Context: an optimization exercise on an open-source flow, tuned for small area. The choices shown serve that exercise and are no tape-out recipe. Only simulation tests tie the RTL to the original design; equivalence was not proved. Not every run is shown, and edits may drop behaviour that the tests do not exercise. No activity file was given, so power comes from the tool's default toggle rates.

Figure 1. Worst path highlighted (run 1).
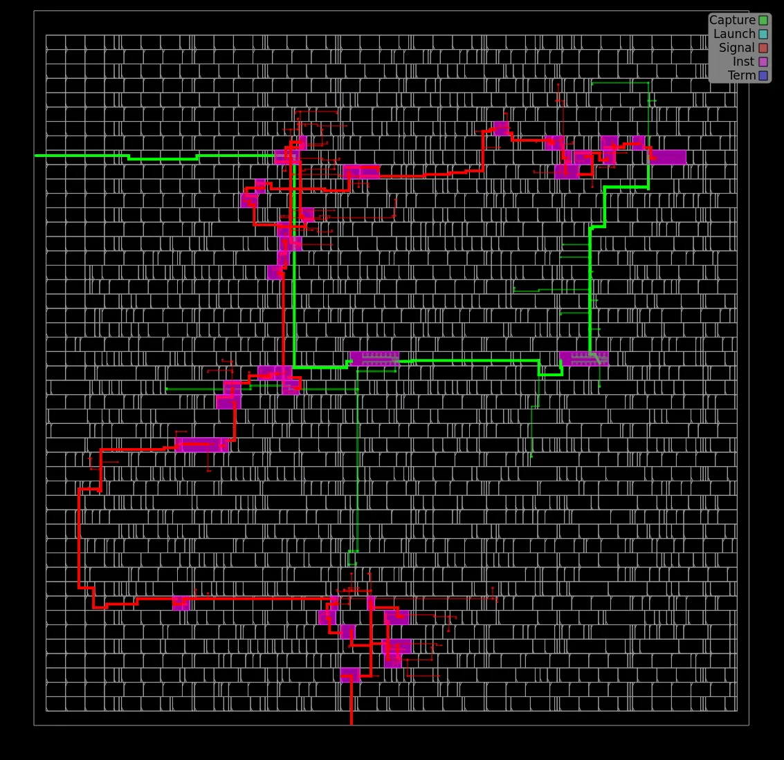
Figure 2. Routed metal per tile (run 1).
Drawn at 3 px/um. 27 x 27 tiles, from black (low) to pale yellow (high), scaled to the fullest tile. Values are wire area over tile area, all layers added.
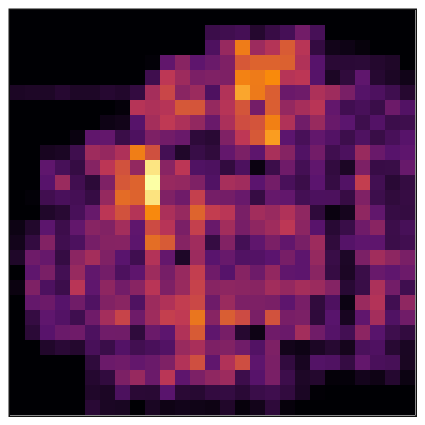
Figure 3. Cells colored by class (run 1).
Drawn at 4 px/um. Fill, decap, tap and diode cells in gray.
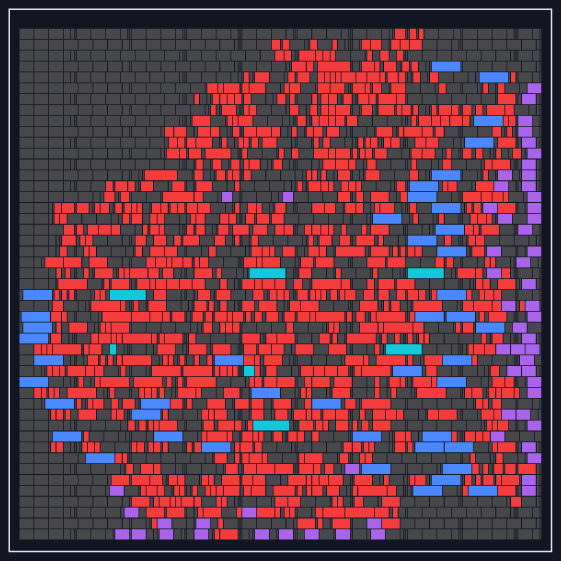
Figure 4. Cell outlines without signal wires (run 1).
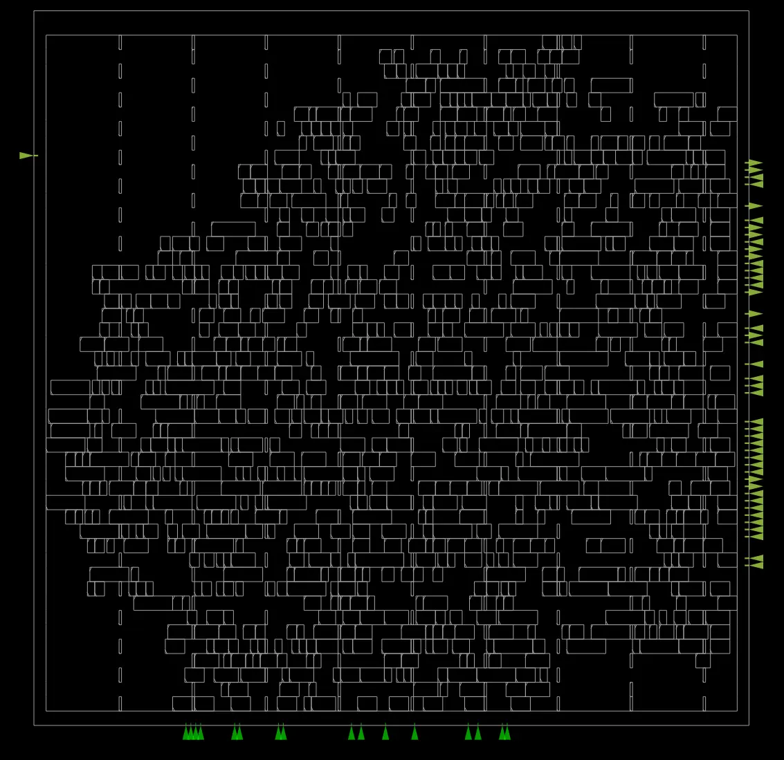
--- design/flow/design.v ---
module adas_top
(
    input clk,
    input rst_n,
    input timer_trick_i,
    input mode_i,                    
    input [1:0] redlight_i,          
    input [1:0] crosswall_i,
    input [7:0] distance_lidar_i,
    input [7:0] distance_cam_i,
    input [7:0] speed_measured_i,
    input [7:0] following_distance_i,
    input [7:0] speed_i,
    output gas_o,
    output brake_o,
    output redlight_o,
    output crosswall_o,
    output [7:0] following_distance_o
);
localparam assistance = 1'b0;
localparam autonomous = 1'b1;
reg gas_r;
reg brake_r;
reg [7:0] speed_buff;
reg [7:0] following_distance_buff;
reg [7:0] sensor_data_flow [3:0];
reg [1:0] state_fmd;
reg [7:0] sensor_measured_data_r;
wire [7:0] sensor_data_diff;
wire [7:0] sensor_data_avg_w;
wire [7:0] sensor_data_avg;
assign gas_o = gas_r;
assign brake_o = brake_r;
assign sensor_data_diff = distance_cam_i - distance_lidar_i;
assign sensor_data_avg_w = (distance_cam_i + distance_lidar_i) / 2;
assign sensor_data_avg = (sensor_data_diff>20) ? 
                        distance_lidar_i : sensor_data_avg_w;
assign following_distance_o = sensor_measured_data_r;
assign redlight_o = redlight_i[0] & redlight_i[1];
assign crosswall_o = crosswall_i[0] & crosswall_i[1];
always @(posedge clk) begin
    if(~rst_n) begin
        gas_r <= 1'b0;
        brake_r <= 1'b0;
    end
    else if(timer_trick_i) begin
        case(mode_i)
            autonomous: begin
                if(speed_measured_i > speed_buff) begin
                        gas_r <= 1'b0;
                        brake_r <= 1'b1;
                end
                else if(speed_measured_i < speed_buff) begin
                    if(following_distance_i > sensor_measured_data_r) begin
                        gas_r <= 1'b0;
                        brake_r <= 1'b1;
                    end
                    else if(following_distance_i == sensor_measured_data_r) begin
                        gas_r <= 1'b1;
                        brake_r <= 1'b1;
                    end
                    else begin
                        gas_r <= 1'b1;
                        brake_r <= 1'b0; 
                    end                     
                end
                else if(speed_measured_i == speed_buff) begin
                    if(following_distance_i > sensor_measured_data_r) begin
                        gas_r <= 1'b0;
                        brake_r <= 1'b1;
                    end
                    else begin
                        gas_r <= 1'b1;
                        brake_r <= 1'b1; 
                    end                    
                end
            end
            assistance: begin 
                gas_r <= 1'b0;
                brake_r <= 1'b0;
            end
        endcase
    end
end
always @(posedge clk) begin
    if(~rst_n) begin
        speed_buff <= 'd100; 
        following_distance_buff <= 'd50;
    end
    else if(timer_trick_i && mode_i) begin
        case({redlight_i, crosswall_i})
            4'b1100: begin
                speed_buff <= 8'b0;
            end
            4'b1111: begin
                speed_buff <= 8'b0;
            end
            4'b0011: begin
                speed_buff <= 'd20;
            end
            default: begin 
                if(speed_i == 8'b0) begin
                    speed_buff <= 'd100; 
                end
                else begin
                    speed_buff <= speed_i; 
                end
            end
        endcase
        if(following_distance_i == 8'b0) begin
            following_distance_buff <= 'd50; 
        end
        else begin
            following_distance_buff <= following_distance_i; 
        end
    end
    else begin
        speed_buff <= speed_buff; 
        following_distance_buff <= following_distance_buff;
    end
end
always @(posedge clk) begin
    if(~rst_n) begin
        sensor_data_flow[0] <= 8'b0;
        sensor_data_flow[1] <= 8'b0;
        sensor_data_flow[2] <= 8'b0;
        sensor_data_flow[3] <= 8'b0;
        state_fmd <= 2'b00;
        sensor_measured_data_r <= 8'b0;
    end
    else if(timer_trick_i) begin
        case(state_fmd)
            2'b00: begin
                sensor_data_flow[0] <= sensor_data_avg;
                sensor_measured_data_r <=  (sensor_data_flow[1] + sensor_data_flow[2] + 
                    sensor_data_flow[3] + sensor_data_avg) / 3;
                state_fmd <= 2'b01;
            end
            2'b01: begin
                sensor_data_flow[1] <= sensor_data_avg;
                sensor_measured_data_r <=  (sensor_data_flow[0] + sensor_data_flow[2] + 
                    sensor_data_flow[3] + sensor_data_avg) / 3;
                state_fmd <= 2'b10;
            end
            2'b10: begin
                sensor_data_flow[2] <= sensor_data_avg;
                sensor_measured_data_r <=  (sensor_data_flow[0] + sensor_data_flow[1] + 
                    sensor_data_flow[3] + sensor_data_avg) / 3;
                state_fmd <= 2'b11;
            end
            2'b11: begin
                sensor_data_flow[2] <= sensor_data_avg;
                sensor_measured_data_r <=  (sensor_data_flow[0] + sensor_data_flow[1] + 
                    sensor_data_flow[2] + sensor_data_avg) / 3;
                state_fmd <= 2'b00;
            end
            default: begin
                sensor_data_flow[0] <= 8'b0;
                sensor_data_flow[1] <= 8'b0;
                sensor_data_flow[2] <= 8'b0;
                sensor_data_flow[3] <= 8'b0;
                state_fmd <= 2'b00;
                sensor_measured_data_r <= 8'b0;
            end
        endcase
    end
    else begin
            sensor_data_flow[0] <= sensor_data_flow[0];
            sensor_data_flow[1] <= sensor_data_flow[1];
            sensor_data_flow[2] <= sensor_data_flow[2];
            sensor_data_flow[3] <= sensor_data_flow[3];
            state_fmd <= state_fmd;
            sensor_measured_data_r <= sensor_measured_data_r;
    end
end
endmodule
--- design/flow/run.sh ---
#!/bin/bash
# synth_recipe.tcl (not shown) runs the flow's synth.tcl, then flattens the netlist and writes it again
# the make line also repeats each setting of config.mk as NAME=value (left out here)
make -C /OpenROAD-flow-scripts/flow DESIGN_CONFIG=/design/flow/config.mk WORK_HOME=/design/flow/orfs CLKGATE_MAP_FILE= SYNTH_SCRIPT=/design/flow/synth_recipe.tcl finish
--- design/flow/config.mk ---
export PLATFORM = sky130hd
export DESIGN_NAME = adas_top
export DESIGN_NICKNAME = adas_top
export VERILOG_FILES = /design/flow/design.v
export SDC_FILE = /design/flow/constraint.sdc
export NUM_CORES = 4
export LEC_CHECK = 0
export CAP_MARGIN = 20
export CORE_MARGIN = 2
export CORE_UTILIZATION = 40
export SLEW_MARGIN = 20
--- design/flow/constraint.sdc ---
create_clock -name core_clock -period 15.0 [get_ports {clk}]
set_input_delay 3.0000 -clock core_clock [delete_from_list [all_inputs] [get_ports {clk}]]
set_output_delay 3.0000 -clock core_clock [all_outputs]
set_load 0.01 [all_outputs]
==> impl_metrics.json, run 1 <==
{
  "worstHoldStart": "sensor_data_flow[2][5]",
  "timing.slew.headroom": 0.368,
  "synth_compound_area_frac": 0.303,
  "design.die.area_mm2": 0.0183,
  "clock_tree_area_fraction": 0.0178,
  "clk_transition_reported_paths_ns": 0.06,
  "fmax_ghz": 0.0775,
  "placed_area_mm2": 0.00761,
  "inverters_excl_clock": 118,
  "arrival_ns": 13.07,
  "grt_antenna_before_repair": 0,
  "hold_violations": 0,
  "postSynthNetCount": 1070,
  "syn_avg_cell_area_um2": 7.50,
  "worst_path_dominant_cell_family": "compound AO/OA/AOI/OAI gates",
  "globalRoute.totalOverflow": 0,
  "leakage_power_uw": 0.00342,
  "dpl.hpwl_mm": 15.1,
  "synth_edf_count": 0,
  "layout_area_growth_over_synthesis_pct": 12.5,
  "total_power_uw": 940,
  "placement_rows": 47,
  "synth_top_flop_cell": "dfxtp_1",
  "timing.setup.critical_path_class": "in2reg",
  "yosysSeqAreaShare": 0.128,
  "ys_ff_latch": 44,
  "critical_path_fanout_max": 12,
  "critPathRequiredTime_ns": 15.16,
  "num_vias": 6746,
  "synthAdderAreaFrac": 0.220,
  "initial_core_util": 0.412,
  "critical_path_depth": 38,
  "postSynth.asyncResetShare": 0,
  "grt_pass1_wl_mm": 31.1,
  "clockBufferCount": 5,
  "io_pins": 60,
  "cts_hold_buffers": 0,
  "grt_start_max_net_pins": 38,
  "grt_util_all_layers": 0.209,
  "synthSimpleGateAreaFrac": 0.180,
  "cap_violations": 0,
  "synth.top_cells.by_count": "inv_1, ha_1, a21oi_1",
  "multi_input_gates": 723,
  "min_path_cells": 2,
  "crit_path_max_incr_delay_ns": 0.57,
  "peakVddDrop_mv": 0.0606,
  "tritoncts": "built",
  "num_tap_cells": 220,
  "synth.top_cell.area_share": 0.145,
  "drc": 0,
  "placement.setup.worst_slack_ns": 1.94,
  "critical_path.startpoint": "distance_lidar_i[3]",
  "p_per_area_mw_per_mm2": 121,
  "die_span_y_um": 135,
  "synth.area.mux_share": 0.0284,
  "clockPowerShare": 0.115,
  "seq_power_uw": 141,
  "sequentialPowerShare": 0.150,
  "length_of_the_first_detailed_routing_pass_in_iterations": 5,
  "cts_resized": 0,
  "timing.critical_path.to_type": "flip-flop",
  "multi_input_comb_area_mm2": 0.00540,
  "ant_nets": 0,
  "globalplace.congestion": 0.910,
  "synthTopCellsByArea": "ha_1, dfxtp_1, fa_1",
  "netSwitchingFraction": 0.502,
  "timing_max_transition_violations_final": 0,
  "cp_num_buf_inv": 6,
  "num_antenna_cells": 0,
  "combinational_group_power_uw": 691,
  "reg2reg_slack_ns": 5.85,
  "result_of_the_run": "timing/DRC/antenna clean",
  "cts_buffer_depth": 2,
  "min_path_type": "reg2reg",
  "fin_area_mm2": 0.00774,
  "final.setup.tns_ns": 0,
  "bufAreaShareNonClock": 0.0782,
  "regToRegEndpoint": "sensor_measured_data_r[0]",
  "clkSinkCount": 44,
  "maxPowerGroup": "combinational logic",
  "detailedRoute.firstIterationViolations": 449,
  "clock_tree.root_cell": "clkbuf_16",
  "die_width_um": 135
}
Back to the opening pictures, Figure 1:
Util after Layout: 0.464
final worst path period need: 12.90 ns
Final WS setup: 2.10 ns

Back to the opening pictures, Figure 2:
fullest tile	0.72
mean over tiles	0.17
nearly empty tiles	22%
tiles over half the peak	7.8%
emptiest ninth of the die	upper left

Back to the opening pictures, Figure 3:
class	color	cells	share of their area
remaining buffers and delay cells	purple	61	8.1%
registers	blue	44	12%
clock drivers and dummy loads	cyan	7	1.8%
remaining logic cells	red	841	78%

Back to the opening pictures, Figure 4:
Core Area: 0.0167 mm^2
number of flip-flops and latches: 44
non-filler cells, final: 1173
sequential cell area share: 0.114

run 1: registers in the layout (all words and copies together) (netlist names):
name / flops
sensor_measured_data_r: 8
state_fmd: 2
speed_buff: 8
sensor_data_flow: 24
gas_r: 1
brake_r: 1
run 1: layout by cell type (no fill, tap or decap), types with 11 or more instances in the layout:
cell	count
o21a_1	11
a211oi_1	16
o21ai_0	50
xnor2_1	38
nand2_1	73
nand4_1	11
nor2_1	73
clkdlybuf4s50_1	59
inv_1	115
a31oi_1	14
and2_1	11
fa_1	25
nand2b_1	11
a21o_1	24
nor3_1	12
nand3_1	18
ha_1	80
a21oi_1	75
dfxtp_1	44
run 1: kinds of logic after synthesis:
group,after synthesis
adders and majority gates,106
xor gates and xnor gates,42
DFF,44
AOI/OAI and AO/OA,302
muxes,16
and+or+nand+nor,257
buffers and inverters,150
run 1: routing by layer:
metal  part of all wire  global-route usage  wire length (um)  vias to the layer above
met3              0.063              0.0284              1190                       24
met4              0.018              0.0492               337                        0
met5                  0                   0                 0                        -
li1                   -                   -                 -                     3363
met1               0.48               0.295              8980                     3132
met2               0.44               0.339              8270                      227
==> run 1 -> run 2 <==
==> design/flow/design.v (replaced) <==
module adas_top
(
    input clk,
    input rst_n,
    input timer_trick_i,
    input mode_i,
    input [1:0] redlight_i,
    input [1:0] crosswall_i,
    input [7:0] distance_lidar_i,
    input [7:0] distance_cam_i,
    input [7:0] speed_measured_i,
    input [7:0] following_distance_i,
    input [7:0] speed_i,
    output gas_o,
    output brake_o,
    output redlight_o,
    output crosswall_o,
    output [7:0] following_distance_o
);
reg        gas_r, brake_r;
reg [7:0]  t_r;
reg [8:0]  x_r;
reg [7:0]  y_r;
reg [1:0]  p_r;
reg [7:0]  f_r;
assign gas_o = gas_r;
assign brake_o = brake_r;
assign following_distance_o = f_r;
assign redlight_o = redlight_i[0] & redlight_i[1];
assign crosswall_o = crosswall_i[0] & crosswall_i[1];
wire [8:0] bc;
wire [7:0] d;
assign bc[0] = 1'b1;
genvar k;
generate for (k = 0; k < 8; k = k + 1) begin : g_sub
    assign d[k] = distance_cam_i[k] ^ ~distance_lidar_i[k] ^ bc[k];
    assign bc[k+1] = (distance_cam_i[k] & ~distance_lidar_i[k]) |
                     (distance_cam_i[k] & bc[k]) | (~distance_lidar_i[k] & bc[k]);
end endgenerate
wire       bo = ~bc[8];
wire       far = (d[7:5] != 3'b000) | (d[4] & (d[3] | (d[2] & (d[1] | d[0]))));
wire [3:0] e = far ? 4'd0 : d[4:1];
wire [8:0] ac;
wire [7:0] as;
assign ac[0] = 1'b0;
generate for (k = 0; k < 8; k = k + 1) begin : g_fus
    if (k < 4) begin : g_fa
        assign as[k] = distance_lidar_i[k] ^ e[k] ^ ac[k];
        assign ac[k+1] = (distance_lidar_i[k] & e[k]) | (distance_lidar_i[k] & ac[k]) | (e[k] & ac[k]);
    end else begin : g_ha
        assign as[k] = distance_lidar_i[k] ^ ac[k];
        assign ac[k+1] = distance_lidar_i[k] & ac[k];
    end
end endgenerate
wire [7:0] a = {as[7] ^ (bo & ~far), as[6:0]};
wire [9:0] ps, s;
wire [9:0] pc, sc;
assign pc[0] = 1'b0;
assign sc[0] = 1'b0;
generate for (k = 0; k < 9; k = k + 1) begin : g_sum
    wire ak = (k < 8) ? a[k] : 1'b0;
    wire yk = (k < 8) ? y_r[k] : 1'b0;
    assign ps[k] = x_r[k] ^ ak ^ pc[k];
    assign pc[k+1] = (x_r[k] & ak) | (x_r[k] & pc[k]) | (ak & pc[k]);
    assign s[k] = ps[k] ^ yk ^ sc[k];
    assign sc[k+1] = (ps[k] & yk) | (ps[k] & sc[k]) | (yk & sc[k]);
end endgenerate
assign ps[9] = pc[9];
assign s[9] = ps[9] ^ sc[9];
wire [10:0] r1, r0;
wire [9:0]  qb;
assign r1[10] = 1'b0;
assign r0[10] = 1'b0;
generate for (k = 9; k >= 0; k = k - 1) begin : g_div
    assign qb[k] = r1[k+1] | (r0[k+1] & s[k]);
    assign r1[k] = (r0[k+1] & ~s[k]) | (r1[k+1] & s[k]);
    assign r0[k] = (~r1[k+1] & ~r0[k+1] & s[k]) | (r1[k+1] & ~s[k]);
end endgenerate
wire [7:0] q = qb[7:0];
function automatic lt8(input [7:0] x, input [7:0] y);
    integer j;
    reg l;
    begin
        l = 1'b0;
        for (j = 0; j < 8; j = j + 1)
            l = (~x[j] & y[j]) | (~x[j] & l) | (y[j] & l);
        lt8 = l;
    end
endfunction
wire v_gt_t = lt8(t_r, speed_measured_i);
wire v_lt_t = lt8(speed_measured_i, t_r);
wire u_gt_f = lt8(f_r, following_distance_i);
wire u_lt_f = lt8(following_distance_i, f_r);
always @(posedge clk) begin
    if (~rst_n) begin
        gas_r <= 1'b0;
        brake_r <= 1'b0;
    end else if (timer_trick_i) begin
        gas_r <= mode_i & ~v_gt_t & ~u_gt_f;
        brake_r <= mode_i & ~(v_lt_t & u_lt_f);
    end
end
always @(posedge clk) begin
    if (~rst_n)
        t_r <= 8'd100;
    else if (timer_trick_i && mode_i) begin
        case ({redlight_i, crosswall_i})
            4'b1100, 4'b1111: t_r <= 8'd0;
            4'b0011: t_r <= 8'd20;
            default: t_r <= (speed_i == 8'd0) ? 8'd100 : speed_i;
        endcase
    end
end
always @(posedge clk) begin
    if (~rst_n) begin
        x_r <= 9'd0;
        y_r <= 8'd0;
        p_r <= 2'd0;
        f_r <= 8'd0;
    end else if (timer_trick_i) begin
        p_r <= p_r + 2'd1;
        f_r <= q;
        case (p_r)
            2'd0: x_r <= {1'b0, a};
            2'd1: y_r <= a;
            2'd2: x_r <= ps[8:0];
            2'd3: begin x_r <= {1'b0, y_r}; y_r <= a; end
        endcase
    end
end
endmodule
Figure 5. Cell outlines without signal wires (run 2).
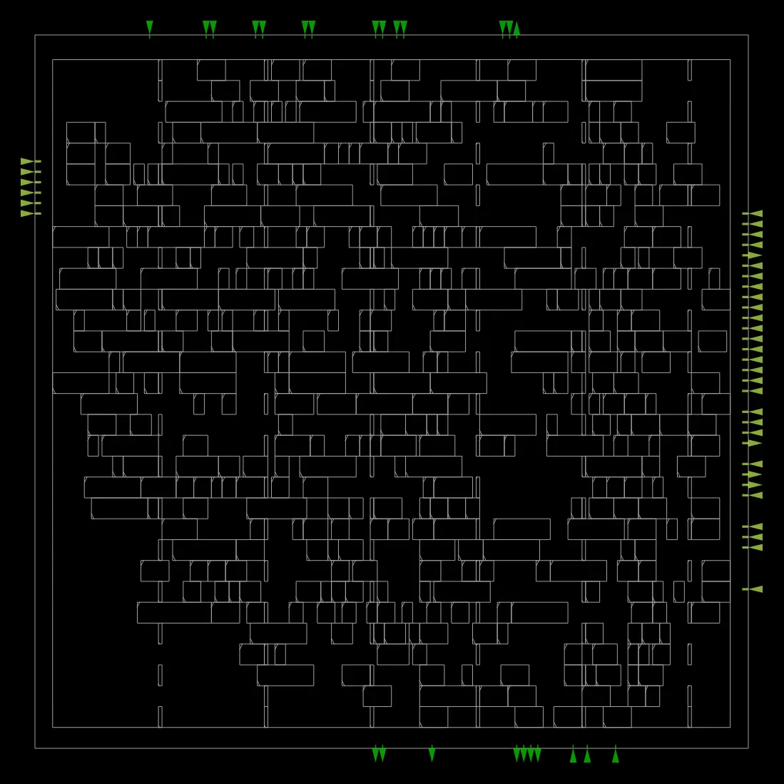
Layout fillers: 743
sequential cell area share: 0.190
number of flip-flops and latches: 37
Core Area: 0.00769 mm^2
non-filler cells, final: 533

Figure 6. A small window of the routed layout (run 2).
Window x 43 to 93, y 43 to 93 um. Cells in gray, sequential cells in the stronger gray; small squares are vias.
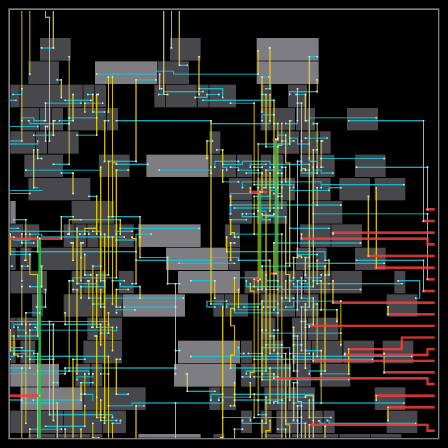
layer	color
M1	cyan
M4	green
M3	red
M2	yellow
sequential cells in the window	12
cells with their middle in the window	137
most frequent	clkdlybuf4s50_1 (25), inv_1 (19), nor2_1 (13)
netlist names of flops here include	`t_r` (7), `y_r` (3), `x_r` (2)

==> impl_metrics.json, run 2 <==
{
  "result_of_the_run": "timing/DRC/antenna clean",
  "placed_area_mm2": 0.00380,
  "sequentialPowerShare": 0.250,
  "reg2reg_slack_ns": 8.59,
  "wl_met3_um": 337,
  "layout_min_cycle_time_ns": 12.68,
  "fin_area_mm2": 0.00389,
  "synth_top_flop_cell": "dfxtp_1",
  "cts_resized": 0,
  "final_util": 0.506,
  "synth.top_cells.by_count": "inv_1, dfxtp_1, nor2_1",
  "grt-busiest-layer": "met2",
  "io_pins": 60,
  "globalRoute.totalOverflow": 0,
  "grt_pass1_wl_mm": 11.9,
  "clk_transition_reported_paths_ns": 0.08,
  "routed-wl-met2_mm": 3.31,
  "placement_rows": 32,
  "grt_antenna_before_repair": 0,
  "grt_util_met3": 0.0355,
  "global_route.usage.met1": 0.219,
  "hold_violations": 0,
  "initial_core_util": 0.412,
  "cap_violations": 0,
  "largest_register_ff_count": 9,
  "die_width_um": 93.0,
  "placement.setup.worst_slack_ns": 2.00,
  "drt-met1-wl_mm": 3.47,
  "p_per_area_mw_per_mm2": 128,
  "crit_path_max_incr_delay_ns": 0.52,
  "netSwitchingFraction": 0.428,
  "drc": 0,
  "min_path_cells": 2,
  "synth.top_cell.area_share": 0.234,
  "regToRegEndpoint": "f_r[0]",
  "length_of_the_first_detailed_routing_pass_in_iterations": 4,
  "maxPowerGroup": "combinational logic",
  "combinational_group_power_uw": 304,
  "seq_power_uw": 124,
  "mostFrequentLayoutCell": "clkdlybuf4s50_1",
  "ys_ff_latch": 37,
  "die_span_y_um": 93.0,
  "tritoncts": "built",
  "ant_nets": 0,
  "dpl.hpwl_mm": 5.70,
  "clkSinkCount": 37,
  "cts_buffer_depth": 2,
  "arrival_ns": 12.88,
  "top_register_by_number_of_flip_flops": "x_r",
  "leakage_power_uw": 0.00163,
  "detailedRoute.firstIterationViolations": 99,
  "grtUsageMet2": 0.290,
  "grt_start_max_net_pins": 24,
  "timing.setup.critical_path_class": "in2reg",
  "grt_util_all_layers": 0.169,
  "num_vias": 2803,
  "timing.slew.headroom": 0.362,
  "clock_tree.root_cell": "clkbuf_8",
  "total_power_uw": 496,
  "postSynthNetCount": 466,
  "clockPowerShare": 0.138,
  "final_critical_path_setup_slack_ns": 2.32,
  "yosysSeqAreaShare": 0.234,
  "timing.critical_path.to_type": "flip-flop",
  "globalplace.congestion": 0.864,
  "highest_layer": "met4",
  "critPathRequiredTime_ns": 15.20,
  "cts_hold_buffers": 0
}
==> run 2: worst max path at each step <==
stage	start	end	slack, ns	depth (start not counted)
floorplan	distance_cam_i[0]	f_r[0]	3.07	38
global placement	distance_cam_i[0]	f_r[0]	2.23	39
detailed placement	distance_cam_i[0]	f_r[0]	2.00	39
CTS	distance_cam_i[0]	f_r[0]	2.30	39
global route	distance_cam_i[0]	f_r[0]	1.76	39
finish	distance_cam_i[0]	f_r[0]	2.32	39
==> run 2: logic make-up after synthesis <==
logic type,share of synthesized area
adder cells (fa/ha/maj),0.209
AND/OR/NAND/NOR,0.149
multiplexers,0.0292
AO/OA/AOI/OAI,0.266
buffers and inverters,0.0905
XOR/XNOR,0.0221
flip-flops,0.234
==> run 2: layout make-up <==
cell class	instances	area [um^2]
inverter	55	206
fill	743	3800
sequential	37	741
clock inverter	2	10.0
tap	102	128
multi-input combinational	272	2140
timing repair buffer	59	591
clock buffer	6	72.6
==> run 2: worst max-delay path, delay by kind of cell <==
family | cells | cell delay [ns]
buffers and inverters | 10 | 0.98
AND/OR/NAND/NOR | 3 | 0.71
XOR/XNOR | 1 | 0.20
adder cells (fa/ha/maj) | 20 | 6.86
AO/OA/AOI/OAI | 5 | 1.11
==> run 2 -> run 3 <==
==> design/flow/flow/run.sh (new file) <==
#!/bin/bash
# Standard synthesis, then an area re-mapping of its combinational logic
# (flip-flops untouched), then the standard layout with buf_1 port buffers.
set -euo pipefail
R=orfs/results/sky130hd/adas_top/base
bash standard.sh synth > 1_standard_synth.log 2>&1
cp $R/1_2_yosys.v 1_2_yosys.standard.v
bash flow/resynth.sh 1_2_yosys.standard.v 1_2_yosys.resynth.v resynth > 2_resynth.log 2>&1
python3 flow/checkregs.py 1_2_yosys.standard.v 1_2_yosys.resynth.v > 3_checkregs.log 2>&1
cp 1_2_yosys.resynth.v $R/1_2_yosys.v
rm -f $R/1_synth.odb $R/1_synth.sdc
export BUFFER_PORTS_ARGS="-buffer_cell sky130_fd_sc_hd__buf_1"
bash standard.sh > 4_standard_layout.log 2>&1
==> design/flow/flow/area.abc (new file) <==
strash
&get -n
&deepsyn -T 60
&put
dch
amap -F 4 -A 10 -x
==> design/flow/flow/checkregs.py (new file) <==
# Check that both netlists hold the same flip-flop instances (name and cell type).
import re, sys
def regs(path):
    t = open(path).read()
    return sorted(re.findall(r'^\s*(sky130_fd_sc_hd__(?:df|sdf|edf|dl)\w*)\s+(\S+)\s*\(', t, re.M))
a, b = regs(sys.argv[1]), regs(sys.argv[2])
print(len(a), 'registers in standard,', len(b), 'after re-mapping')
if a != b:
    print('MISMATCH', set(a) ^ set(b))
    sys.exit(1)
print('registers match')
==> design/flow/flow/mkcomb.py (new file) <==
# Write a copy of the liberty file holding only its combinational cells.
import re, sys
t = open(sys.argv[1]).read()
i = t.index('cell (')
head = t[:i]
out = [head]
pat = re.compile(r'\n\s*cell\s*\(')
while True:
    m = pat.search(t, i - 1)
    if not m:
        break
    s = m.start()
    b = t.index('{', s)
    d = 1
    j = b + 1
    while d:
        c = t[j]
        if c == '{':
            d += 1
        elif c == '}':
            d -= 1
        j += 1
    cell = t[s:j]
    name = re.search(r'cell\s*\(\s*"?(\w+)', cell).group(1)
    # full adders stay cells of their own (the mapper cannot use two-output cells)
    if re.match(r'sky130_fd_sc_hd__fah?_', name):
        pass
    elif not re.search(r'\b(ff|latch|statetable)\s*\(', cell):
        out.append(cell)
    i = j
out.append('\n}\n')
open(sys.argv[2], 'w').write(''.join(out))
==> design/flow/flow/resynth.sh (new file) <==
#!/bin/bash
# Re-map the combinational logic of the standard synthesis netlist for area.
# The flip-flops stay the same instances (names, cell types, connections).
# usage: resynth.sh in.v out.v workdir
set -euo pipefail
IN=$1; OUT=$2; W=$3
LIB=$FLOW_HOME/platforms/sky130hd/lib/sky130_fd_sc_hd__tt_025C_1v80.lib
HERE=$(cd "$(dirname "$0")" && pwd)
mkdir -p $W
python3 $HERE/mkcomb.py $LIB $W/comb.lib
cp $HERE/area.abc $W/area.abc
cat > $W/resynth.ys <<Y
read_liberty -lib $LIB
read_liberty -overwrite $W/comb.lib
read_verilog $IN
hierarchy -top $FLOW_TOP
flatten
opt_clean -purge
opt -fast
abc -liberty $LIB -dont_use *lpflow* -dont_use *probe* -dont_use *clkdly* -dont_use *dlygate* -script $W/area.abc
read_liberty -lib -overwrite $LIB
opt_clean -purge
hilomap -singleton -hicell sky130_fd_sc_hd__conb_1 HI -locell sky130_fd_sc_hd__conb_1 LO
insbuf -buf sky130_fd_sc_hd__buf_4 A X
splitnets
opt_clean -purge
check -assert -mapped
tee -o $W/resynth_stat.txt stat -liberty $LIB
write_verilog -noattr -nohex -nodec $OUT
Y
yosys -s $W/resynth.ys
==> design/flow/standard.sh (new file) <==
#!/bin/bash
# synth_recipe.tcl (not shown) runs the flow's synth.tcl, then flattens the netlist and writes it again
# the make line also repeats each setting of config.mk as NAME=value (left out here)
make -C /OpenROAD-flow-scripts/flow DESIGN_CONFIG=/design/flow/config.mk WORK_HOME=/design/flow/orfs CLKGATE_MAP_FILE= SYNTH_SCRIPT=/design/flow/synth_recipe.tcl "${@:-finish}"
--- a/design/flow/config.mk
+++ b/design/flow/config.mk
@@ -7,5 +7,6 @@
 export LEC_CHECK = 0
 export CAP_MARGIN = 20
 export CORE_MARGIN = 2
-export CORE_UTILIZATION = 40
+export CORE_UTILIZATION = 60
+export CTS_BUF_LIST = sky130_fd_sc_hd__clkbuf_4
 export SLEW_MARGIN = 20
removed: design/flow/run.sh
Figure 7. Metal layers overlaid (run 3).
Drawn at 6 px/um. Two of the layers only.
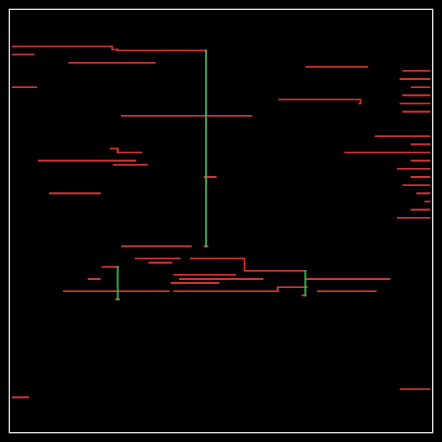
layer	color	wire length
M3	red	368 um
M4	green	42.2 um
total routing usage reported by global routing: 0.261
total via count in the routed design: 2476
total wire length: 5.95 mm
routed len/inst: 13.4 um

Figure 8. Routed metal per tile (run 3).
Drawn at 6 px/um. 14 x 14 tiles, from black (low) to pale yellow (high), scaled to the fullest tile. Values are wire area over tile area, all layers added.
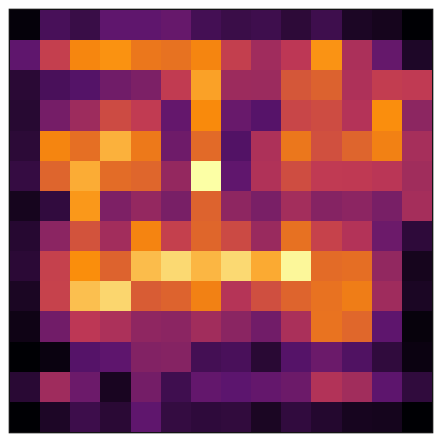
fullest tile	0.48
mean over tiles	0.19
densest ninth of the die	center
tiles over half the peak	35%

==> impl_metrics.json, run 3 <==
{
  "die_span_y_um": 70.3,
  "placedCellCount": 437,
  "highest_layer": "met4",
  "top_register_by_number_of_flip_flops": "x_r",
  "timing.critical_path.to_type": "flip-flop",
  "final_util": 0.681,
  "grt_pass1_wl_mm": 10.4,
  "drt-met1-wl_mm": 2.81,
  "post_layout_nonfiller_instances": 445,
  "worst_path_dominant_cell_family": "adder cells",
  "vias_per_cell": 5.56,
  "routed-wl-met2_mm": 2.73,
  "cts_buffers": 5,
  "globalRoute.totalOverflow": 0,
  "finalClockSkew_ns": 0.00960,
  "grtUsageMet2": 0.412,
  "largest_register_ff_count": 9,
  "grt_util_met3": 0.0620,
  "grt_setup_unrepaired": "false",
  "layout_fillers": 406,
  "cap_violations": 0,
  "num_antenna_cells": 0,
  "cts_hold_buffers": 0,
  "grt_start_max_net_pins": 21,
  "fp.coreArea_mm2": 0.00429,
  "placed_area_mm2": 0.00287,
  "arrival_ns": 13.32,
  "timing_max_transition_violations_final": 0,
  "timing.setup.critical_path_class": "in2reg",
  "critPathMostFrequentCell": "fa_1",
  "cts_buffer_depth": 2,
  "peakVddDrop_mv": 0.117,
  "fmax_ghz": 0.0765,
  "syn_avg_cell_area_um2": 7.93,
  "crit_path_max_incr_delay_ns": 0.52,
  "cts_resized": 0,
  "multi_input_comb_area_mm2": 0.00154,
  "timing.hold.ws_ns": 0.481,
  "final_critical_path_setup_slack_ns": 1.93,
  "placement_rows": 24,
  "ant_nets": 0,
  "timing.slew.headroom": 0.506,
  "p_per_area_mw_per_mm2": 122,
  "fin_area_mm2": 0.00292,
  "mostFrequentLayoutCell": "clkinv_1",
  "initial_core_util": 0.615,
  "drc": 0,
  "total_power_uw": 357,
  "length_of_the_first_detailed_routing_pass_in_iterations": 7,
  "placement.setup.worst_slack_ns": 1.52,
  "dpl.hpwl_mm": 4.83,
  "leakage_power_uw": 0.00104,
  "postSynthNetCount": 406,
  "globalplace.congestion": 0.896,
  "critPathRequiredTime_ns": 15.25,
  "clk_transition_reported_paths_ns": 0.11,
  "portBuffers": 59,
  "final_net_count": 465,
  "clk-insertion-delay-late_ns": 0.35,
  "layout_min_cycle_time_ns": 13.07,
  "critical_path.slowest_cell": "fa_1",
  "clock_tree.root_cell": "clkbuf_4",
  "worstSetupStartpointType": "primary input",
  "cp_num_buf_inv": 9,
  "result_of_the_run": "timing/DRC/antenna clean",
  "synth.yosys.warnings": 1,
  "layout_area_growth_over_synthesis_pct": 10.8,
  "final_cell_mix": "clkinv_1, buf_1, nor2_1",
  "detailedRoute.firstIterationViolations": 173,
  "period_share": 0.871,
  "clkSinkCount": 37,
  "tritoncts": "built",
  "global_route.usage.met1": 0.362,
  "syn-cell-area_mm2": 0.00264,
  "final.setup.tns_ns": 0,
  "die_width_um": 70.3,
  "hold_violations": 0,
  "grt-busiest-layer": "met2",
  "sequential_cell_area_um2": 741,
  "postCtsSetupBuffers": 0,
  "grt_antenna_before_repair": 0,
  "drive_above_1_share": 0.0178,
  "critical_path_fanout_max": 3,
  "io_pins": 60,
  "wl_met3_um": 368,
  "report.final.setup_viol": 0
}
## run 3: cell types whose count changed in the layout (fill, tap and decap cells not counted), moves of 9 or more
cell,before,now
a222oi_1,0,9
a31oi_1,14,3
clkinv_1,0,81
ha_1,13,0
inv_1,55,0
clkdlybuf4s50_1,59,0
a22oi_1,16,2
o22ai_1,2,16
a21oi_1,20,10
buf_1,0,59
## run 3: path summary, 6_finish.rpt
kind                     start  endpoint  slack (ns)  cells after the start
max          distance_cam_i[0]    f_r[0]        1.93                     47
min                     t_r[1]    t_r[1]        0.48                      2
max reg2reg             x_r[1]    f_r[0]        7.97                     26
min reg2reg             t_r[1]    t_r[1]        0.48                      2
## run 3: report_power, final
part / switching [uW] / leakage (uW) / internal (uW)
clock network: 34.0 / 0.0000300 / 17.0
logic: 112 / 0.000703 / 72.4
registers: 10.2 / 0.000303 / 111
## run 3: area by class of cell
cell class | count | share of cell area
inverters | 79 | 0.101
multi-input cells | 209 | 0.528
clock inverters | 3 | 0.00428
well taps | 52 | 0.0223
repair buffers | 60 | 0.0783
clock buffers | 5 | 0.0128
flip-flops and latches | 37 | 0.253
==> run 3 -> run 4 <==
==> design/flow/flow/area.abc (replaced) <==
&get -n
&deepsyn -T 60
&put
dch
amap
--- a/design/flow/flow/mkcomb.py
+++ b/design/flow/flow/mkcomb.py
@@ -21,11 +21,7 @@
             d -= 1
         j += 1
     cell = t[s:j]
-    name = re.search(r'cell\s*\(\s*"?(\w+)', cell).group(1)
-    # full adders stay cells of their own (the mapper cannot use two-output cells)
-    if re.match(r'sky130_fd_sc_hd__fah?_', name):
-        pass
-    elif not re.search(r'\b(ff|latch|statetable)\s*\(', cell):
+    if not re.search(r'\b(ff|latch|statetable)\s*\(', cell):
         out.append(cell)
     i = j
 out.append('\n}\n')
--- a/design/flow/config.mk
+++ b/design/flow/config.mk
@@ -8,5 +8,4 @@
 export CAP_MARGIN = 20
 export CORE_MARGIN = 2
 export CORE_UTILIZATION = 60
-export CTS_BUF_LIST = sky130_fd_sc_hd__clkbuf_4
 export SLEW_MARGIN = 20
Figure 9. Worst path highlighted (run 4).
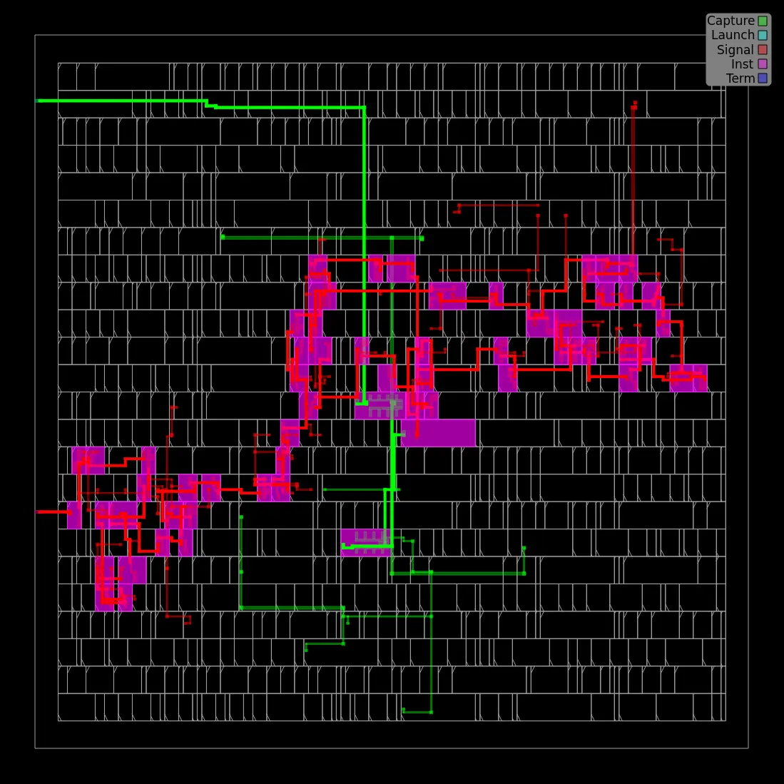
final worst path period need: 11.28 ns
non-filler cells, final: 531
Final WS setup: 3.72 ns
Util after Layout: 0.692

Figure 10. Gate-type map (run 4).
Drawn at 8 px/um.
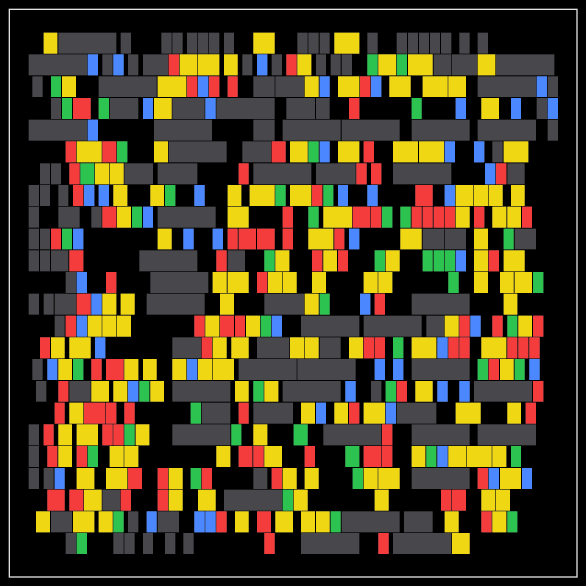
family	color	cells	most used	where
inv cells	blue	55	clkinv_1	widely spread
nor cells	red	101	nor2_1	widely spread
aoi and oai cells	yellow	140	o21ai_0	widely spread
nand cells	green	50	nand2_1	widely spread
fraction of area in multi-input gates: 0.558
most common cell after layout, fill and taps aside: nor2_1

==> impl_metrics.json, run 4 <==
{
  "detailedRoute.firstIterationViolations": 176,
  "placed_area_mm2": 0.00291,
  "die_width_um": 70.8,
  "final_cell_mix": "nor2_1, buf_1, clkinv_1, o21ai_0, nand2_1",
  "crit_path_max_incr_delay_ns": 0.59,
  "worstHoldStart": "brake_r",
  "cap_violations": 0,
  "ff2ff_path_depth": 41,
  "cts_hold_buffers": 0,
  "timing.hold.ws_ns": 0.472,
  "timing.setup.critical_path_class": "in2reg",
  "placedCellCount": 523,
  "drc": 0,
  "initial_core_util": 0.619,
  "reg2reg_slack_ns": 8.36,
  "grt_start_max_net_pins": 23,
  "final.setup.tns_ns": 0,
  "regToRegEndpoint": "f_r[1]",
  "globalRoute.totalOverflow": 0,
  "critPathRequiredTime_ns": 15.17,
  "largest_register_ff_count": 9,
  "p_per_area_mw_per_mm2": 127,
  "total_power_uw": 380,
  "clkSinkCount": 37,
  "leakage_power_uw": 0.00107,
  "fp.coreArea_mm2": 0.00432,
  "num_vias": 3085,
  "cts_resized": 0,
  "clock_tree.root_cell": "clkbuf_8",
  "die_span_y_um": 70.8,
  "globalplace.congestion": 0.882,
  "io_pins": 60,
  "worstSetupStartpointType": "primary input",
  "wire_per_inst_um": 12.4,
  "cp_num_buf_inv": 6,
  "cts_buffer_depth": 2,
  "arrival_ns": 11.45,
  "num_antenna_cells": 0,
  "ant_nets": 0,
  "finalClockSkew_ns": 0.00796,
  "hold-path-endpoint": "brake_r",
  "min_path_cells": 2,
  "report.final.setup_viol": 0,
  "peakVddDrop_mv": 0.0628,
  "syn-cell-area_mm2": 0.00268,
  "grt_pass1_wl_mm": 11.0,
  "placement_rows": 24,
  "critical_path.startpoint": "distance_lidar_i[2]",
  "result_of_the_run": "timing/DRC/antenna clean",
  "vias_per_cell": 5.81,
  "critPathMostFrequentCell": "nor2_1",
  "final_net_count": 526,
  "syn_avg_cell_area_um2": 6.39,
  "portBuffers": 59,
  "drive_above_1_share": 0.0167,
  "critical_path.slowest_cell": "o31ai_1"
}
==> run 4: changes by cell type in the layout (fill, tap and decap cells not counted), moves of 5 or more <==
cell	before	now
nor2_1	40	81
nor3_1	3	11
o32ai_1	0	5
clkinv_1	81	55
clkbuf_8	0	5
nand2_1	22	47
clkbuf_4	5	0
a21oi_1	10	33
a222oi_1	9	2
fa_1	25	0
nand3_1	8	3
o21ai_0	29	55
==> run 4: where the power goes <==
| group | switching [uW] | internal [uW] |
|---|---|---|
| sequential | 9.62 | 112 |
| clock | 34.5 | 32.2 |
| combinational | 125 | 67.8 |
==> run 4: worst max-delay path by stage <==
stage | end | depth (start not counted)
2_1_floorplan | f_r[1] | 57
3_3_place_gp | f_r[1] | 58
3_5_place_dp | f_r[1] | 58
4_1_cts | f_r[1] | 58
5_1_grt | f_r[1] | 58
6_report | f_r[1] | 58
==> run 4: layout make-up <==
cell class	instances	area, um^2	share of cell area
multi-input cells	319	1670	0.558
flip-flops and latches	37	741	0.247
repair buffers	60	229	0.0765
inverters	55	206	0.0690
clock buffers	6	72.6	0.0242
well taps	52	65.1	0.0217
clock inverters	2	10.0	0.00334
==> run 4 -> run 5 <==
--- a/design/flow/design.v
+++ b/design/flow/design.v
@@ -18,7 +18,7 @@
     output [7:0] following_distance_o
 );
 reg        gas_r, brake_r;
-reg [7:0]  t_r;
+reg [7:0]  tn_r;    
 reg [8:0]  x_r;
 reg [7:0]  y_r;
 reg [1:0]  p_r;
@@ -77,37 +77,38 @@
     assign r0[k] = (~r1[k+1] & ~r0[k+1] & s[k]) | (r1[k+1] & ~s[k]);
 end endgenerate
 wire [7:0] q = qb[7:0];
-function automatic lt8(input [7:0] x, input [7:0] y);
+function automatic cy8(input [7:0] x, input [7:0] y, input c0);
     integer j;
-    reg l;
+    reg c;
     begin
-        l = 1'b0;
+        c = c0;
         for (j = 0; j < 8; j = j + 1)
-            l = (~x[j] & y[j]) | (~x[j] & l) | (y[j] & l);
-        lt8 = l;
+            c = (x[j] & y[j]) | (x[j] & c) | (y[j] & c);
+        cy8 = c;
     end
 endfunction
-wire v_gt_t = lt8(t_r, speed_measured_i);
-wire v_lt_t = lt8(speed_measured_i, t_r);
-wire u_gt_f = lt8(f_r, following_distance_i);
-wire u_lt_f = lt8(following_distance_i, f_r);
+wire [7:0] fn = ~f_r;
+wire v_gt_t = cy8(speed_measured_i, tn_r, 1'b0);
+wire v_ge_t = cy8(speed_measured_i, tn_r, 1'b1);
+wire u_gt_f = cy8(following_distance_i, fn, 1'b0);
+wire u_ge_f = cy8(following_distance_i, fn, 1'b1);
 always @(posedge clk) begin
     if (~rst_n) begin
         gas_r <= 1'b0;
         brake_r <= 1'b0;
     end else if (timer_trick_i) begin
         gas_r <= mode_i & ~v_gt_t & ~u_gt_f;
-        brake_r <= mode_i & ~(v_lt_t & u_lt_f);
+        brake_r <= mode_i & (v_ge_t | u_ge_f);
     end
 end
 always @(posedge clk) begin
     if (~rst_n)
-        t_r <= 8'd100;
+        tn_r <= ~8'd100;
     else if (timer_trick_i && mode_i) begin
         case ({redlight_i, crosswall_i})
-            4'b1100, 4'b1111: t_r <= 8'd0;
-            4'b0011: t_r <= 8'd20;
-            default: t_r <= (speed_i == 8'd0) ? 8'd100 : speed_i;
+            4'b1100, 4'b1111: tn_r <= ~8'd0;
+            4'b0011: tn_r <= ~8'd20;
+            default: tn_r <= (speed_i == 8'd0) ? ~8'd100 : ~speed_i;
         endcase
     end
 end
==> design/flow/flow/area0.abc (new file) <==
strash
&get -n
&deepsyn -T 15
&put
dch
amap -F 4 -A 10 -x
==> design/flow/flow/area1.abc (new file) <==
strash
&get -n
&deepsyn -T 30
&put
dc2
dch
amap -F 4 -A 10 -x
==> design/flow/flow/area2.abc (new file) <==
strash
&get -n
&deepsyn -T 20 -S 3
&put
dch
amap -F 4 -A 10 -x
==> design/flow/flow/area3.abc (new file) <==
strash
&get -n
&deepsyn -T 45 -S 1
&put
dc2
dch
amap -F 4 -A 10 -x
--- a/design/flow/flow/mkcomb.py
+++ b/design/flow/flow/mkcomb.py
@@ -21,7 +21,11 @@
             d -= 1
         j += 1
     cell = t[s:j]
-    if not re.search(r'\b(ff|latch|statetable)\s*\(', cell):
+    name = re.search(r'cell\s*\(\s*"?(\w+)', cell).group(1)
+    # full adders stay cells of their own (the mapper cannot use two-output cells)
+    if re.match(r'sky130_fd_sc_hd__fah?_', name):
+        pass
+    elif not re.search(r'\b(ff|latch|statetable)\s*\(', cell):
         out.append(cell)
     i = j
 out.append('\n}\n')
==> design/flow/flow/resynth.sh (replaced) <==
#!/bin/bash
# Re-map the combinational logic of the standard synthesis netlist for area.
# The flip-flops and full adders stay the same instances (names, cell types,
# connections). Several ABC runs (different scripts) go in parallel and
# the smallest result is kept.
# usage: resynth.sh in.v out.v workdir
set -euo pipefail
IN=$(readlink -f $1); OUT=$(readlink -f $2); W=$3
LIB=$FLOW_HOME/platforms/sky130hd/lib/sky130_fd_sc_hd__tt_025C_1v80.lib
HERE=$(cd "$(dirname "$0")" && pwd)
mkdir -p $W
W=$(readlink -f $W)
python3 $HERE/mkcomb.py $LIB $W/comb.lib
for i in 0 1 2 3; do
  mkdir -p $W/r$i
  cp $HERE/area$i.abc $W/r$i/area.abc
  cat > $W/r$i/resynth.ys <<Y
read_liberty -lib $LIB
read_liberty -overwrite $W/comb.lib
read_verilog $IN
hierarchy -top $FLOW_TOP
flatten
opt_clean -purge
opt -fast
abc -liberty $LIB -dont_use *lpflow* -dont_use *probe* -dont_use *clkdly* -dont_use *dlygate* -script $W/r$i/area.abc
read_liberty -lib -overwrite $LIB
opt_clean -purge
hilomap -singleton -hicell sky130_fd_sc_hd__conb_1 HI -locell sky130_fd_sc_hd__conb_1 LO
insbuf -buf sky130_fd_sc_hd__buf_4 A X
splitnets
opt_clean -purge
check -assert -mapped
tee -o $W/r$i/stat.txt stat -liberty $LIB
write_verilog -noattr -nohex -nodec $W/r$i/out.v
Y
  (cd $W/r$i && yosys -s resynth.ys > yosys.log 2>&1) &
done
wait
best=""
bestarea=""
for i in 0 1 2 3; do
  a=$(grep "Chip area" $W/r$i/stat.txt | awk '{print $NF}')
  echo "run $i: area $a"
  if [[ -z "$best" ]] || python3 -c "import sys; sys.exit(0 if $a < $bestarea else 1)"; then
    best=$i; bestarea=$a
  fi
done
echo "kept run $best: area $bestarea"
cp $W/r$best/out.v $OUT
--- a/design/flow/config.mk
+++ b/design/flow/config.mk
@@ -8,4 +8,5 @@
 export CAP_MARGIN = 20
 export CORE_MARGIN = 2
 export CORE_UTILIZATION = 60
+export CTS_BUF_LIST = sky130_fd_sc_hd__clkbuf_4
 export SLEW_MARGIN = 20
removed: design/flow/flow/area.abc
Figure 11. Worst path highlighted (run 5).
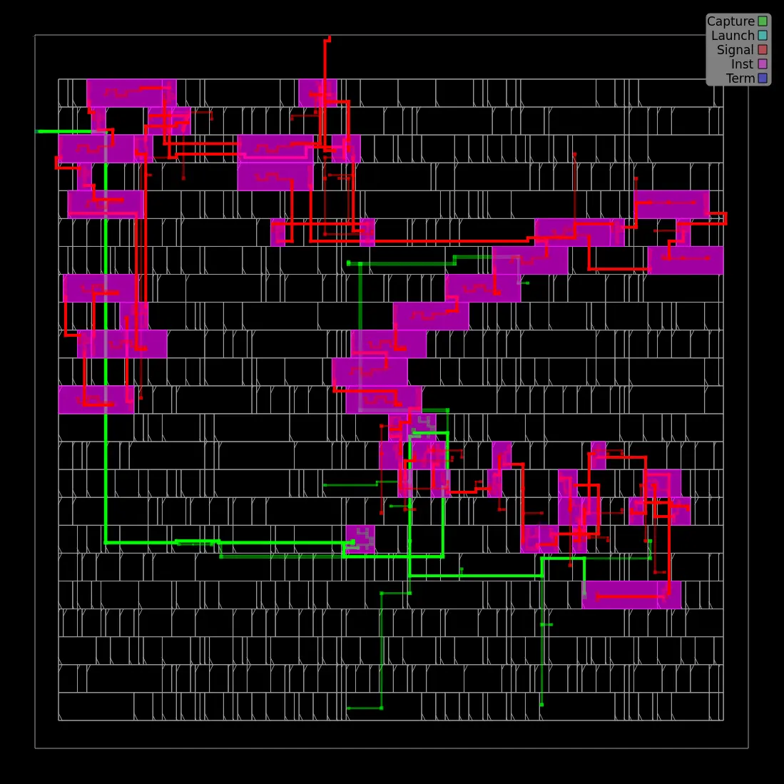
non-filler cells, final: 433
Final WS setup: 1.13 ns

Figure 12. Metal layers overlaid (run 5).
Drawn at 6 px/um. Two of the layers only.
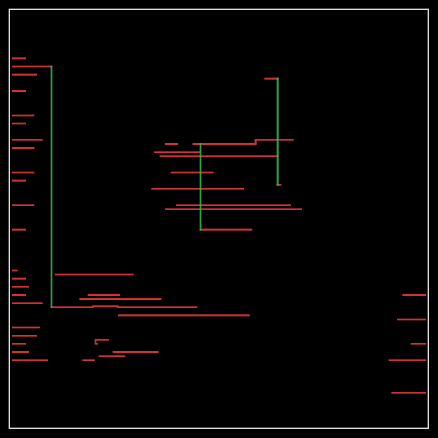
total wire length: 5.52 mm
total routing usage reported by global routing: 0.245

==> impl_metrics.json, run 5 <==
{
  "bufAreaShareNonClock": 0.0776,
  "cts_buffer_depth": 2,
  "fp.coreArea_mm2": 0.00406,
  "report.final.setup_viol": 0,
  "cp_num_buf_inv": 12,
  "final_cell_mix": "clkinv_1, buf_1, nor2_1",
  "vias_per_cell": 5.52,
  "synth.yosys.warnings": 1,
  "die_width_um": 69.6,
  "placed_area_mm2": 0.00281,
  "drive_above_1_share": 0.0157,
  "layout.sequential_cells": 37,
  "num_vias": 2388,
  "grt_pass1_wl_mm": 9.67,
  "critical_path.startpoint": "distance_lidar_i[0]",
  "timing.hold.ws_ns": 0.477,
  "ff2ff_path_depth": 30,
  "non_clock_buffer_count": 59,
  "num_tap_cells": 50,
  "netSwitchingFraction": 0.429,
  "sequentialPowerShare": 0.342,
  "regToRegEndpoint": "f_r[0]",
  "finalClockSkew_ns": 0.0119,
  "clock_tree.root_cell": "clkbuf_4",
  "fraction_of_area_in_multi_input_gates": 0.529,
  "multi_input_comb_area_mm2": 0.00151,
  "reg2reg_slack_ns": 7.60,
  "critical_path_depth": 52,
  "critPathMostFrequentCell": "fa_1",
  "wire_per_inst_um": 12.7,
  "io_pins": 60,
  "total_power_uw": 349,
  "crit_path_max_incr_delay_ns": 0.56,
  "result_of_the_run": "timing/DRC/antenna clean",
  "syn_avg_cell_area_um2": 7.94,
  "mostFrequentLayoutCell": "clkinv_1",
  "multi_input_gates": 208,
  "ant_nets": 0,
  "grt_start_max_net_pins": 13,
  "portBuffers": 59,
  "cts_buffers": 5,
  "largest_register_ff_count": 9,
  "clock_tree_area_fraction": 0.0171,
  "critical_path.slowest_cell": "fa_1",
  "placedCellCount": 426,
  "globalplace.congestion": 0.863,
  "final_net_count": 456,
  "num_antenna_cells": 0,
  "sh_seq_area": 0.260,
  "leakage_power_uw": 0.000996,
  "clockPowerShare": 0.147,
  "placement.setup.worst_slack_ns": 0.765,
  "drc": 0,
  "layout_min_cycle_time_ns": 13.87,
  "final.setup.tns_ns": 0,
  "sequential_cell_area_um2": 741,
  "dominant-cell-class": "multi-input gates",
  "cts_hold_buffers": 0,
  "syn-cell-area_mm2": 0.00258,
  "critPathRequiredTime_ns": 15.23,
  "clockBufferCount": 6,
  "cap_violations": 0,
  "timing.setup.critical_path_class": "in2reg",
  "initial_core_util": 0.636,
  "arrival_ns": 14.10,
  "p_sw_uw": 150,
  "globalRoute.totalOverflow": 0,
  "final_util": 0.703,
  "combinationalPowerShare": 0.511,
  "detailedRoute.firstIterationViolations": 176,
  "inverters_excl_clock": 72,
  "worstSetupStartpointType": "primary input",
  "internal_power_uw": 199,
  "critical_path_fanout_max": 4,
  "cts_resized": 0
}
## run 5: worst reg2reg max path: cells and delay by family, from the launching register on
| family | cells | cell delay, ns |
|---|---|---|
| and+or+nand+nor | 6 | 0.67 |
| adders and majority gates | 9 | 3.83 |
| buffers and inverters | 5 | 0.50 |
| AOI/OAI and AO/OA | 10 | 1.91 |
| DFF | 1 | 0.37 |
## run 5: power groups by stage
stage | registers [uW] | clock network [uW] | logic (uW)
after floorplan | 120 | 0 | 148
after global placement | 121 | 0 | 174
after detailed placement | 121 | 0 | 179
after CTS | 119 | 51.8 | 180
after global routing | 121 | 54.2 | 208
final | 119 | 51.3 | 178
## run 5: routing by layer
metal	part of all wire	GRT usage	vias to the layer above
met5	0	0	-
met4	0.013	0.0741	0
met3	0.055	0.0392	7
met2	0.48	0.409	63
met1	0.45	0.328	1091
li1	-	-	1227
## run 5: how the worst min path moves through the flow
stage	from	to	slack, ns	cells past startpoint
after floorplan	p_r[0]	p_r[0]	0.46	2
after CTS	brake_r	brake_r	0.48	2
after global placement	gas_r	gas_r	0.46	2
after global routing	brake_r	brake_r	0.51	2
after detailed placement	brake_r	brake_r	0.46	2
final	gas_r	gas_r	0.48	2
==> run 5 -> run 6 <==
--- a/design/flow/design.v
+++ b/design/flow/design.v
@@ -21,24 +21,28 @@
 reg [7:0]  tn_r;    
 reg [8:0]  x_r;
 reg [7:0]  y_r;
-reg [1:0]  p_r;
+reg [1:0]  p_r;     
 reg [7:0]  f_r;
 assign gas_o = gas_r;
 assign brake_o = brake_r;
 assign following_distance_o = f_r;
 assign redlight_o = redlight_i[0] & redlight_i[1];
 assign crosswall_o = crosswall_i[0] & crosswall_i[1];
-wire [8:0] bc;
-wire [7:0] d;
+wire [5:0] bc;
+wire [4:0] d;
 assign bc[0] = 1'b1;
 genvar k;
-generate for (k = 0; k < 8; k = k + 1) begin : g_sub
+generate for (k = 0; k < 5; k = k + 1) begin : g_sub
     assign d[k] = distance_cam_i[k] ^ ~distance_lidar_i[k] ^ bc[k];
     assign bc[k+1] = (distance_cam_i[k] & ~distance_lidar_i[k]) |
                      (distance_cam_i[k] & bc[k]) | (~distance_lidar_i[k] & bc[k]);
 end endgenerate
-wire       bo = ~bc[8];
-wire       far = (d[7:5] != 3'b000) | (d[4] & (d[3] | (d[2] & (d[1] | d[0]))));
+wire [2:0] ch = distance_cam_i[7:5];
+wire [2:0] lh = distance_lidar_i[7:5];
+wire [2:0] lh1 = {lh[2] ^ (lh[1] & lh[0]), lh[1] ^ lh[0], ~lh[0]};
+wire       hi_zero = bc[5] ? (ch == lh) : (ch == lh1);
+wire       far = ~hi_zero | (d[4] & (d[3] | (d[2] & (d[1] | d[0]))));
+wire       bo = ~bc[5] & (lh == 3'b111);
 wire [3:0] e = far ? 4'd0 : d[4:1];
 wire [8:0] ac;
 wire [7:0] as;
@@ -119,13 +123,13 @@
         p_r <= 2'd0;
         f_r <= 8'd0;
     end else if (timer_trick_i) begin
-        p_r <= p_r + 2'd1;
+        p_r <= {p_r[0], ~p_r[1]};
         f_r <= q;
         case (p_r)
-            2'd0: x_r <= {1'b0, a};
-            2'd1: y_r <= a;
-            2'd2: x_r <= ps[8:0];
-            2'd3: begin x_r <= {1'b0, y_r}; y_r <= a; end
+            2'b00: x_r <= {1'b0, a};
+            2'b01: y_r <= a;
+            2'b11: x_r <= ps[8:0];
+            2'b10: begin x_r <= {1'b0, y_r}; y_r <= a; end
         endcase
     end
 end
--- a/design/flow/config.mk
+++ b/design/flow/config.mk
@@ -8,5 +8,7 @@
 export CAP_MARGIN = 20
 export CORE_MARGIN = 2
 export CORE_UTILIZATION = 60
-export CTS_BUF_LIST = sky130_fd_sc_hd__clkbuf_4
+export CTS_BUF_LIST = sky130_fd_sc_hd__clkbuf_8
+export CTS_CLUSTER_DIAMETER = 200
+export CTS_CLUSTER_SIZE = 40
 export SLEW_MARGIN = 20
Figure 13. Cells colored by class (run 6).
Drawn at 8 px/um. Fill, decap, tap and diode cells in gray.
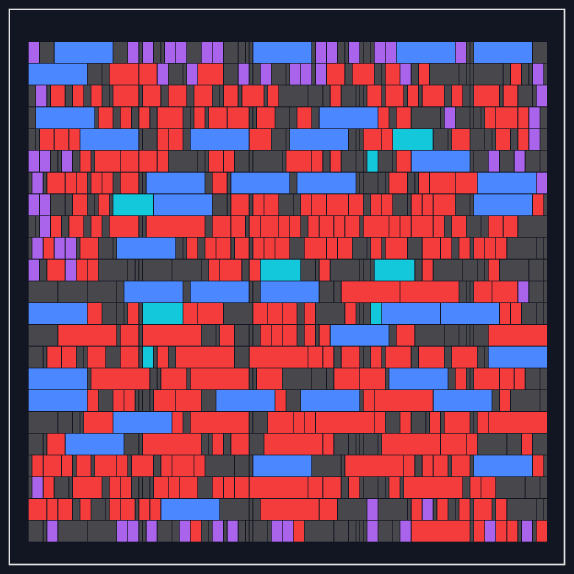
class	color	cells	share of their area
remaining logic cells	red	278	63%
clock drivers and dummy loads	cyan	8	2.9%
remaining buffers and delay cells	purple	59	7.9%
registers	blue	37	27%

Figure 14. Worst path highlighted (run 6).
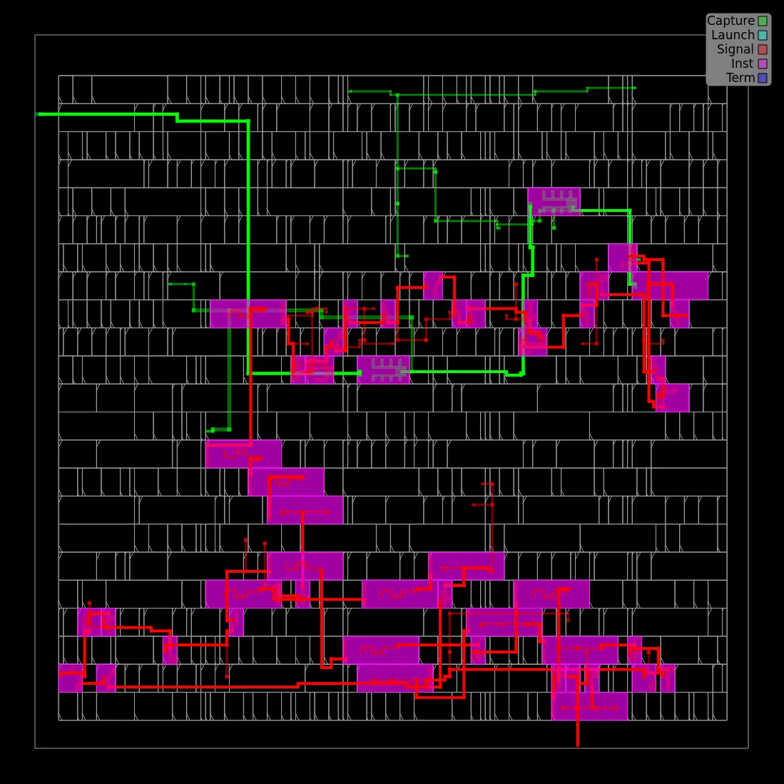
final worst path period need: 13.32 ns
Final WS setup: 1.68 ns

==> impl_metrics.json, run 6 <==
{
  "result_of_the_run": "timing/DRC/antenna clean",
  "timing_max_transition_violations_final": 0,
  "hold_violations": 0,
  "inverters_excl_clock": 68,
  "sh_seq_area": 0.259,
  "grt_pass1_wl_mm": 9.76,
  "wl_met3_um": 229,
  "layout_area_growth_over_synthesis_pct": 11.9,
  "final.setup.tns_ns": 0,
  "p_per_area_mw_per_mm2": 152,
  "critPathMostFrequentCell": "fa_1",
  "critical_path.slowest_cell": "fa_1",
  "fraction_of_area_in_multi_input_gates": 0.524,
  "final_net_count": 451,
  "layout_fillers": 365,
  "highest_layer": "met4",
  "clk_transition_reported_paths_ns": 0.07,
  "mostFrequentLayoutCell": "clkinv_1",
  "postCtsSetupBuffers": 0,
  "sequentialPowerShare": 0.284,
  "globalRoute.totalOverflow": 0,
  "dominant-cell-class": "multi-input gates",
  "bufAreaShareNonClock": 0.0775,
  "leakage_power_uw": 0.00100,
  "grt_pass1_vias": 2317,
  "length_of_the_first_detailed_routing_pass_in_iterations": 5,
  "critical_path.startpoint": "distance_lidar_i[1]",
  "clkSinkCount": 37,
  "timing.hold.ws_ns": 0.475,
  "grt_start_max_net_pins": 18,
  "min_path_type": "reg2reg",
  "worst_margin_pin_slew_ns": 1.01,
  "timing.critical_path.to_type": "flip-flop",
  "grt-busiest-layer": "met2",
  "multi_input_gates": 210,
  "vias_per_cell": 5.68,
  "multi_input_comb_area_mm2": 0.00150,
  "ant_nets": 0,
  "placement_rows": 23,
  "arrival_ns": 13.54,
  "cts_buffer_depth": 2,
  "fp.coreArea_mm2": 0.00406,
  "netSwitchingFraction": 0.453,
  "critPathRequiredTime_ns": 15.22,
  "die_width_um": 69.2,
  "clock_tree_area_fraction": 0.0280,
  "cts_buffers": 5,
  "wire_per_inst_um": 13.0,
  "cap_violations": 0,
  "detailedRoute.firstIterationViolations": 121,
  "globalplace.congestion": 0.837,
  "finalClockSkew_ns": 0.00623,
  "io_pins": 60,
  "crit_path_max_incr_delay_ns": 0.56,
  "total_power_uw": 433,
  "drt-met1-wl_mm": 2.70,
  "portBuffers": 59,
  "layout.sequential_cells": 37,
  "clk-insertion-delay-late_ns": 0.28,
  "worstHoldStart": "p_r[1]",
  "largest_register_ff_count": 9,
  "internal_power_uw": 237,
  "dpl.hpwl_mm": 4.62,
  "syn_avg_cell_area_um2": 7.90,
  "report.final.setup_viol": 0,
  "routed_wirelength_mm": 5.61,
  "tritoncts": "built",
  "clock_tree.root_cell": "clkbuf_8",
  "period_share": 0.888,
  "grt_util_met3": 0.0422,
  "reg2reg_slack_ns": 7.76,
  "drive_above_1_share": 0.0131,
  "cts_resized": 0,
  "grt_setup_unrepaired": "false",
  "combinationalPowerShare": 0.566,
  "num_vias": 2455,
  "sequential_cell_area_um2": 741,
  "grtUsageMet2": 0.409,
  "top_register_by_number_of_flip_flops": "x_r",
  "grt_util_all_layers": 0.247,
  "non_clock_buffer_count": 59,
  "synth.yosys.warnings": 1,
  "placement.setup.worst_slack_ns": 1.43,
  "postSynthNetCount": 393,
  "worstSetupStartpointType": "primary input",
  "timing.slew.headroom": 0.323,
  "final_cell_mix": "clkinv_1, buf_1, nor2_1",
  "critical_path_fanout_max": 4,
  "routed-wl-met2_mm": 2.63,
  "p_sw_uw": 196,
  "syn-cell-area_mm2": 0.00255,
  "syn-instance-count": 323,
  "design.die.area_mm2": 0.00479,
  "clockBufferCount": 5,
  "cts-htree-levels": 2,
  "cts_hold_buffers": 0,
  "num_tap_cells": 50,
  "initial_core_util": 0.629,
  "peakVddDrop_mv": 0.0969,
  "die_span_y_um": 69.2,
  "grt_antenna_before_repair": 0,
  "clockPowerShare": 0.150,
  "drc": 0,
  "timing.setup.critical_path_class": "in2reg",
  "num_antenna_cells": 0,
  "global_route.usage.met1": 0.339
}
run 6: through the flow:
| step | cell area, um^2 | utilization | std cells |
|---|---|---|---|
| after floorplan | 2550 | - | 323 |
| after global placement | 2780 | 0.684 | 424 |
| after detailed placement | 2780 | 0.684 | 424 |
| after CTS | 2860 | 0.704 | 432 |
| after global routing | 2860 | 0.704 | 432 |
| final | 2860 | 0.704 | 432 |
run 6: power by group through the flow:
| stage | Clock, uW | Combinational [uW] | Sequential (uW) |
|---|---|---|---|
| 2_1_floorplan | 0 | 202 | 123 |
| 3_3_place_gp | 0 | 235 | 125 |
| 3_5_place_dp | 0 | 243 | 125 |
| 4_1_cts | 66.4 | 244 | 123 |
| 5_1_grt | 70.5 | 283 | 125 |
| 6_report | 65.0 | 245 | 123 |
run 6: worst max-delay path, delay by kind of cell:
kind | cells | cell delay (ns)
buf+inv | 10 | 0.99
simple gates | 10 | 1.02
compound gates | 11 | 2.68
fa+ha+maj | 14 | 5.84
run 6: worst paths after layout:
path,end,depth (start not counted)
worst max-delay path,f_r[0],45
worst min-delay path,p_r[1],2
worst min register to register,p_r[1],2
worst max register to register,f_r[0],27
==> run 6 -> run 7 <==
--- a/design/flow/config.mk
+++ b/design/flow/config.mk
@@ -8,7 +8,5 @@
 export CAP_MARGIN = 20
 export CORE_MARGIN = 2
 export CORE_UTILIZATION = 60
-export CTS_BUF_LIST = sky130_fd_sc_hd__clkbuf_8
-export CTS_CLUSTER_DIAMETER = 200
-export CTS_CLUSTER_SIZE = 40
+export CTS_BUF_LIST = sky130_fd_sc_hd__clkbuf_4
 export SLEW_MARGIN = 20
Figure 15. Routed metal per tile (run 7).
Drawn at 6 px/um. 14 x 14 tiles, from black (low) to pale yellow (high), scaled to the fullest tile. Values are wire area over tile area, all layers added.
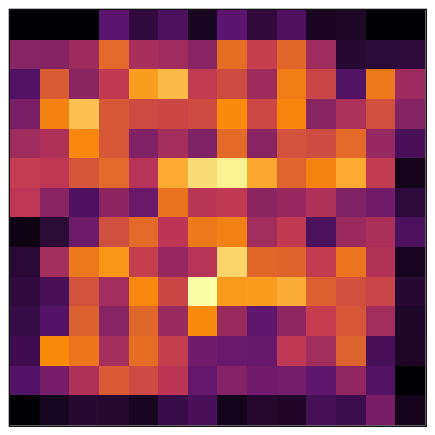
mean over tiles	0.18
densest ninth of the die	center
nearly empty tiles	3.6%
tiles over half the peak	39%
fullest tile	0.43
total routing usage reported by global routing: 0.246
routed len/inst: 13.0 um
total wire length: 5.62 mm
total via count in the routed design: 2442

Figure 16. Metal layers overlaid (run 7).
Drawn at 6 px/um. Two of the layers only.
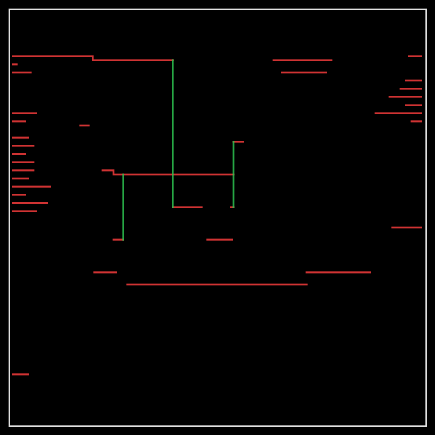
layer	color	wire length
M4	green	46.2 um
M3	red	202 um

==> impl_metrics.json, run 7 <==
{
  "wl_met3_um": 202,
  "result_of_the_run": "timing/DRC/antenna clean",
  "period_share": 0.884,
  "timing.setup.critical_path_class": "in2reg",
  "placedCellCount": 424,
  "grt_pass1_wl_mm": 9.78,
  "leakage_power_uw": 0.000986,
  "clock_tree.root_cell": "clkbuf_4",
  "final_net_count": 451,
  "cts_buffer_depth": 2,
  "worst_margin_pin_slew_ns": 0.995,
  "report.final.setup_viol": 0,
  "peakVddDrop_mv": 0.0937,
  "fin_area_mm2": 0.00284,
  "layout_min_cycle_time_ns": 13.27,
  "num_antenna_cells": 0,
  "largest_register_ff_count": 9,
  "critPathMostFrequentCell": "fa_1",
  "total_power_uw": 424,
  "globalplace.congestion": 0.837,
  "grt_util_met3": 0.0392,
  "critPathRequiredTime_ns": 15.27,
  "grtUsageMet2": 0.409,
  "ant_nets": 0,
  "drive_above_1_share": 0.0209,
  "drt-met1-wl_mm": 2.73,
  "critical_path_fanout_max": 4,
  "layout_fillers": 365,
  "synth.yosys.warnings": 1,
  "min_path_type": "reg2reg",
  "timing.hold.ws_ns": 0.481,
  "cts_hold_buffers": 0,
  "die_span_y_um": 69.2,
  "final_util": 0.699,
  "initial_core_util": 0.629,
  "placement.setup.worst_slack_ns": 1.43,
  "cts_resized": 0,
  "mostFrequentLayoutCell": "clkinv_1",
  "highest_layer": "met4",
  "global_route.usage.met1": 0.342,
  "tritoncts": "built",
  "length_of_the_first_detailed_routing_pass_in_iterations": 4,
  "layout_area_growth_over_synthesis_pct": 11.1,
  "finalClockSkew_ns": 0.00978,
  "vias_per_cell": 5.65,
  "dpl.hpwl_mm": 4.62,
  "p_per_area_mw_per_mm2": 150,
  "final_cell_mix": "clkinv_1, buf_1, nor2_1",
  "design.die.area_mm2": 0.00479,
  "top_register_by_number_of_flip_flops": "x_r",
  "grt_setup_unrepaired": "false",
  "drc": 0,
  "grt_antenna_before_repair": 0,
  "syn-instance-count": 323,
  "portBuffers": 59,
  "clk-insertion-delay-late_ns": 0.33,
  "detailedRoute.firstIterationViolations": 183,
  "cts-htree-levels": 2,
  "clkSinkCount": 37,
  "arrival_ns": 13.54,
  "syn_avg_cell_area_um2": 7.90,
  "clk_transition_reported_paths_ns": 0.11,
  "cts_buffers": 5,
  "postSynthNetCount": 393,
  "syn-cell-area_mm2": 0.00255,
  "crit_path_max_incr_delay_ns": 0.56,
  "io_pins": 60,
  "timing.critical_path.to_type": "flip-flop",
  "die_width_um": 69.2,
  "post_layout_nonfiller_instances": 432
}
[run 7: path summary, 6_finish.rpt]
check / cells past startpoint / startpoint / slack (ns) / end
max: 45 / distance_lidar_i[1] / 1.73 / f_r[0]
min: 2 / p_r[1] / 0.48 / p_r[1]
max reg2reg: 27 / x_r[1] / 7.75 / f_r[0]
min reg2reg: 2 / p_r[1] / 0.48 / p_r[1]
[run 7: report_power, final]
part | internal (uW) | switching, uW | leakage [uW]
sequential | 113 | 10.0 | 0.000305
combinational | 92.9 | 152 | 0.000644
clock | 24.1 | 32.0 | 0.0000368
total | 230 | 194 | 0.000986
[run 7: worst max-delay path: cells and delay by family]
family,cells,cell delay [ns]
buf+inv,9,0.88
fa+ha+maj,14,5.82
simple gates,10,1.07
compound gates,12,2.74
[run 7: area by class of cell]
cell class | count | area [um^2] | share of cell area
flip-flops and latches | 37 | 741 | 0.261
clock buffers | 8 | 60.1 | 0.0212
repair buffers | 59 | 221 | 0.0781
inverters | 68 | 255 | 0.0900
multi-input cells | 210 | 1500 | 0.528
well taps | 50 | 62.6 | 0.0221
==> run 7 -> run 8 <==
--- a/design/flow/flow/run.sh
+++ b/design/flow/flow/run.sh
@@ -10,4 +10,5 @@
 cp 1_2_yosys.resynth.v $R/1_2_yosys.v
 rm -f $R/1_synth.odb $R/1_synth.sdc
 export BUFFER_PORTS_ARGS="-buffer_cell sky130_fd_sc_hd__buf_1"
+export CTS_ARGS="-sink_clustering_enable -repair_clock_nets -buf_list sky130_fd_sc_hd__clkbuf_4 -dont_use_dummy_load"
 bash standard.sh > 4_standard_layout.log 2>&1
--- a/design/flow/flow/resynth.sh
+++ b/design/flow/flow/resynth.sh
@@ -20,6 +20,7 @@
 read_verilog $IN
 hierarchy -top $FLOW_TOP
 flatten
+rename -hide w:*.*
 opt_clean -purge
 opt -fast
 abc -liberty $LIB -dont_use *lpflow* -dont_use *probe* -dont_use *clkdly* -dont_use *dlygate* -script $W/r$i/area.abc
Figure 17. Gate-type map (run 8).
Drawn at 8 px/um.
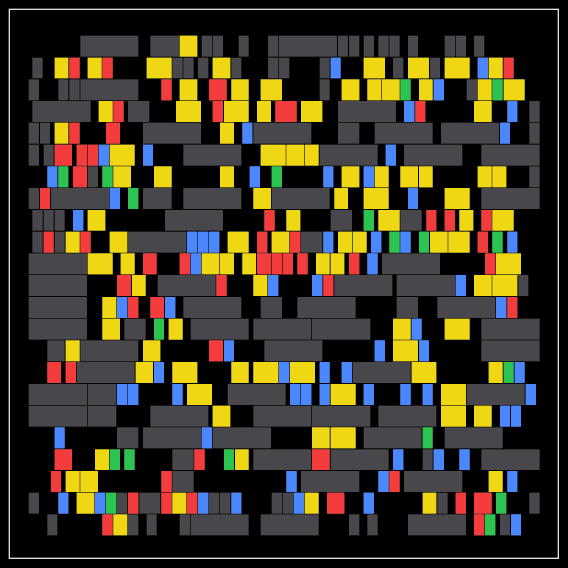
fraction of area in multi-input gates: 0.532
most common cell after layout, fill and taps aside: clkinv_1
non-filler cells, final: 429

Figure 18. Routed metal per tile (run 8).
Drawn at 6 px/um. 14 x 14 tiles, from black (low) to pale yellow (high), scaled to the fullest tile. Values are wire area over tile area, all layers added.
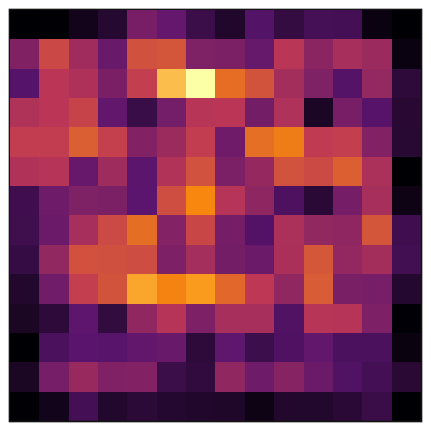
total wire length: 5.50 mm
total via count in the routed design: 2357
routed len/inst: 12.8 um

==> impl_metrics.json, run 8 <==
{
  "netSwitchingFraction": 0.458,
  "sequentialPowerShare": 0.303,
  "period_share": 0.866,
  "grt_setup_unrepaired": "false",
  "layout_area_growth_over_synthesis_pct": 12.9,
  "die_span_y_um": 68.5,
  "leakage_power_uw": 0.000972,
  "drive_above_1_share": 0.0132,
  "combinational_group_power_uw": 239,
  "worstSetupEndpoint": "f_r[0]",
  "cts_resized": 0,
  "power.clock.total_uw": 45.3,
  "postSynthNetCount": 385,
  "timing.critical_path.to_type": "flip-flop",
  "seq_power_uw": 123,
  "grt_antenna_before_repair": 0,
  "critPathRequiredTime_ns": 15.28,
  "worstHoldStart": "p_r[1]",
  "worst_path_dominant_cell_family": "adder cells",
  "worst_margin_pin_slew_ns": 1.06,
  "largest_register_ff_count": 9,
  "clkSinkCount": 37,
  "peakVddDrop_mv": 0.0768,
  "cp_num_buf_inv": 10,
  "top_register_by_number_of_flip_flops": "x_r",
  "drc": 0,
  "globalplace.congestion": 0.838,
  "critical_path.startpoint": "distance_lidar_i[1]",
  "internal_power_uw": 221,
  "tritoncts": "built",
  "num_antenna_cells": 0,
  "maxPowerGroup": "combinational logic",
  "grt_util_met3": 0.0641,
  "grt_util_all_layers": 0.257,
  "detailedRoute.firstIterationViolations": 75,
  "timing.setup.critical_path_class": "in2reg",
  "result_of_the_run": "timing/DRC/antenna clean",
  "global_route.usage.met1": 0.359,
  "vias_per_cell": 5.49,
  "wl_met3_um": 239,
  "die_width_um": 68.5,
  "length_of_the_first_detailed_routing_pass_in_iterations": 4,
  "layout_fillers": 355,
  "drt-met1-wl_mm": 2.71,
  "clk-insertion-delay-late_ns": 0.34,
  "highest_layer": "met4",
  "critical_path_fanout_max": 4,
  "clock_tree.root_cell": "clkbuf_4",
  "report.final.setup_viol": 0,
  "finalClockSkew_ns": 0.0111,
  "rr_startpoint": "x_r[1]",
  "crit_path_max_incr_delay_ns": 0.56,
  "critPathMostFrequentCell": "fa_1",
  "design.die.area_mm2": 0.00469,
  "cts_buffers": 5,
  "p_sw_uw": 187,
  "final_net_count": 451,
  "dpl.hpwl_mm": 4.53
}
[run 8: cell types whose count changed in the layout (fill, tap and decap cells not counted)]
cell      change
clkbuf_4      -3
[run 8: area by class of cell]
cell class	count	area (um^2)	area share
multi-input cells	210	1500	0.532
flip-flops and latches	37	741	0.263
well taps	50	62.6	0.0222
repair buffers	59	221	0.0787
clock buffers	5	37.5	0.0133
inverters	68	255	0.0907
[run 8: metrics by stage]
step / hold slack, ns / setup slack [ns] / power [uW] / cell area, um^2
final: 0.473 / 2.01 / 407 / 2810
after global routing: 0.488 / 1.09 / 455 / 2810
after CTS: 0.474 / 1.98 / 409 / 2810
after detailed placement: 0.460 / 1.63 / 363 / 2780
after global placement: 0.460 / 1.91 / 359 / 2780
after floorplan: 0.439 / 2.65 / 315 / 2490
[run 8: tightest hold or removal path: cells and delay by family (launching register included)]
kind	cells	cell delay [ns]
flip-flops	1	0.33
buffers and inverters	1	0.05
AO/OA/AOI/OAI	1	0.06
==> run 8 -> run 9 <==
==> design/flow/flow/area0.abc (replaced) <==
strash
&get -n
&deepsyn -T 8 -S 0
&put
dch
amap -F 4 -A 10 -x
strash
&get -n
&deepsyn -T 8 -S 0
&put
dch
amap -F 4 -A 10 -x
strash
&get -n
&deepsyn -T 8 -S 0
&put
dch
amap -F 4 -A 10 -x
strash
&get -n
&deepsyn -T 8 -S 0
&put
dch
amap -F 4 -A 10 -x
strash
&get -n
&deepsyn -T 8 -S 0
&put
dch
amap -F 4 -A 10 -x
strash
&get -n
&deepsyn -T 8 -S 0
&put
dch
amap -F 4 -A 10 -x
==> design/flow/flow/area1.abc (replaced) <==
strash
&get -n
&deepsyn -T 8 -S 1
&put
dc2
dch
amap -F 4 -A 10 -x
strash
&get -n
&deepsyn -T 8 -S 1
&put
dc2
dch
amap -F 4 -A 10 -x
strash
&get -n
&deepsyn -T 8 -S 1
&put
dc2
dch
amap -F 4 -A 10 -x
strash
&get -n
&deepsyn -T 8 -S 1
&put
dc2
dch
amap -F 4 -A 10 -x
strash
&get -n
&deepsyn -T 8 -S 1
&put
dc2
dch
amap -F 4 -A 10 -x
strash
&get -n
&deepsyn -T 8 -S 1
&put
dc2
dch
amap -F 4 -A 10 -x
==> design/flow/flow/area2.abc (replaced) <==
strash
&get -n
&deepsyn -T 12 -S 2
&put
dch
amap -F 4 -A 10 -x
strash
&get -n
&deepsyn -T 12 -S 2
&put
dch
amap -F 4 -A 10 -x
strash
&get -n
&deepsyn -T 12 -S 2
&put
dch
amap -F 4 -A 10 -x
strash
&get -n
&deepsyn -T 12 -S 2
&put
dch
amap -F 4 -A 10 -x
==> design/flow/flow/area3.abc (replaced) <==
strash
&get -n
&deepsyn -T 6 -S 3
&put
dch
amap -F 4 -A 10 -x
strash
&get -n
&deepsyn -T 6 -S 3
&put
dch
amap -F 4 -A 10 -x
strash
&get -n
&deepsyn -T 6 -S 3
&put
dch
amap -F 4 -A 10 -x
strash
&get -n
&deepsyn -T 6 -S 3
&put
dch
amap -F 4 -A 10 -x
strash
&get -n
&deepsyn -T 6 -S 3
&put
dch
amap -F 4 -A 10 -x
strash
&get -n
&deepsyn -T 6 -S 3
&put
dch
amap -F 4 -A 10 -x
strash
&get -n
&deepsyn -T 6 -S 3
&put
dch
amap -F 4 -A 10 -x
strash
&get -n
&deepsyn -T 6 -S 3
&put
dch
amap -F 4 -A 10 -x
Figure 19. Worst path highlighted (run 9).
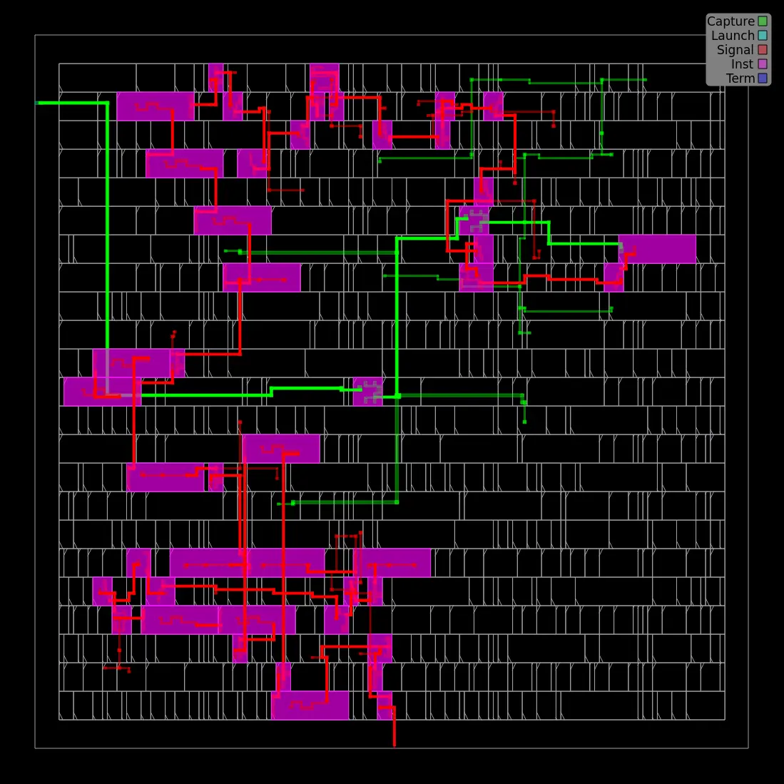
Util after Layout: 0.703
Final WS setup: 2.01 ns

Figure 20. Cells colored by class (run 9).
Drawn at 8 px/um. Fill, decap, tap and diode cells in gray.
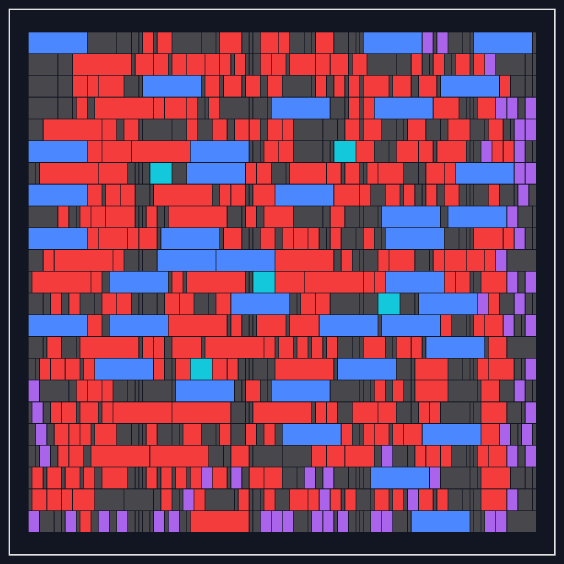
Core Area: 0.00397 mm^2
sequential cell area share: 0.265
final design area excluding fillers: 0.00279 mm^2
num rows: 23

==> impl_metrics.json, run 9 <==
{
  "peakVddDrop_mv": 0.0746,
  "drive_above_1_share": 0.0189,
  "syn-cell-area_mm2": 0.00246,
  "critical_path.slowest_cell": "fa_1",
  "io_pins": 60,
  "globalplace.congestion": 0.829,
  "cts_buffer_depth": 2,
  "num_vias": 2365,
  "initial_core_util": 0.619,
  "vias_per_cell": 5.63,
  "top_register_by_number_of_flip_flops": "x_r",
  "grt-busiest-layer": "met2",
  "num_antenna_cells": 0,
  "worstSetupStartpointType": "primary input",
  "timing.hold.ws_ns": 0.480,
  "tritoncts": "built",
  "grt_antenna_before_repair": 0,
  "timing.critical_path.to_type": "flip-flop",
  "die_span_y_um": 68.0,
  "critical_path_fanout_max": 4,
  "worst_margin_pin_slew_ns": 0.855,
  "cts_buffers": 5,
  "cts-htree-levels": 2,
  "dpl.hpwl_mm": 4.42,
  "drc": 0,
  "routed_wirelength_mm": 5.35,
  "largest_register_ff_count": 9,
  "design.die.area_mm2": 0.00463,
  "leakage_power_uw": 0.000957,
  "placed_area_mm2": 0.00274,
  "clk_transition_reported_paths_ns": 0.12,
  "critPathRequiredTime_ns": 15.24,
  "final_net_count": 442,
  "postCtsSetupBuffers": 0,
  "result_of_the_run": "timing/DRC/antenna clean",
  "timing.setup.critical_path_class": "in2reg",
  "die_width_um": 68.0,
  "finalClockSkew_ns": 0.0274,
  "cts_resized": 0,
  "wire_per_inst_um": 12.7,
  "placement.setup.worst_slack_ns": 1.67,
  "grt_pass1_wl_mm": 8.90,
  "critPathMostFrequentCell": "fa_1",
  "ant_nets": 0,
  "p_per_area_mw_per_mm2": 122,
  "clk-insertion-delay-late_ns": 0.35,
  "detailedRoute.firstIterationViolations": 137,
  "period_share": 0.866,
  "mostFrequentLayoutCell": "clkinv_1",
  "grt_util_all_layers": 0.255,
  "clock_tree.root_cell": "clkbuf_4",
  "timing_max_transition_violations_final": 0,
  "syn-instance-count": 306,
  "length_of_the_first_detailed_routing_pass_in_iterations": 4,
  "final.setup.tns_ns": 0,
  "report.final.setup_viol": 0,
  "syn_avg_cell_area_um2": 8.03,
  "layout_area_growth_over_synthesis_pct": 13.5,
  "grt_util_met3": 0.0543,
  "synth.yosys.warnings": 1,
  "crit_path_max_incr_delay_ns": 0.55,
  "post_layout_nonfiller_instances": 420,
  "clkSinkCount": 37,
  "postSynthNetCount": 376,
  "placedCellCount": 415,
  "grt_setup_unrepaired": "false",
  "global_route.usage.met1": 0.305,
  "total_power_uw": 339
}
[run 9: power by group]
part / total [uW] / switching, uW / internal, uW
Combinational: 174 / 108 / 66.4
Sequential: 119 / 8.31 / 111
Clock: 46.1 / 30.4 / 15.7
Total: 339 / 147 / 193
[run 9: cell type report]
type / count / area, um^2
repair buffers: 59 / 221
fillers: 385 / 1180
multi-input cells: 201 / 1470
well taps: 50 / 62.6
flip-flops and latches: 37 / 741
clock buffers: 5 / 37.5
inverters: 68 / 255
[run 9: critical path, delay by kind of cell]
kind	cells	cell delay (ns)
AO/OA/AOI/OAI	13	2.53
adder cells (fa/ha/maj)	14	5.77
buffers and inverters	10	1.06
AND/OR/NAND/NOR	6	0.88
[run 9: path summary, 6_finish.rpt]
| kind | startpoint | endpoint | cells past startpoint |
|---|---|---|---|
| max | distance_lidar_i[0] | f_r[0] | 43 |
| min | brake_r | brake_r | 2 |
| max reg2reg | x_r[0] | f_r[0] | 26 |
| min reg2reg | brake_r | brake_r | 2 |
[run 9: routing by layer]
layer,vias to the layer above,part of all wire
met4,0,0.0095
li1,1209,-
met3,5,0.071
met2,68,0.49
met5,-,0
met1,1083,0.43
==> run 9 -> run 10 <==
--- a/design/flow/design.v
+++ b/design/flow/design.v
@@ -21,7 +21,7 @@
 reg [7:0]  tn_r;    
 reg [8:0]  x_r;
 reg [7:0]  y_r;
-reg [1:0]  p_r;     
+reg [1:0]  p_r;
 reg [7:0]  f_r;
 assign gas_o = gas_r;
 assign brake_o = brake_r;
@@ -123,13 +123,13 @@
         p_r <= 2'd0;
         f_r <= 8'd0;
     end else if (timer_trick_i) begin
-        p_r <= {p_r[0], ~p_r[1]};
+        p_r <= {p_r[1] ^ p_r[0], ~p_r[0]};
         f_r <= q;
         case (p_r)
             2'b00: x_r <= {1'b0, a};
             2'b01: y_r <= a;
-            2'b11: x_r <= ps[8:0];
-            2'b10: begin x_r <= {1'b0, y_r}; y_r <= a; end
+            2'b10: x_r <= ps[8:0];
+            2'b11: begin x_r <= {1'b0, y_r}; y_r <= a; end
         endcase
     end
 end
--- a/design/flow/flow/run.sh
+++ b/design/flow/flow/run.sh
@@ -1,6 +1,7 @@
 #!/bin/bash
 # Standard synthesis, then an area re-mapping of its combinational logic
-# (flip-flops untouched), then the standard layout with buf_1 port buffers.
+# (flip-flops and full adders untouched), then the standard layout with buf_1
+# port buffers and a clock tree of clkbuf_4 without dummy loads.
 set -euo pipefail
 R=orfs/results/sky130hd/adas_top/base
 bash standard.sh synth > 1_standard_synth.log 2>&1
==> design/flow/flow/area4.abc (new file) <==
strash
&get -n
&deepsyn -T 8 -S 4
&put
dch
amap -F 4 -A 10 -x
strash
&get -n
&deepsyn -T 8 -S 4
&put
dch
amap -F 4 -A 10 -x
strash
&get -n
&deepsyn -T 8 -S 4
&put
dch
amap -F 4 -A 10 -x
strash
&get -n
&deepsyn -T 8 -S 4
&put
dch
amap -F 4 -A 10 -x
strash
&get -n
&deepsyn -T 8 -S 4
&put
dch
amap -F 4 -A 10 -x
strash
&get -n
&deepsyn -T 8 -S 4
&put
dch
amap -F 4 -A 10 -x
==> design/flow/flow/area5.abc (new file) <==
strash
&get -n
&deepsyn -T 8 -S 5
&put
dc2
dch
amap -F 4 -A 10 -x
strash
&get -n
&deepsyn -T 8 -S 5
&put
dc2
dch
amap -F 4 -A 10 -x
strash
&get -n
&deepsyn -T 8 -S 5
&put
dc2
dch
amap -F 4 -A 10 -x
strash
&get -n
&deepsyn -T 8 -S 5
&put
dc2
dch
amap -F 4 -A 10 -x
strash
&get -n
&deepsyn -T 8 -S 5
&put
dc2
dch
amap -F 4 -A 10 -x
strash
&get -n
&deepsyn -T 8 -S 5
&put
dc2
dch
amap -F 4 -A 10 -x
==> design/flow/flow/area6.abc (new file) <==
strash
&get -n
&deepsyn -T 10 -S 6
&put
dch
amap -F 4 -A 10 -x
strash
&get -n
&deepsyn -T 10 -S 6
&put
dch
amap -F 4 -A 10 -x
strash
&get -n
&deepsyn -T 10 -S 6
&put
dch
amap -F 4 -A 10 -x
strash
&get -n
&deepsyn -T 10 -S 6
&put
dch
amap -F 4 -A 10 -x
strash
&get -n
&deepsyn -T 10 -S 6
&put
dch
amap -F 4 -A 10 -x
==> design/flow/flow/area7.abc (new file) <==
strash
&get -n
&deepsyn -T 6 -S 7
&put
dc2
dch
amap -F 4 -A 10 -x
strash
&get -n
&deepsyn -T 6 -S 7
&put
dc2
dch
amap -F 4 -A 10 -x
strash
&get -n
&deepsyn -T 6 -S 7
&put
dc2
dch
amap -F 4 -A 10 -x
strash
&get -n
&deepsyn -T 6 -S 7
&put
dc2
dch
amap -F 4 -A 10 -x
strash
&get -n
&deepsyn -T 6 -S 7
&put
dc2
dch
amap -F 4 -A 10 -x
strash
&get -n
&deepsyn -T 6 -S 7
&put
dc2
dch
amap -F 4 -A 10 -x
strash
&get -n
&deepsyn -T 6 -S 7
&put
dc2
dch
amap -F 4 -A 10 -x
strash
&get -n
&deepsyn -T 6 -S 7
&put
dc2
dch
amap -F 4 -A 10 -x
--- a/design/flow/flow/resynth.sh
+++ b/design/flow/flow/resynth.sh
@@ -1,8 +1,8 @@
 #!/bin/bash
 # Re-map the combinational logic of the standard synthesis netlist for area.
 # The flip-flops and full adders stay the same instances (names, cell types,
-# connections). Several ABC runs (different scripts) go in parallel and
-# the smallest result is kept.
+# connections). Eight ABC runs (different scripts and seeds, four at a time)
+# are made and the smallest result is kept.
 # usage: resynth.sh in.v out.v workdir
 set -euo pipefail
 IN=$(readlink -f $1); OUT=$(readlink -f $2); W=$3
@@ -11,7 +11,8 @@
 mkdir -p $W
 W=$(readlink -f $W)
 python3 $HERE/mkcomb.py $LIB $W/comb.lib
-for i in 0 1 2 3; do
+for i in 0 1 2 3 4 5 6 7; do
+  [[ $i == 4 ]] && wait
   mkdir -p $W/r$i
   cp $HERE/area$i.abc $W/r$i/area.abc
   cat > $W/r$i/resynth.ys <<Y
@@ -39,7 +40,7 @@
 wait
 best=""
 bestarea=""
-for i in 0 1 2 3; do
+for i in 0 1 2 3 4 5 6 7; do
   a=$(grep "Chip area" $W/r$i/stat.txt | awk '{print $NF}')
   echo "run $i: area $a"
   if [[ -z "$best" ]] || python3 -c "import sys; sys.exit(0 if $a < $bestarea else 1)"; then
Figure 21. Metal layers overlaid (run 10).
Drawn at 6 px/um. Two of the layers only.
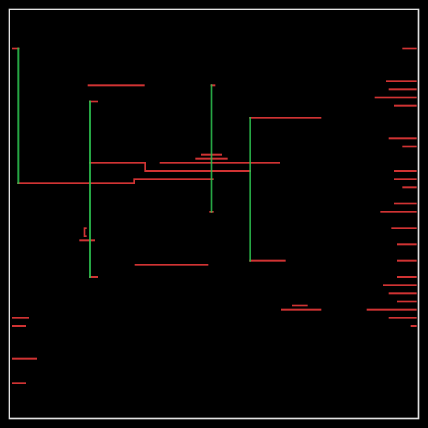
layer	color	wire length
M4	green	96.6 um
M3	red	240 um
routed len/inst: 12.3 um
total wire length: 5.21 mm

Figure 22. Cells colored by class (run 10).
Drawn at 8 px/um. Fill, decap, tap and diode cells in gray.
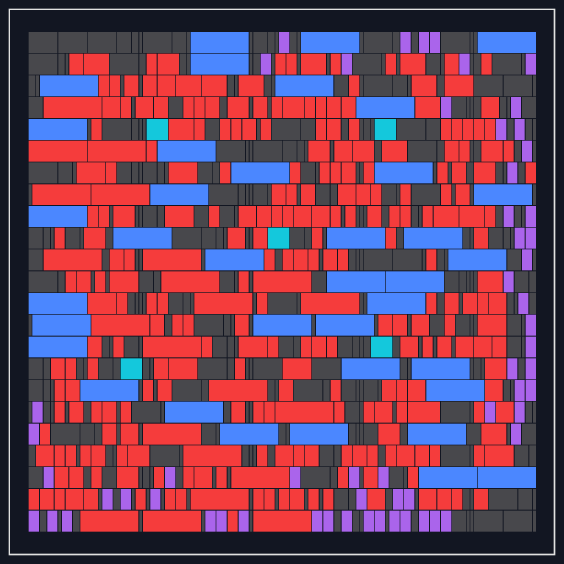
class	color	cells	share of their area
clock-net drivers	cyan	5	1.4%
registers	blue	37	27%
remaining buffers and delay cells	purple	59	8.2%
remaining logic cells	red	272	63%

==> impl_metrics.json, run 10 <==
{
  "result_of_the_run": "timing/DRC/antenna clean",
  "grt_start_max_net_pins": 12,
  "rr_startpoint": "x_r[1]",
  "vias_per_cell": 5.54,
  "synth.yosys.warnings": 1,
  "clk_transition_reported_paths_ns": 0.11,
  "critical_path.slowest_cell": "fa_1",
  "critical_path_fanout_max": 4,
  "grt_pass1_wl_mm": 8.72,
  "detailedRoute.firstIterationViolations": 131,
  "regToRegEndpoint": "f_r[0]",
  "worstHoldStart": "gas_r",
  "cts_buffer_depth": 2,
  "cts_buffers": 5,
  "critPathRequiredTime_ns": 15.28,
  "final.setup.tns_ns": 0,
  "clkSinkCount": 37,
  "grt_antenna_before_repair": 0,
  "num_vias": 2345,
  "postCtsSetupBuffers": 0,
  "grt_setup_unrepaired": "false",
  "largest_register_ff_count": 9,
  "ant_nets": 0,
  "length_of_the_first_detailed_routing_pass_in_iterations": 5,
  "finalClockSkew_ns": 0.0238,
  "critPathMostFrequentCell": "fa_1",
  "timing.critical_path.to_type": "flip-flop",
  "worstSetupStartpointType": "primary input",
  "post_layout_nonfiller_instances": 423,
  "dpl.hpwl_mm": 4.23,
  "drive_above_1_share": 0.0134,
  "crit_path_max_incr_delay_ns": 0.55,
  "grt_util_all_layers": 0.251,
  "timing_max_transition_violations_final": 0,
  "layout_area_growth_over_synthesis_pct": 13.1,
  "peakVddDrop_mv": 0.101,
  "grt_pass1_vias": 2112,
  "io_pins": 60,
  "fp.coreArea_mm2": 0.00397,
  "final_net_count": 445,
  "total_power_uw": 363,
  "top_register_by_number_of_flip_flops": "x_r",
  "placedCellCount": 418,
  "report.final.setup_viol": 0,
  "syn-instance-count": 309,
  "min_path_cells": 2,
  "design.die.area_mm2": 0.00462,
  "fin_area_mm2": 0.00278,
  "syn_avg_cell_area_um2": 7.94,
  "globalplace.congestion": 0.846,
  "syn-cell-area_mm2": 0.00245,
  "die_span_y_um": 68.0,
  "worst_margin_pin_slew_ns": 1.10,
  "timing.setup.critical_path_class": "in2reg",
  "cts_resized": 0,
  "placement_rows": 23,
  "final_critical_path_setup_slack_ns": 2.23,
  "initial_core_util": 0.618,
  "timing.hold.ws_ns": 0.470,
  "die_width_um": 68.0,
  "timing.slew.headroom": 0.259,
  "final_util": 0.699,
  "clk-insertion-delay-late_ns": 0.36,
  "num_antenna_cells": 0,
  "cap_violations": 0,
  "drc": 0,
  "clock_tree.root_cell": "clkbuf_4",
  "p_per_area_mw_per_mm2": 131,
  "leakage_power_uw": 0.000964
}
## run 10: critical path: cells and delay by family
family	cells	cell delay [ns]
AOI/OAI and AO/OA	9	1.70
adders and majority gates	14	5.72
buffers and inverters	9	0.85
and+or+nand+nor	14	1.75
## run 10: layer usage
metal,share of wire,track usage,vias to the layer above,routed length (um)
met5,0,0,-,0
met4,0.018,0.103,0,96
met3,0.046,0.0395,10,239
met2,0.48,0.436,53,2480
met1,0.46,0.312,1067,2390
li1,-,-,1215,-
## run 10: how the worst max path moves through the flow
stage,startpoint,endpoint,slack (ns)
global placement,distance_lidar_i[1],f_r[0],2.06
finish,distance_lidar_i[1],f_r[0],2.23
global route,distance_lidar_i[1],f_r[0],1.26
CTS,distance_lidar_i[1],f_r[0],2.21
floorplan,distance_lidar_i[1],f_r[0],2.69
detailed placement,distance_lidar_i[1],f_r[0],1.85
## run 10: layout make-up
cell class	count	area [um^2]	share of cell area
well taps	50	62.6	0.0225
inverters	59	221	0.0798
clock buffers	5	37.5	0.0135
multi-input cells	213	1490	0.538
repair buffers	59	221	0.0798
flip-flops and latches	37	741	0.267
## run 10: power by group
group          switching, uW  internal (uW)
Combinational            119           76.0
Sequential              9.12            112
Clock                   31.5           15.6
==> run 10 -> run 11 <==
==> design/flow/flow/area0.abc (replaced) <==
strash
&get -n
&deepsyn -T 8 -S 0
&dc2
&put
dch
amap -F 4 -A 10 -x
mfs3 -ae
strash
&get -n
&deepsyn -T 8 -S 0
&dc2
&put
dch
amap -F 4 -A 10 -x
mfs3 -ae
strash
&get -n
&deepsyn -T 8 -S 0
&dc2
&put
dch
amap -F 4 -A 10 -x
mfs3 -ae
strash
&get -n
&deepsyn -T 8 -S 0
&dc2
&put
dch
amap -F 4 -A 10 -x
mfs3 -ae
strash
&get -n
&deepsyn -T 8 -S 0
&dc2
&put
dch
amap -F 4 -A 10 -x
mfs3 -ae
strash
&get -n
&deepsyn -T 8 -S 0
&dc2
&put
dch
amap -F 4 -A 10 -x
mfs3 -ae
==> design/flow/flow/area1.abc (replaced) <==
strash
&get -n
&deepsyn -T 8 -S 1
&dc2
&put
dch
amap -F 4 -A 10 -x
strash
&get -n
&deepsyn -T 8 -S 1
&dc2
&put
dch
amap -F 4 -A 10 -x
strash
&get -n
&deepsyn -T 8 -S 1
&dc2
&put
dch
amap -F 4 -A 10 -x
strash
&get -n
&deepsyn -T 8 -S 1
&dc2
&put
dch
amap -F 4 -A 10 -x
strash
&get -n
&deepsyn -T 8 -S 1
&dc2
&put
dch
amap -F 4 -A 10 -x
strash
&get -n
&deepsyn -T 8 -S 1
&dc2
&put
dch
amap -F 4 -A 10 -x
==> design/flow/flow/area2.abc (replaced) <==
strash
&get -n
&deepsyn -T 12 -S 2
&dc2
&put
dch
amap -F 4 -A 10 -x
mfs3 -ae
strash
&get -n
&deepsyn -T 12 -S 2
&dc2
&put
dch
amap -F 4 -A 10 -x
mfs3 -ae
strash
&get -n
&deepsyn -T 12 -S 2
&dc2
&put
dch
amap -F 4 -A 10 -x
mfs3 -ae
strash
&get -n
&deepsyn -T 12 -S 2
&dc2
&put
dch
amap -F 4 -A 10 -x
mfs3 -ae
==> design/flow/flow/area3.abc (replaced) <==
strash
&get -n
&deepsyn -T 6 -S 3
&dc2
&put
dch
amap -F 4 -A 10 -x
strash
&get -n
&deepsyn -T 6 -S 3
&dc2
&put
dch
amap -F 4 -A 10 -x
strash
&get -n
&deepsyn -T 6 -S 3
&dc2
&put
dch
amap -F 4 -A 10 -x
strash
&get -n
&deepsyn -T 6 -S 3
&dc2
&put
dch
amap -F 4 -A 10 -x
strash
&get -n
&deepsyn -T 6 -S 3
&dc2
&put
dch
amap -F 4 -A 10 -x
strash
&get -n
&deepsyn -T 6 -S 3
&dc2
&put
dch
amap -F 4 -A 10 -x
strash
&get -n
&deepsyn -T 6 -S 3
&dc2
&put
dch
amap -F 4 -A 10 -x
strash
&get -n
&deepsyn -T 6 -S 3
&dc2
&put
dch
amap -F 4 -A 10 -x
==> design/flow/flow/area4.abc (replaced) <==
strash
&get -n
&deepsyn -T 8 -S 4
&dc2
&put
dch
amap -F 4 -A 10 -x
mfs3 -ae
strash
&get -n
&deepsyn -T 8 -S 4
&dc2
&put
dch
amap -F 4 -A 10 -x
mfs3 -ae
strash
&get -n
&deepsyn -T 8 -S 4
&dc2
&put
dch
amap -F 4 -A 10 -x
mfs3 -ae
strash
&get -n
&deepsyn -T 8 -S 4
&dc2
&put
dch
amap -F 4 -A 10 -x
mfs3 -ae
strash
&get -n
&deepsyn -T 8 -S 4
&dc2
&put
dch
amap -F 4 -A 10 -x
mfs3 -ae
strash
&get -n
&deepsyn -T 8 -S 4
&dc2
&put
dch
amap -F 4 -A 10 -x
mfs3 -ae
==> design/flow/flow/area5.abc (replaced) <==
strash
&get -n
&deepsyn -T 8 -S 5
&dc2
&put
dch
amap -F 4 -A 10 -x
strash
&get -n
&deepsyn -T 8 -S 5
&dc2
&put
dch
amap -F 4 -A 10 -x
strash
&get -n
&deepsyn -T 8 -S 5
&dc2
&put
dch
amap -F 4 -A 10 -x
strash
&get -n
&deepsyn -T 8 -S 5
&dc2
&put
dch
amap -F 4 -A 10 -x
strash
&get -n
&deepsyn -T 8 -S 5
&dc2
&put
dch
amap -F 4 -A 10 -x
strash
&get -n
&deepsyn -T 8 -S 5
&dc2
&put
dch
amap -F 4 -A 10 -x
==> design/flow/flow/area6.abc (replaced) <==
strash
&get -n
&deepsyn -T 10 -S 6
&dc2
&put
dch
amap -F 4 -A 10 -x
mfs3 -ae
strash
&get -n
&deepsyn -T 10 -S 6
&dc2
&put
dch
amap -F 4 -A 10 -x
mfs3 -ae
strash
&get -n
&deepsyn -T 10 -S 6
&dc2
&put
dch
amap -F 4 -A 10 -x
mfs3 -ae
strash
&get -n
&deepsyn -T 10 -S 6
&dc2
&put
dch
amap -F 4 -A 10 -x
mfs3 -ae
strash
&get -n
&deepsyn -T 10 -S 6
&dc2
&put
dch
amap -F 4 -A 10 -x
mfs3 -ae
==> design/flow/flow/area7.abc (replaced) <==
strash
&get -n
&deepsyn -T 6 -S 7
&dc2
&put
dch
amap -F 4 -A 10 -x
mfs3 -ae
strash
&get -n
&deepsyn -T 6 -S 7
&dc2
&put
dch
amap -F 4 -A 10 -x
mfs3 -ae
strash
&get -n
&deepsyn -T 6 -S 7
&dc2
&put
dch
amap -F 4 -A 10 -x
mfs3 -ae
strash
&get -n
&deepsyn -T 6 -S 7
&dc2
&put
dch
amap -F 4 -A 10 -x
mfs3 -ae
strash
&get -n
&deepsyn -T 6 -S 7
&dc2
&put
dch
amap -F 4 -A 10 -x
mfs3 -ae
strash
&get -n
&deepsyn -T 6 -S 7
&dc2
&put
dch
amap -F 4 -A 10 -x
mfs3 -ae
strash
&get -n
&deepsyn -T 6 -S 7
&dc2
&put
dch
amap -F 4 -A 10 -x
mfs3 -ae
strash
&get -n
&deepsyn -T 6 -S 7
&dc2
&put
dch
amap -F 4 -A 10 -x
mfs3 -ae
--- a/design/flow/flow/resynth.sh
+++ b/design/flow/flow/resynth.sh
@@ -2,7 +2,7 @@
 # Re-map the combinational logic of the standard synthesis netlist for area.
 # The flip-flops and full adders stay the same instances (names, cell types,
 # connections). Eight ABC runs (different scripts and seeds, four at a time)
-# are made and the smallest result is kept.
+# are made and the smallest result is kept; a run that fails is skipped.
 # usage: resynth.sh in.v out.v workdir
 set -euo pipefail
 IN=$(readlink -f $1); OUT=$(readlink -f $2); W=$3
@@ -35,12 +35,16 @@
 tee -o $W/r$i/stat.txt stat -liberty $LIB
 write_verilog -noattr -nohex -nodec $W/r$i/out.v
 Y
-  (cd $W/r$i && yosys -s resynth.ys > yosys.log 2>&1) &
+  (cd $W/r$i && yosys -s resynth.ys > yosys.log 2>&1 || echo "run $i failed") &
 done
 wait
 best=""
 bestarea=""
 for i in 0 1 2 3 4 5 6 7; do
+  if [[ ! -s $W/r$i/out.v ]]; then
+    echo "run $i: no result"
+    continue
+  fi
   a=$(grep "Chip area" $W/r$i/stat.txt | awk '{print $NF}')
   echo "run $i: area $a"
   if [[ -z "$best" ]] || python3 -c "import sys; sys.exit(0 if $a < $bestarea else 1)"; then
Figure 23. Metal layers overlaid (run 11).
Drawn at 6 px/um. Two of the layers only.
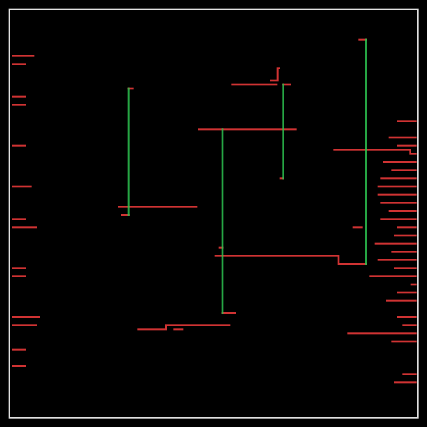
layer	color	wire length
M4	green	105 um
M3	red	265 um

Figure 24. Cells colored by class (run 11).
Drawn at 8 px/um. Fill, decap, tap and diode cells in gray.
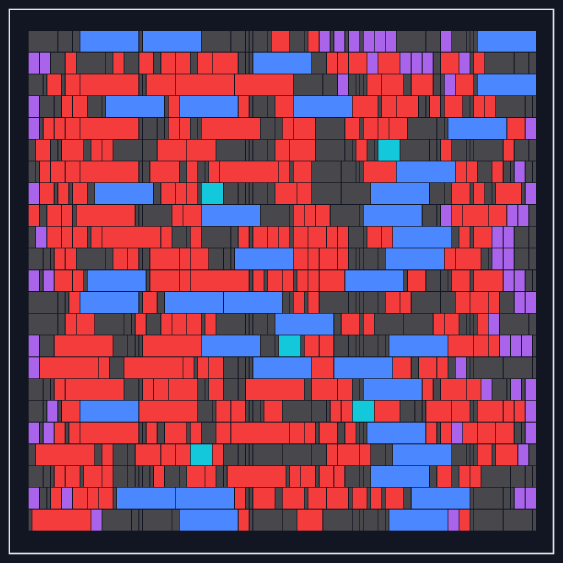
class	color	cells	share of their area
remaining buffers and delay cells	purple	59	8.2%
clock-net drivers	cyan	5	1.4%
remaining logic cells	red	267	63%
registers	blue	37	27%
final design area excluding fillers: 0.00277 mm^2
sequential cell area share: 0.268
Util after Layout: 0.697

==> impl_metrics.json, run 11 <==
{
  "timing.critical_path.to_type": "flip-flop",
  "drt-met1-wl_mm": 2.38,
  "p_per_area_mw_per_mm2": 144,
  "drive_above_1_share": 0.0136,
  "fp.coreArea_mm2": 0.00397,
  "wl_met3_um": 265,
  "globalplace.congestion": 0.767,
  "combinational_group_power_uw": 231,
  "wire_per_inst_um": 13.0,
  "largest_register_ff_count": 9,
  "timing.setup.critical_path_class": "in2reg",
  "grt-busiest-layer": "met2",
  "worst_margin_pin_slew_ns": 0.796,
  "critical_path_fanout_max": 4,
  "initial_core_util": 0.616,
  "final_net_count": 440,
  "critPathMostFrequentCell": "fa_1",
  "cts_buffer_depth": 2,
  "netSwitchingFraction": 0.451,
  "grt_util_all_layers": 0.255,
  "power.clock.total_uw": 46.0,
  "grt_pass1_vias": 2161,
  "min_path_cells": 2,
  "num_antenna_cells": 0,
  "clkSinkCount": 37,
  "final.setup.tns_ns": 0,
  "clockPowerShare": 0.116,
  "cp_num_buf_inv": 8,
  "timing_max_transition_violations_final": 0,
  "synth.yosys.warnings": 1,
  "report.final.setup_viol": 0,
  "worstHoldStart": "gas_r",
  "drc": 0,
  "seq_power_uw": 121,
  "critPathRequiredTime_ns": 15.26,
  "grt_setup_unrepaired": "false",
  "num_vias": 2406,
  "postCtsSetupBuffers": 0,
  "cts_buffers": 5,
  "cap_violations": 0,
  "worstSetupStartpointType": "primary input",
  "design.die.area_mm2": 0.00460,
  "combinationalPowerShare": 0.581,
  "clk-insertion-delay-late_ns": 0.35,
  "clk_transition_reported_paths_ns": 0.10,
  "peakVddDrop_mv": 0.0666,
  "routed-wl-met2_mm": 2.70,
  "worst_path_dominant_cell_family": "adder cells",
  "result_of_the_run": "timing/DRC/antenna clean",
  "regToRegEndpoint": "f_r[0]",
  "layout_area_growth_over_synthesis_pct": 13.2,
  "p_sw_uw": 179,
  "grt_antenna_before_repair": 0,
  "routed_wirelength_mm": 5.45,
  "internal_power_uw": 218,
  "highest_layer": "met4",
  "clock_tree.root_cell": "clkbuf_4",
  "crit_path_max_incr_delay_ns": 0.55,
  "io_pins": 60
}
run 11: through the flow:
stage | std cells | instance area [um^2] | total power (uW) | hold slack, ns
detailed placement | 413 | 2730 | 353 | 0.466
finish | 418 | 2770 | 398 | 0.480
CTS | 418 | 2770 | 399 | 0.480
global route | 418 | 2770 | 439 | 0.496
floorplan | 304 | 2440 | 301 | 0.456
global placement | 413 | 2730 | 343 | 0.457
run 11: how the worst max path moves through the flow:
stage	from	cells past startpoint	end	slack (ns)
after detailed placement	distance_lidar_i[0]	47	f_r[0]	1.08
after floorplan	distance_lidar_i[0]	48	f_r[0]	2.38
after CTS	distance_lidar_i[0]	47	f_r[0]	1.41
after global placement	distance_lidar_i[0]	47	f_r[0]	1.41
after global routing	distance_lidar_i[0]	47	f_r[0]	0.50
final	distance_lidar_i[0]	47	f_r[0]	1.43
run 11: layout make-up:
| type | instances | area [um^2] | share of cell area |
|---|---|---|---|
| sequential | 37 | 741 | 0.268 |
| tap | 50 | 62.6 | 0.0226 |
| inverter | 59 | 221 | 0.0801 |
| clock buffer | 5 | 37.5 | 0.0136 |
| multi-input combinational | 208 | 1480 | 0.536 |
| timing repair buffer | 59 | 221 | 0.0801 |

==> afterwards: timing with drivers on the ports <==
The results above use ideal ports. As a check the final layouts listed here were re-extracted and re-timed, cells and wires unchanged. Step 1 assumes that a clkbuf_16 drives the clock port and a buf_2 every other input. Step 2, shift: input delay + t, output delay - t, t = (earliest + latest rising clock arrival at the registers) / 2. This alone moves slack from input paths to output paths. Three values: no drivers, after step 1, after step 2; two values: the first two.
run	t (ns)	setup slack, ns	worst hold slack (ns)	latest minus earliest clock arrival (ns)
run 1	0.332	2.098 / 2.110 / 1.778	0.459 / 0.459 / 0.459	0.008 / 0.009
run 2	0.312	2.317 / 2.313 / 2.001	0.487 / 0.487 / 0.487	0.009 / 0.009
run 3	0.373	1.931 / 1.937 / 1.564	0.481 / 0.481 / 0.481	0.010 / 0.010
run 4	0.312	3.717 / 3.725 / 3.413	0.472 / 0.472 / 0.472	0.008 / 0.008
run 5	0.369	1.129 / 1.129 / 0.760	0.477 / 0.477 / 0.477	0.012 / 0.012
run 6	0.308	1.683 / 1.686 / 1.377	0.475 / 0.475 / 0.475	0.007 / 0.007
run 7	0.354	1.734 / 1.735 / 1.381	0.481 / 0.481 / 0.481	0.010 / 0.010
run 8	0.362	2.010 / 2.011 / 1.648	0.473 / 0.473 / 0.473	0.011 / 0.011
run 9	0.356	2.007 / 2.009 / 1.653	0.480 / 0.480 / 0.480	0.027 / 0.028
run 10	0.371	2.228 / 2.223 / 1.852	0.470 / 0.470 / 0.470	0.023 / 0.024
run 11	0.367	1.432 / 1.438 / 1.071	0.480 / 0.480 / 0.480	0.018 / 0.018
After both steps every run listed still meets setup and hold. For run 10, which loses most, drivers alone change the setup slack by -0.005 ns; drivers and shift together by -0.376 ns.
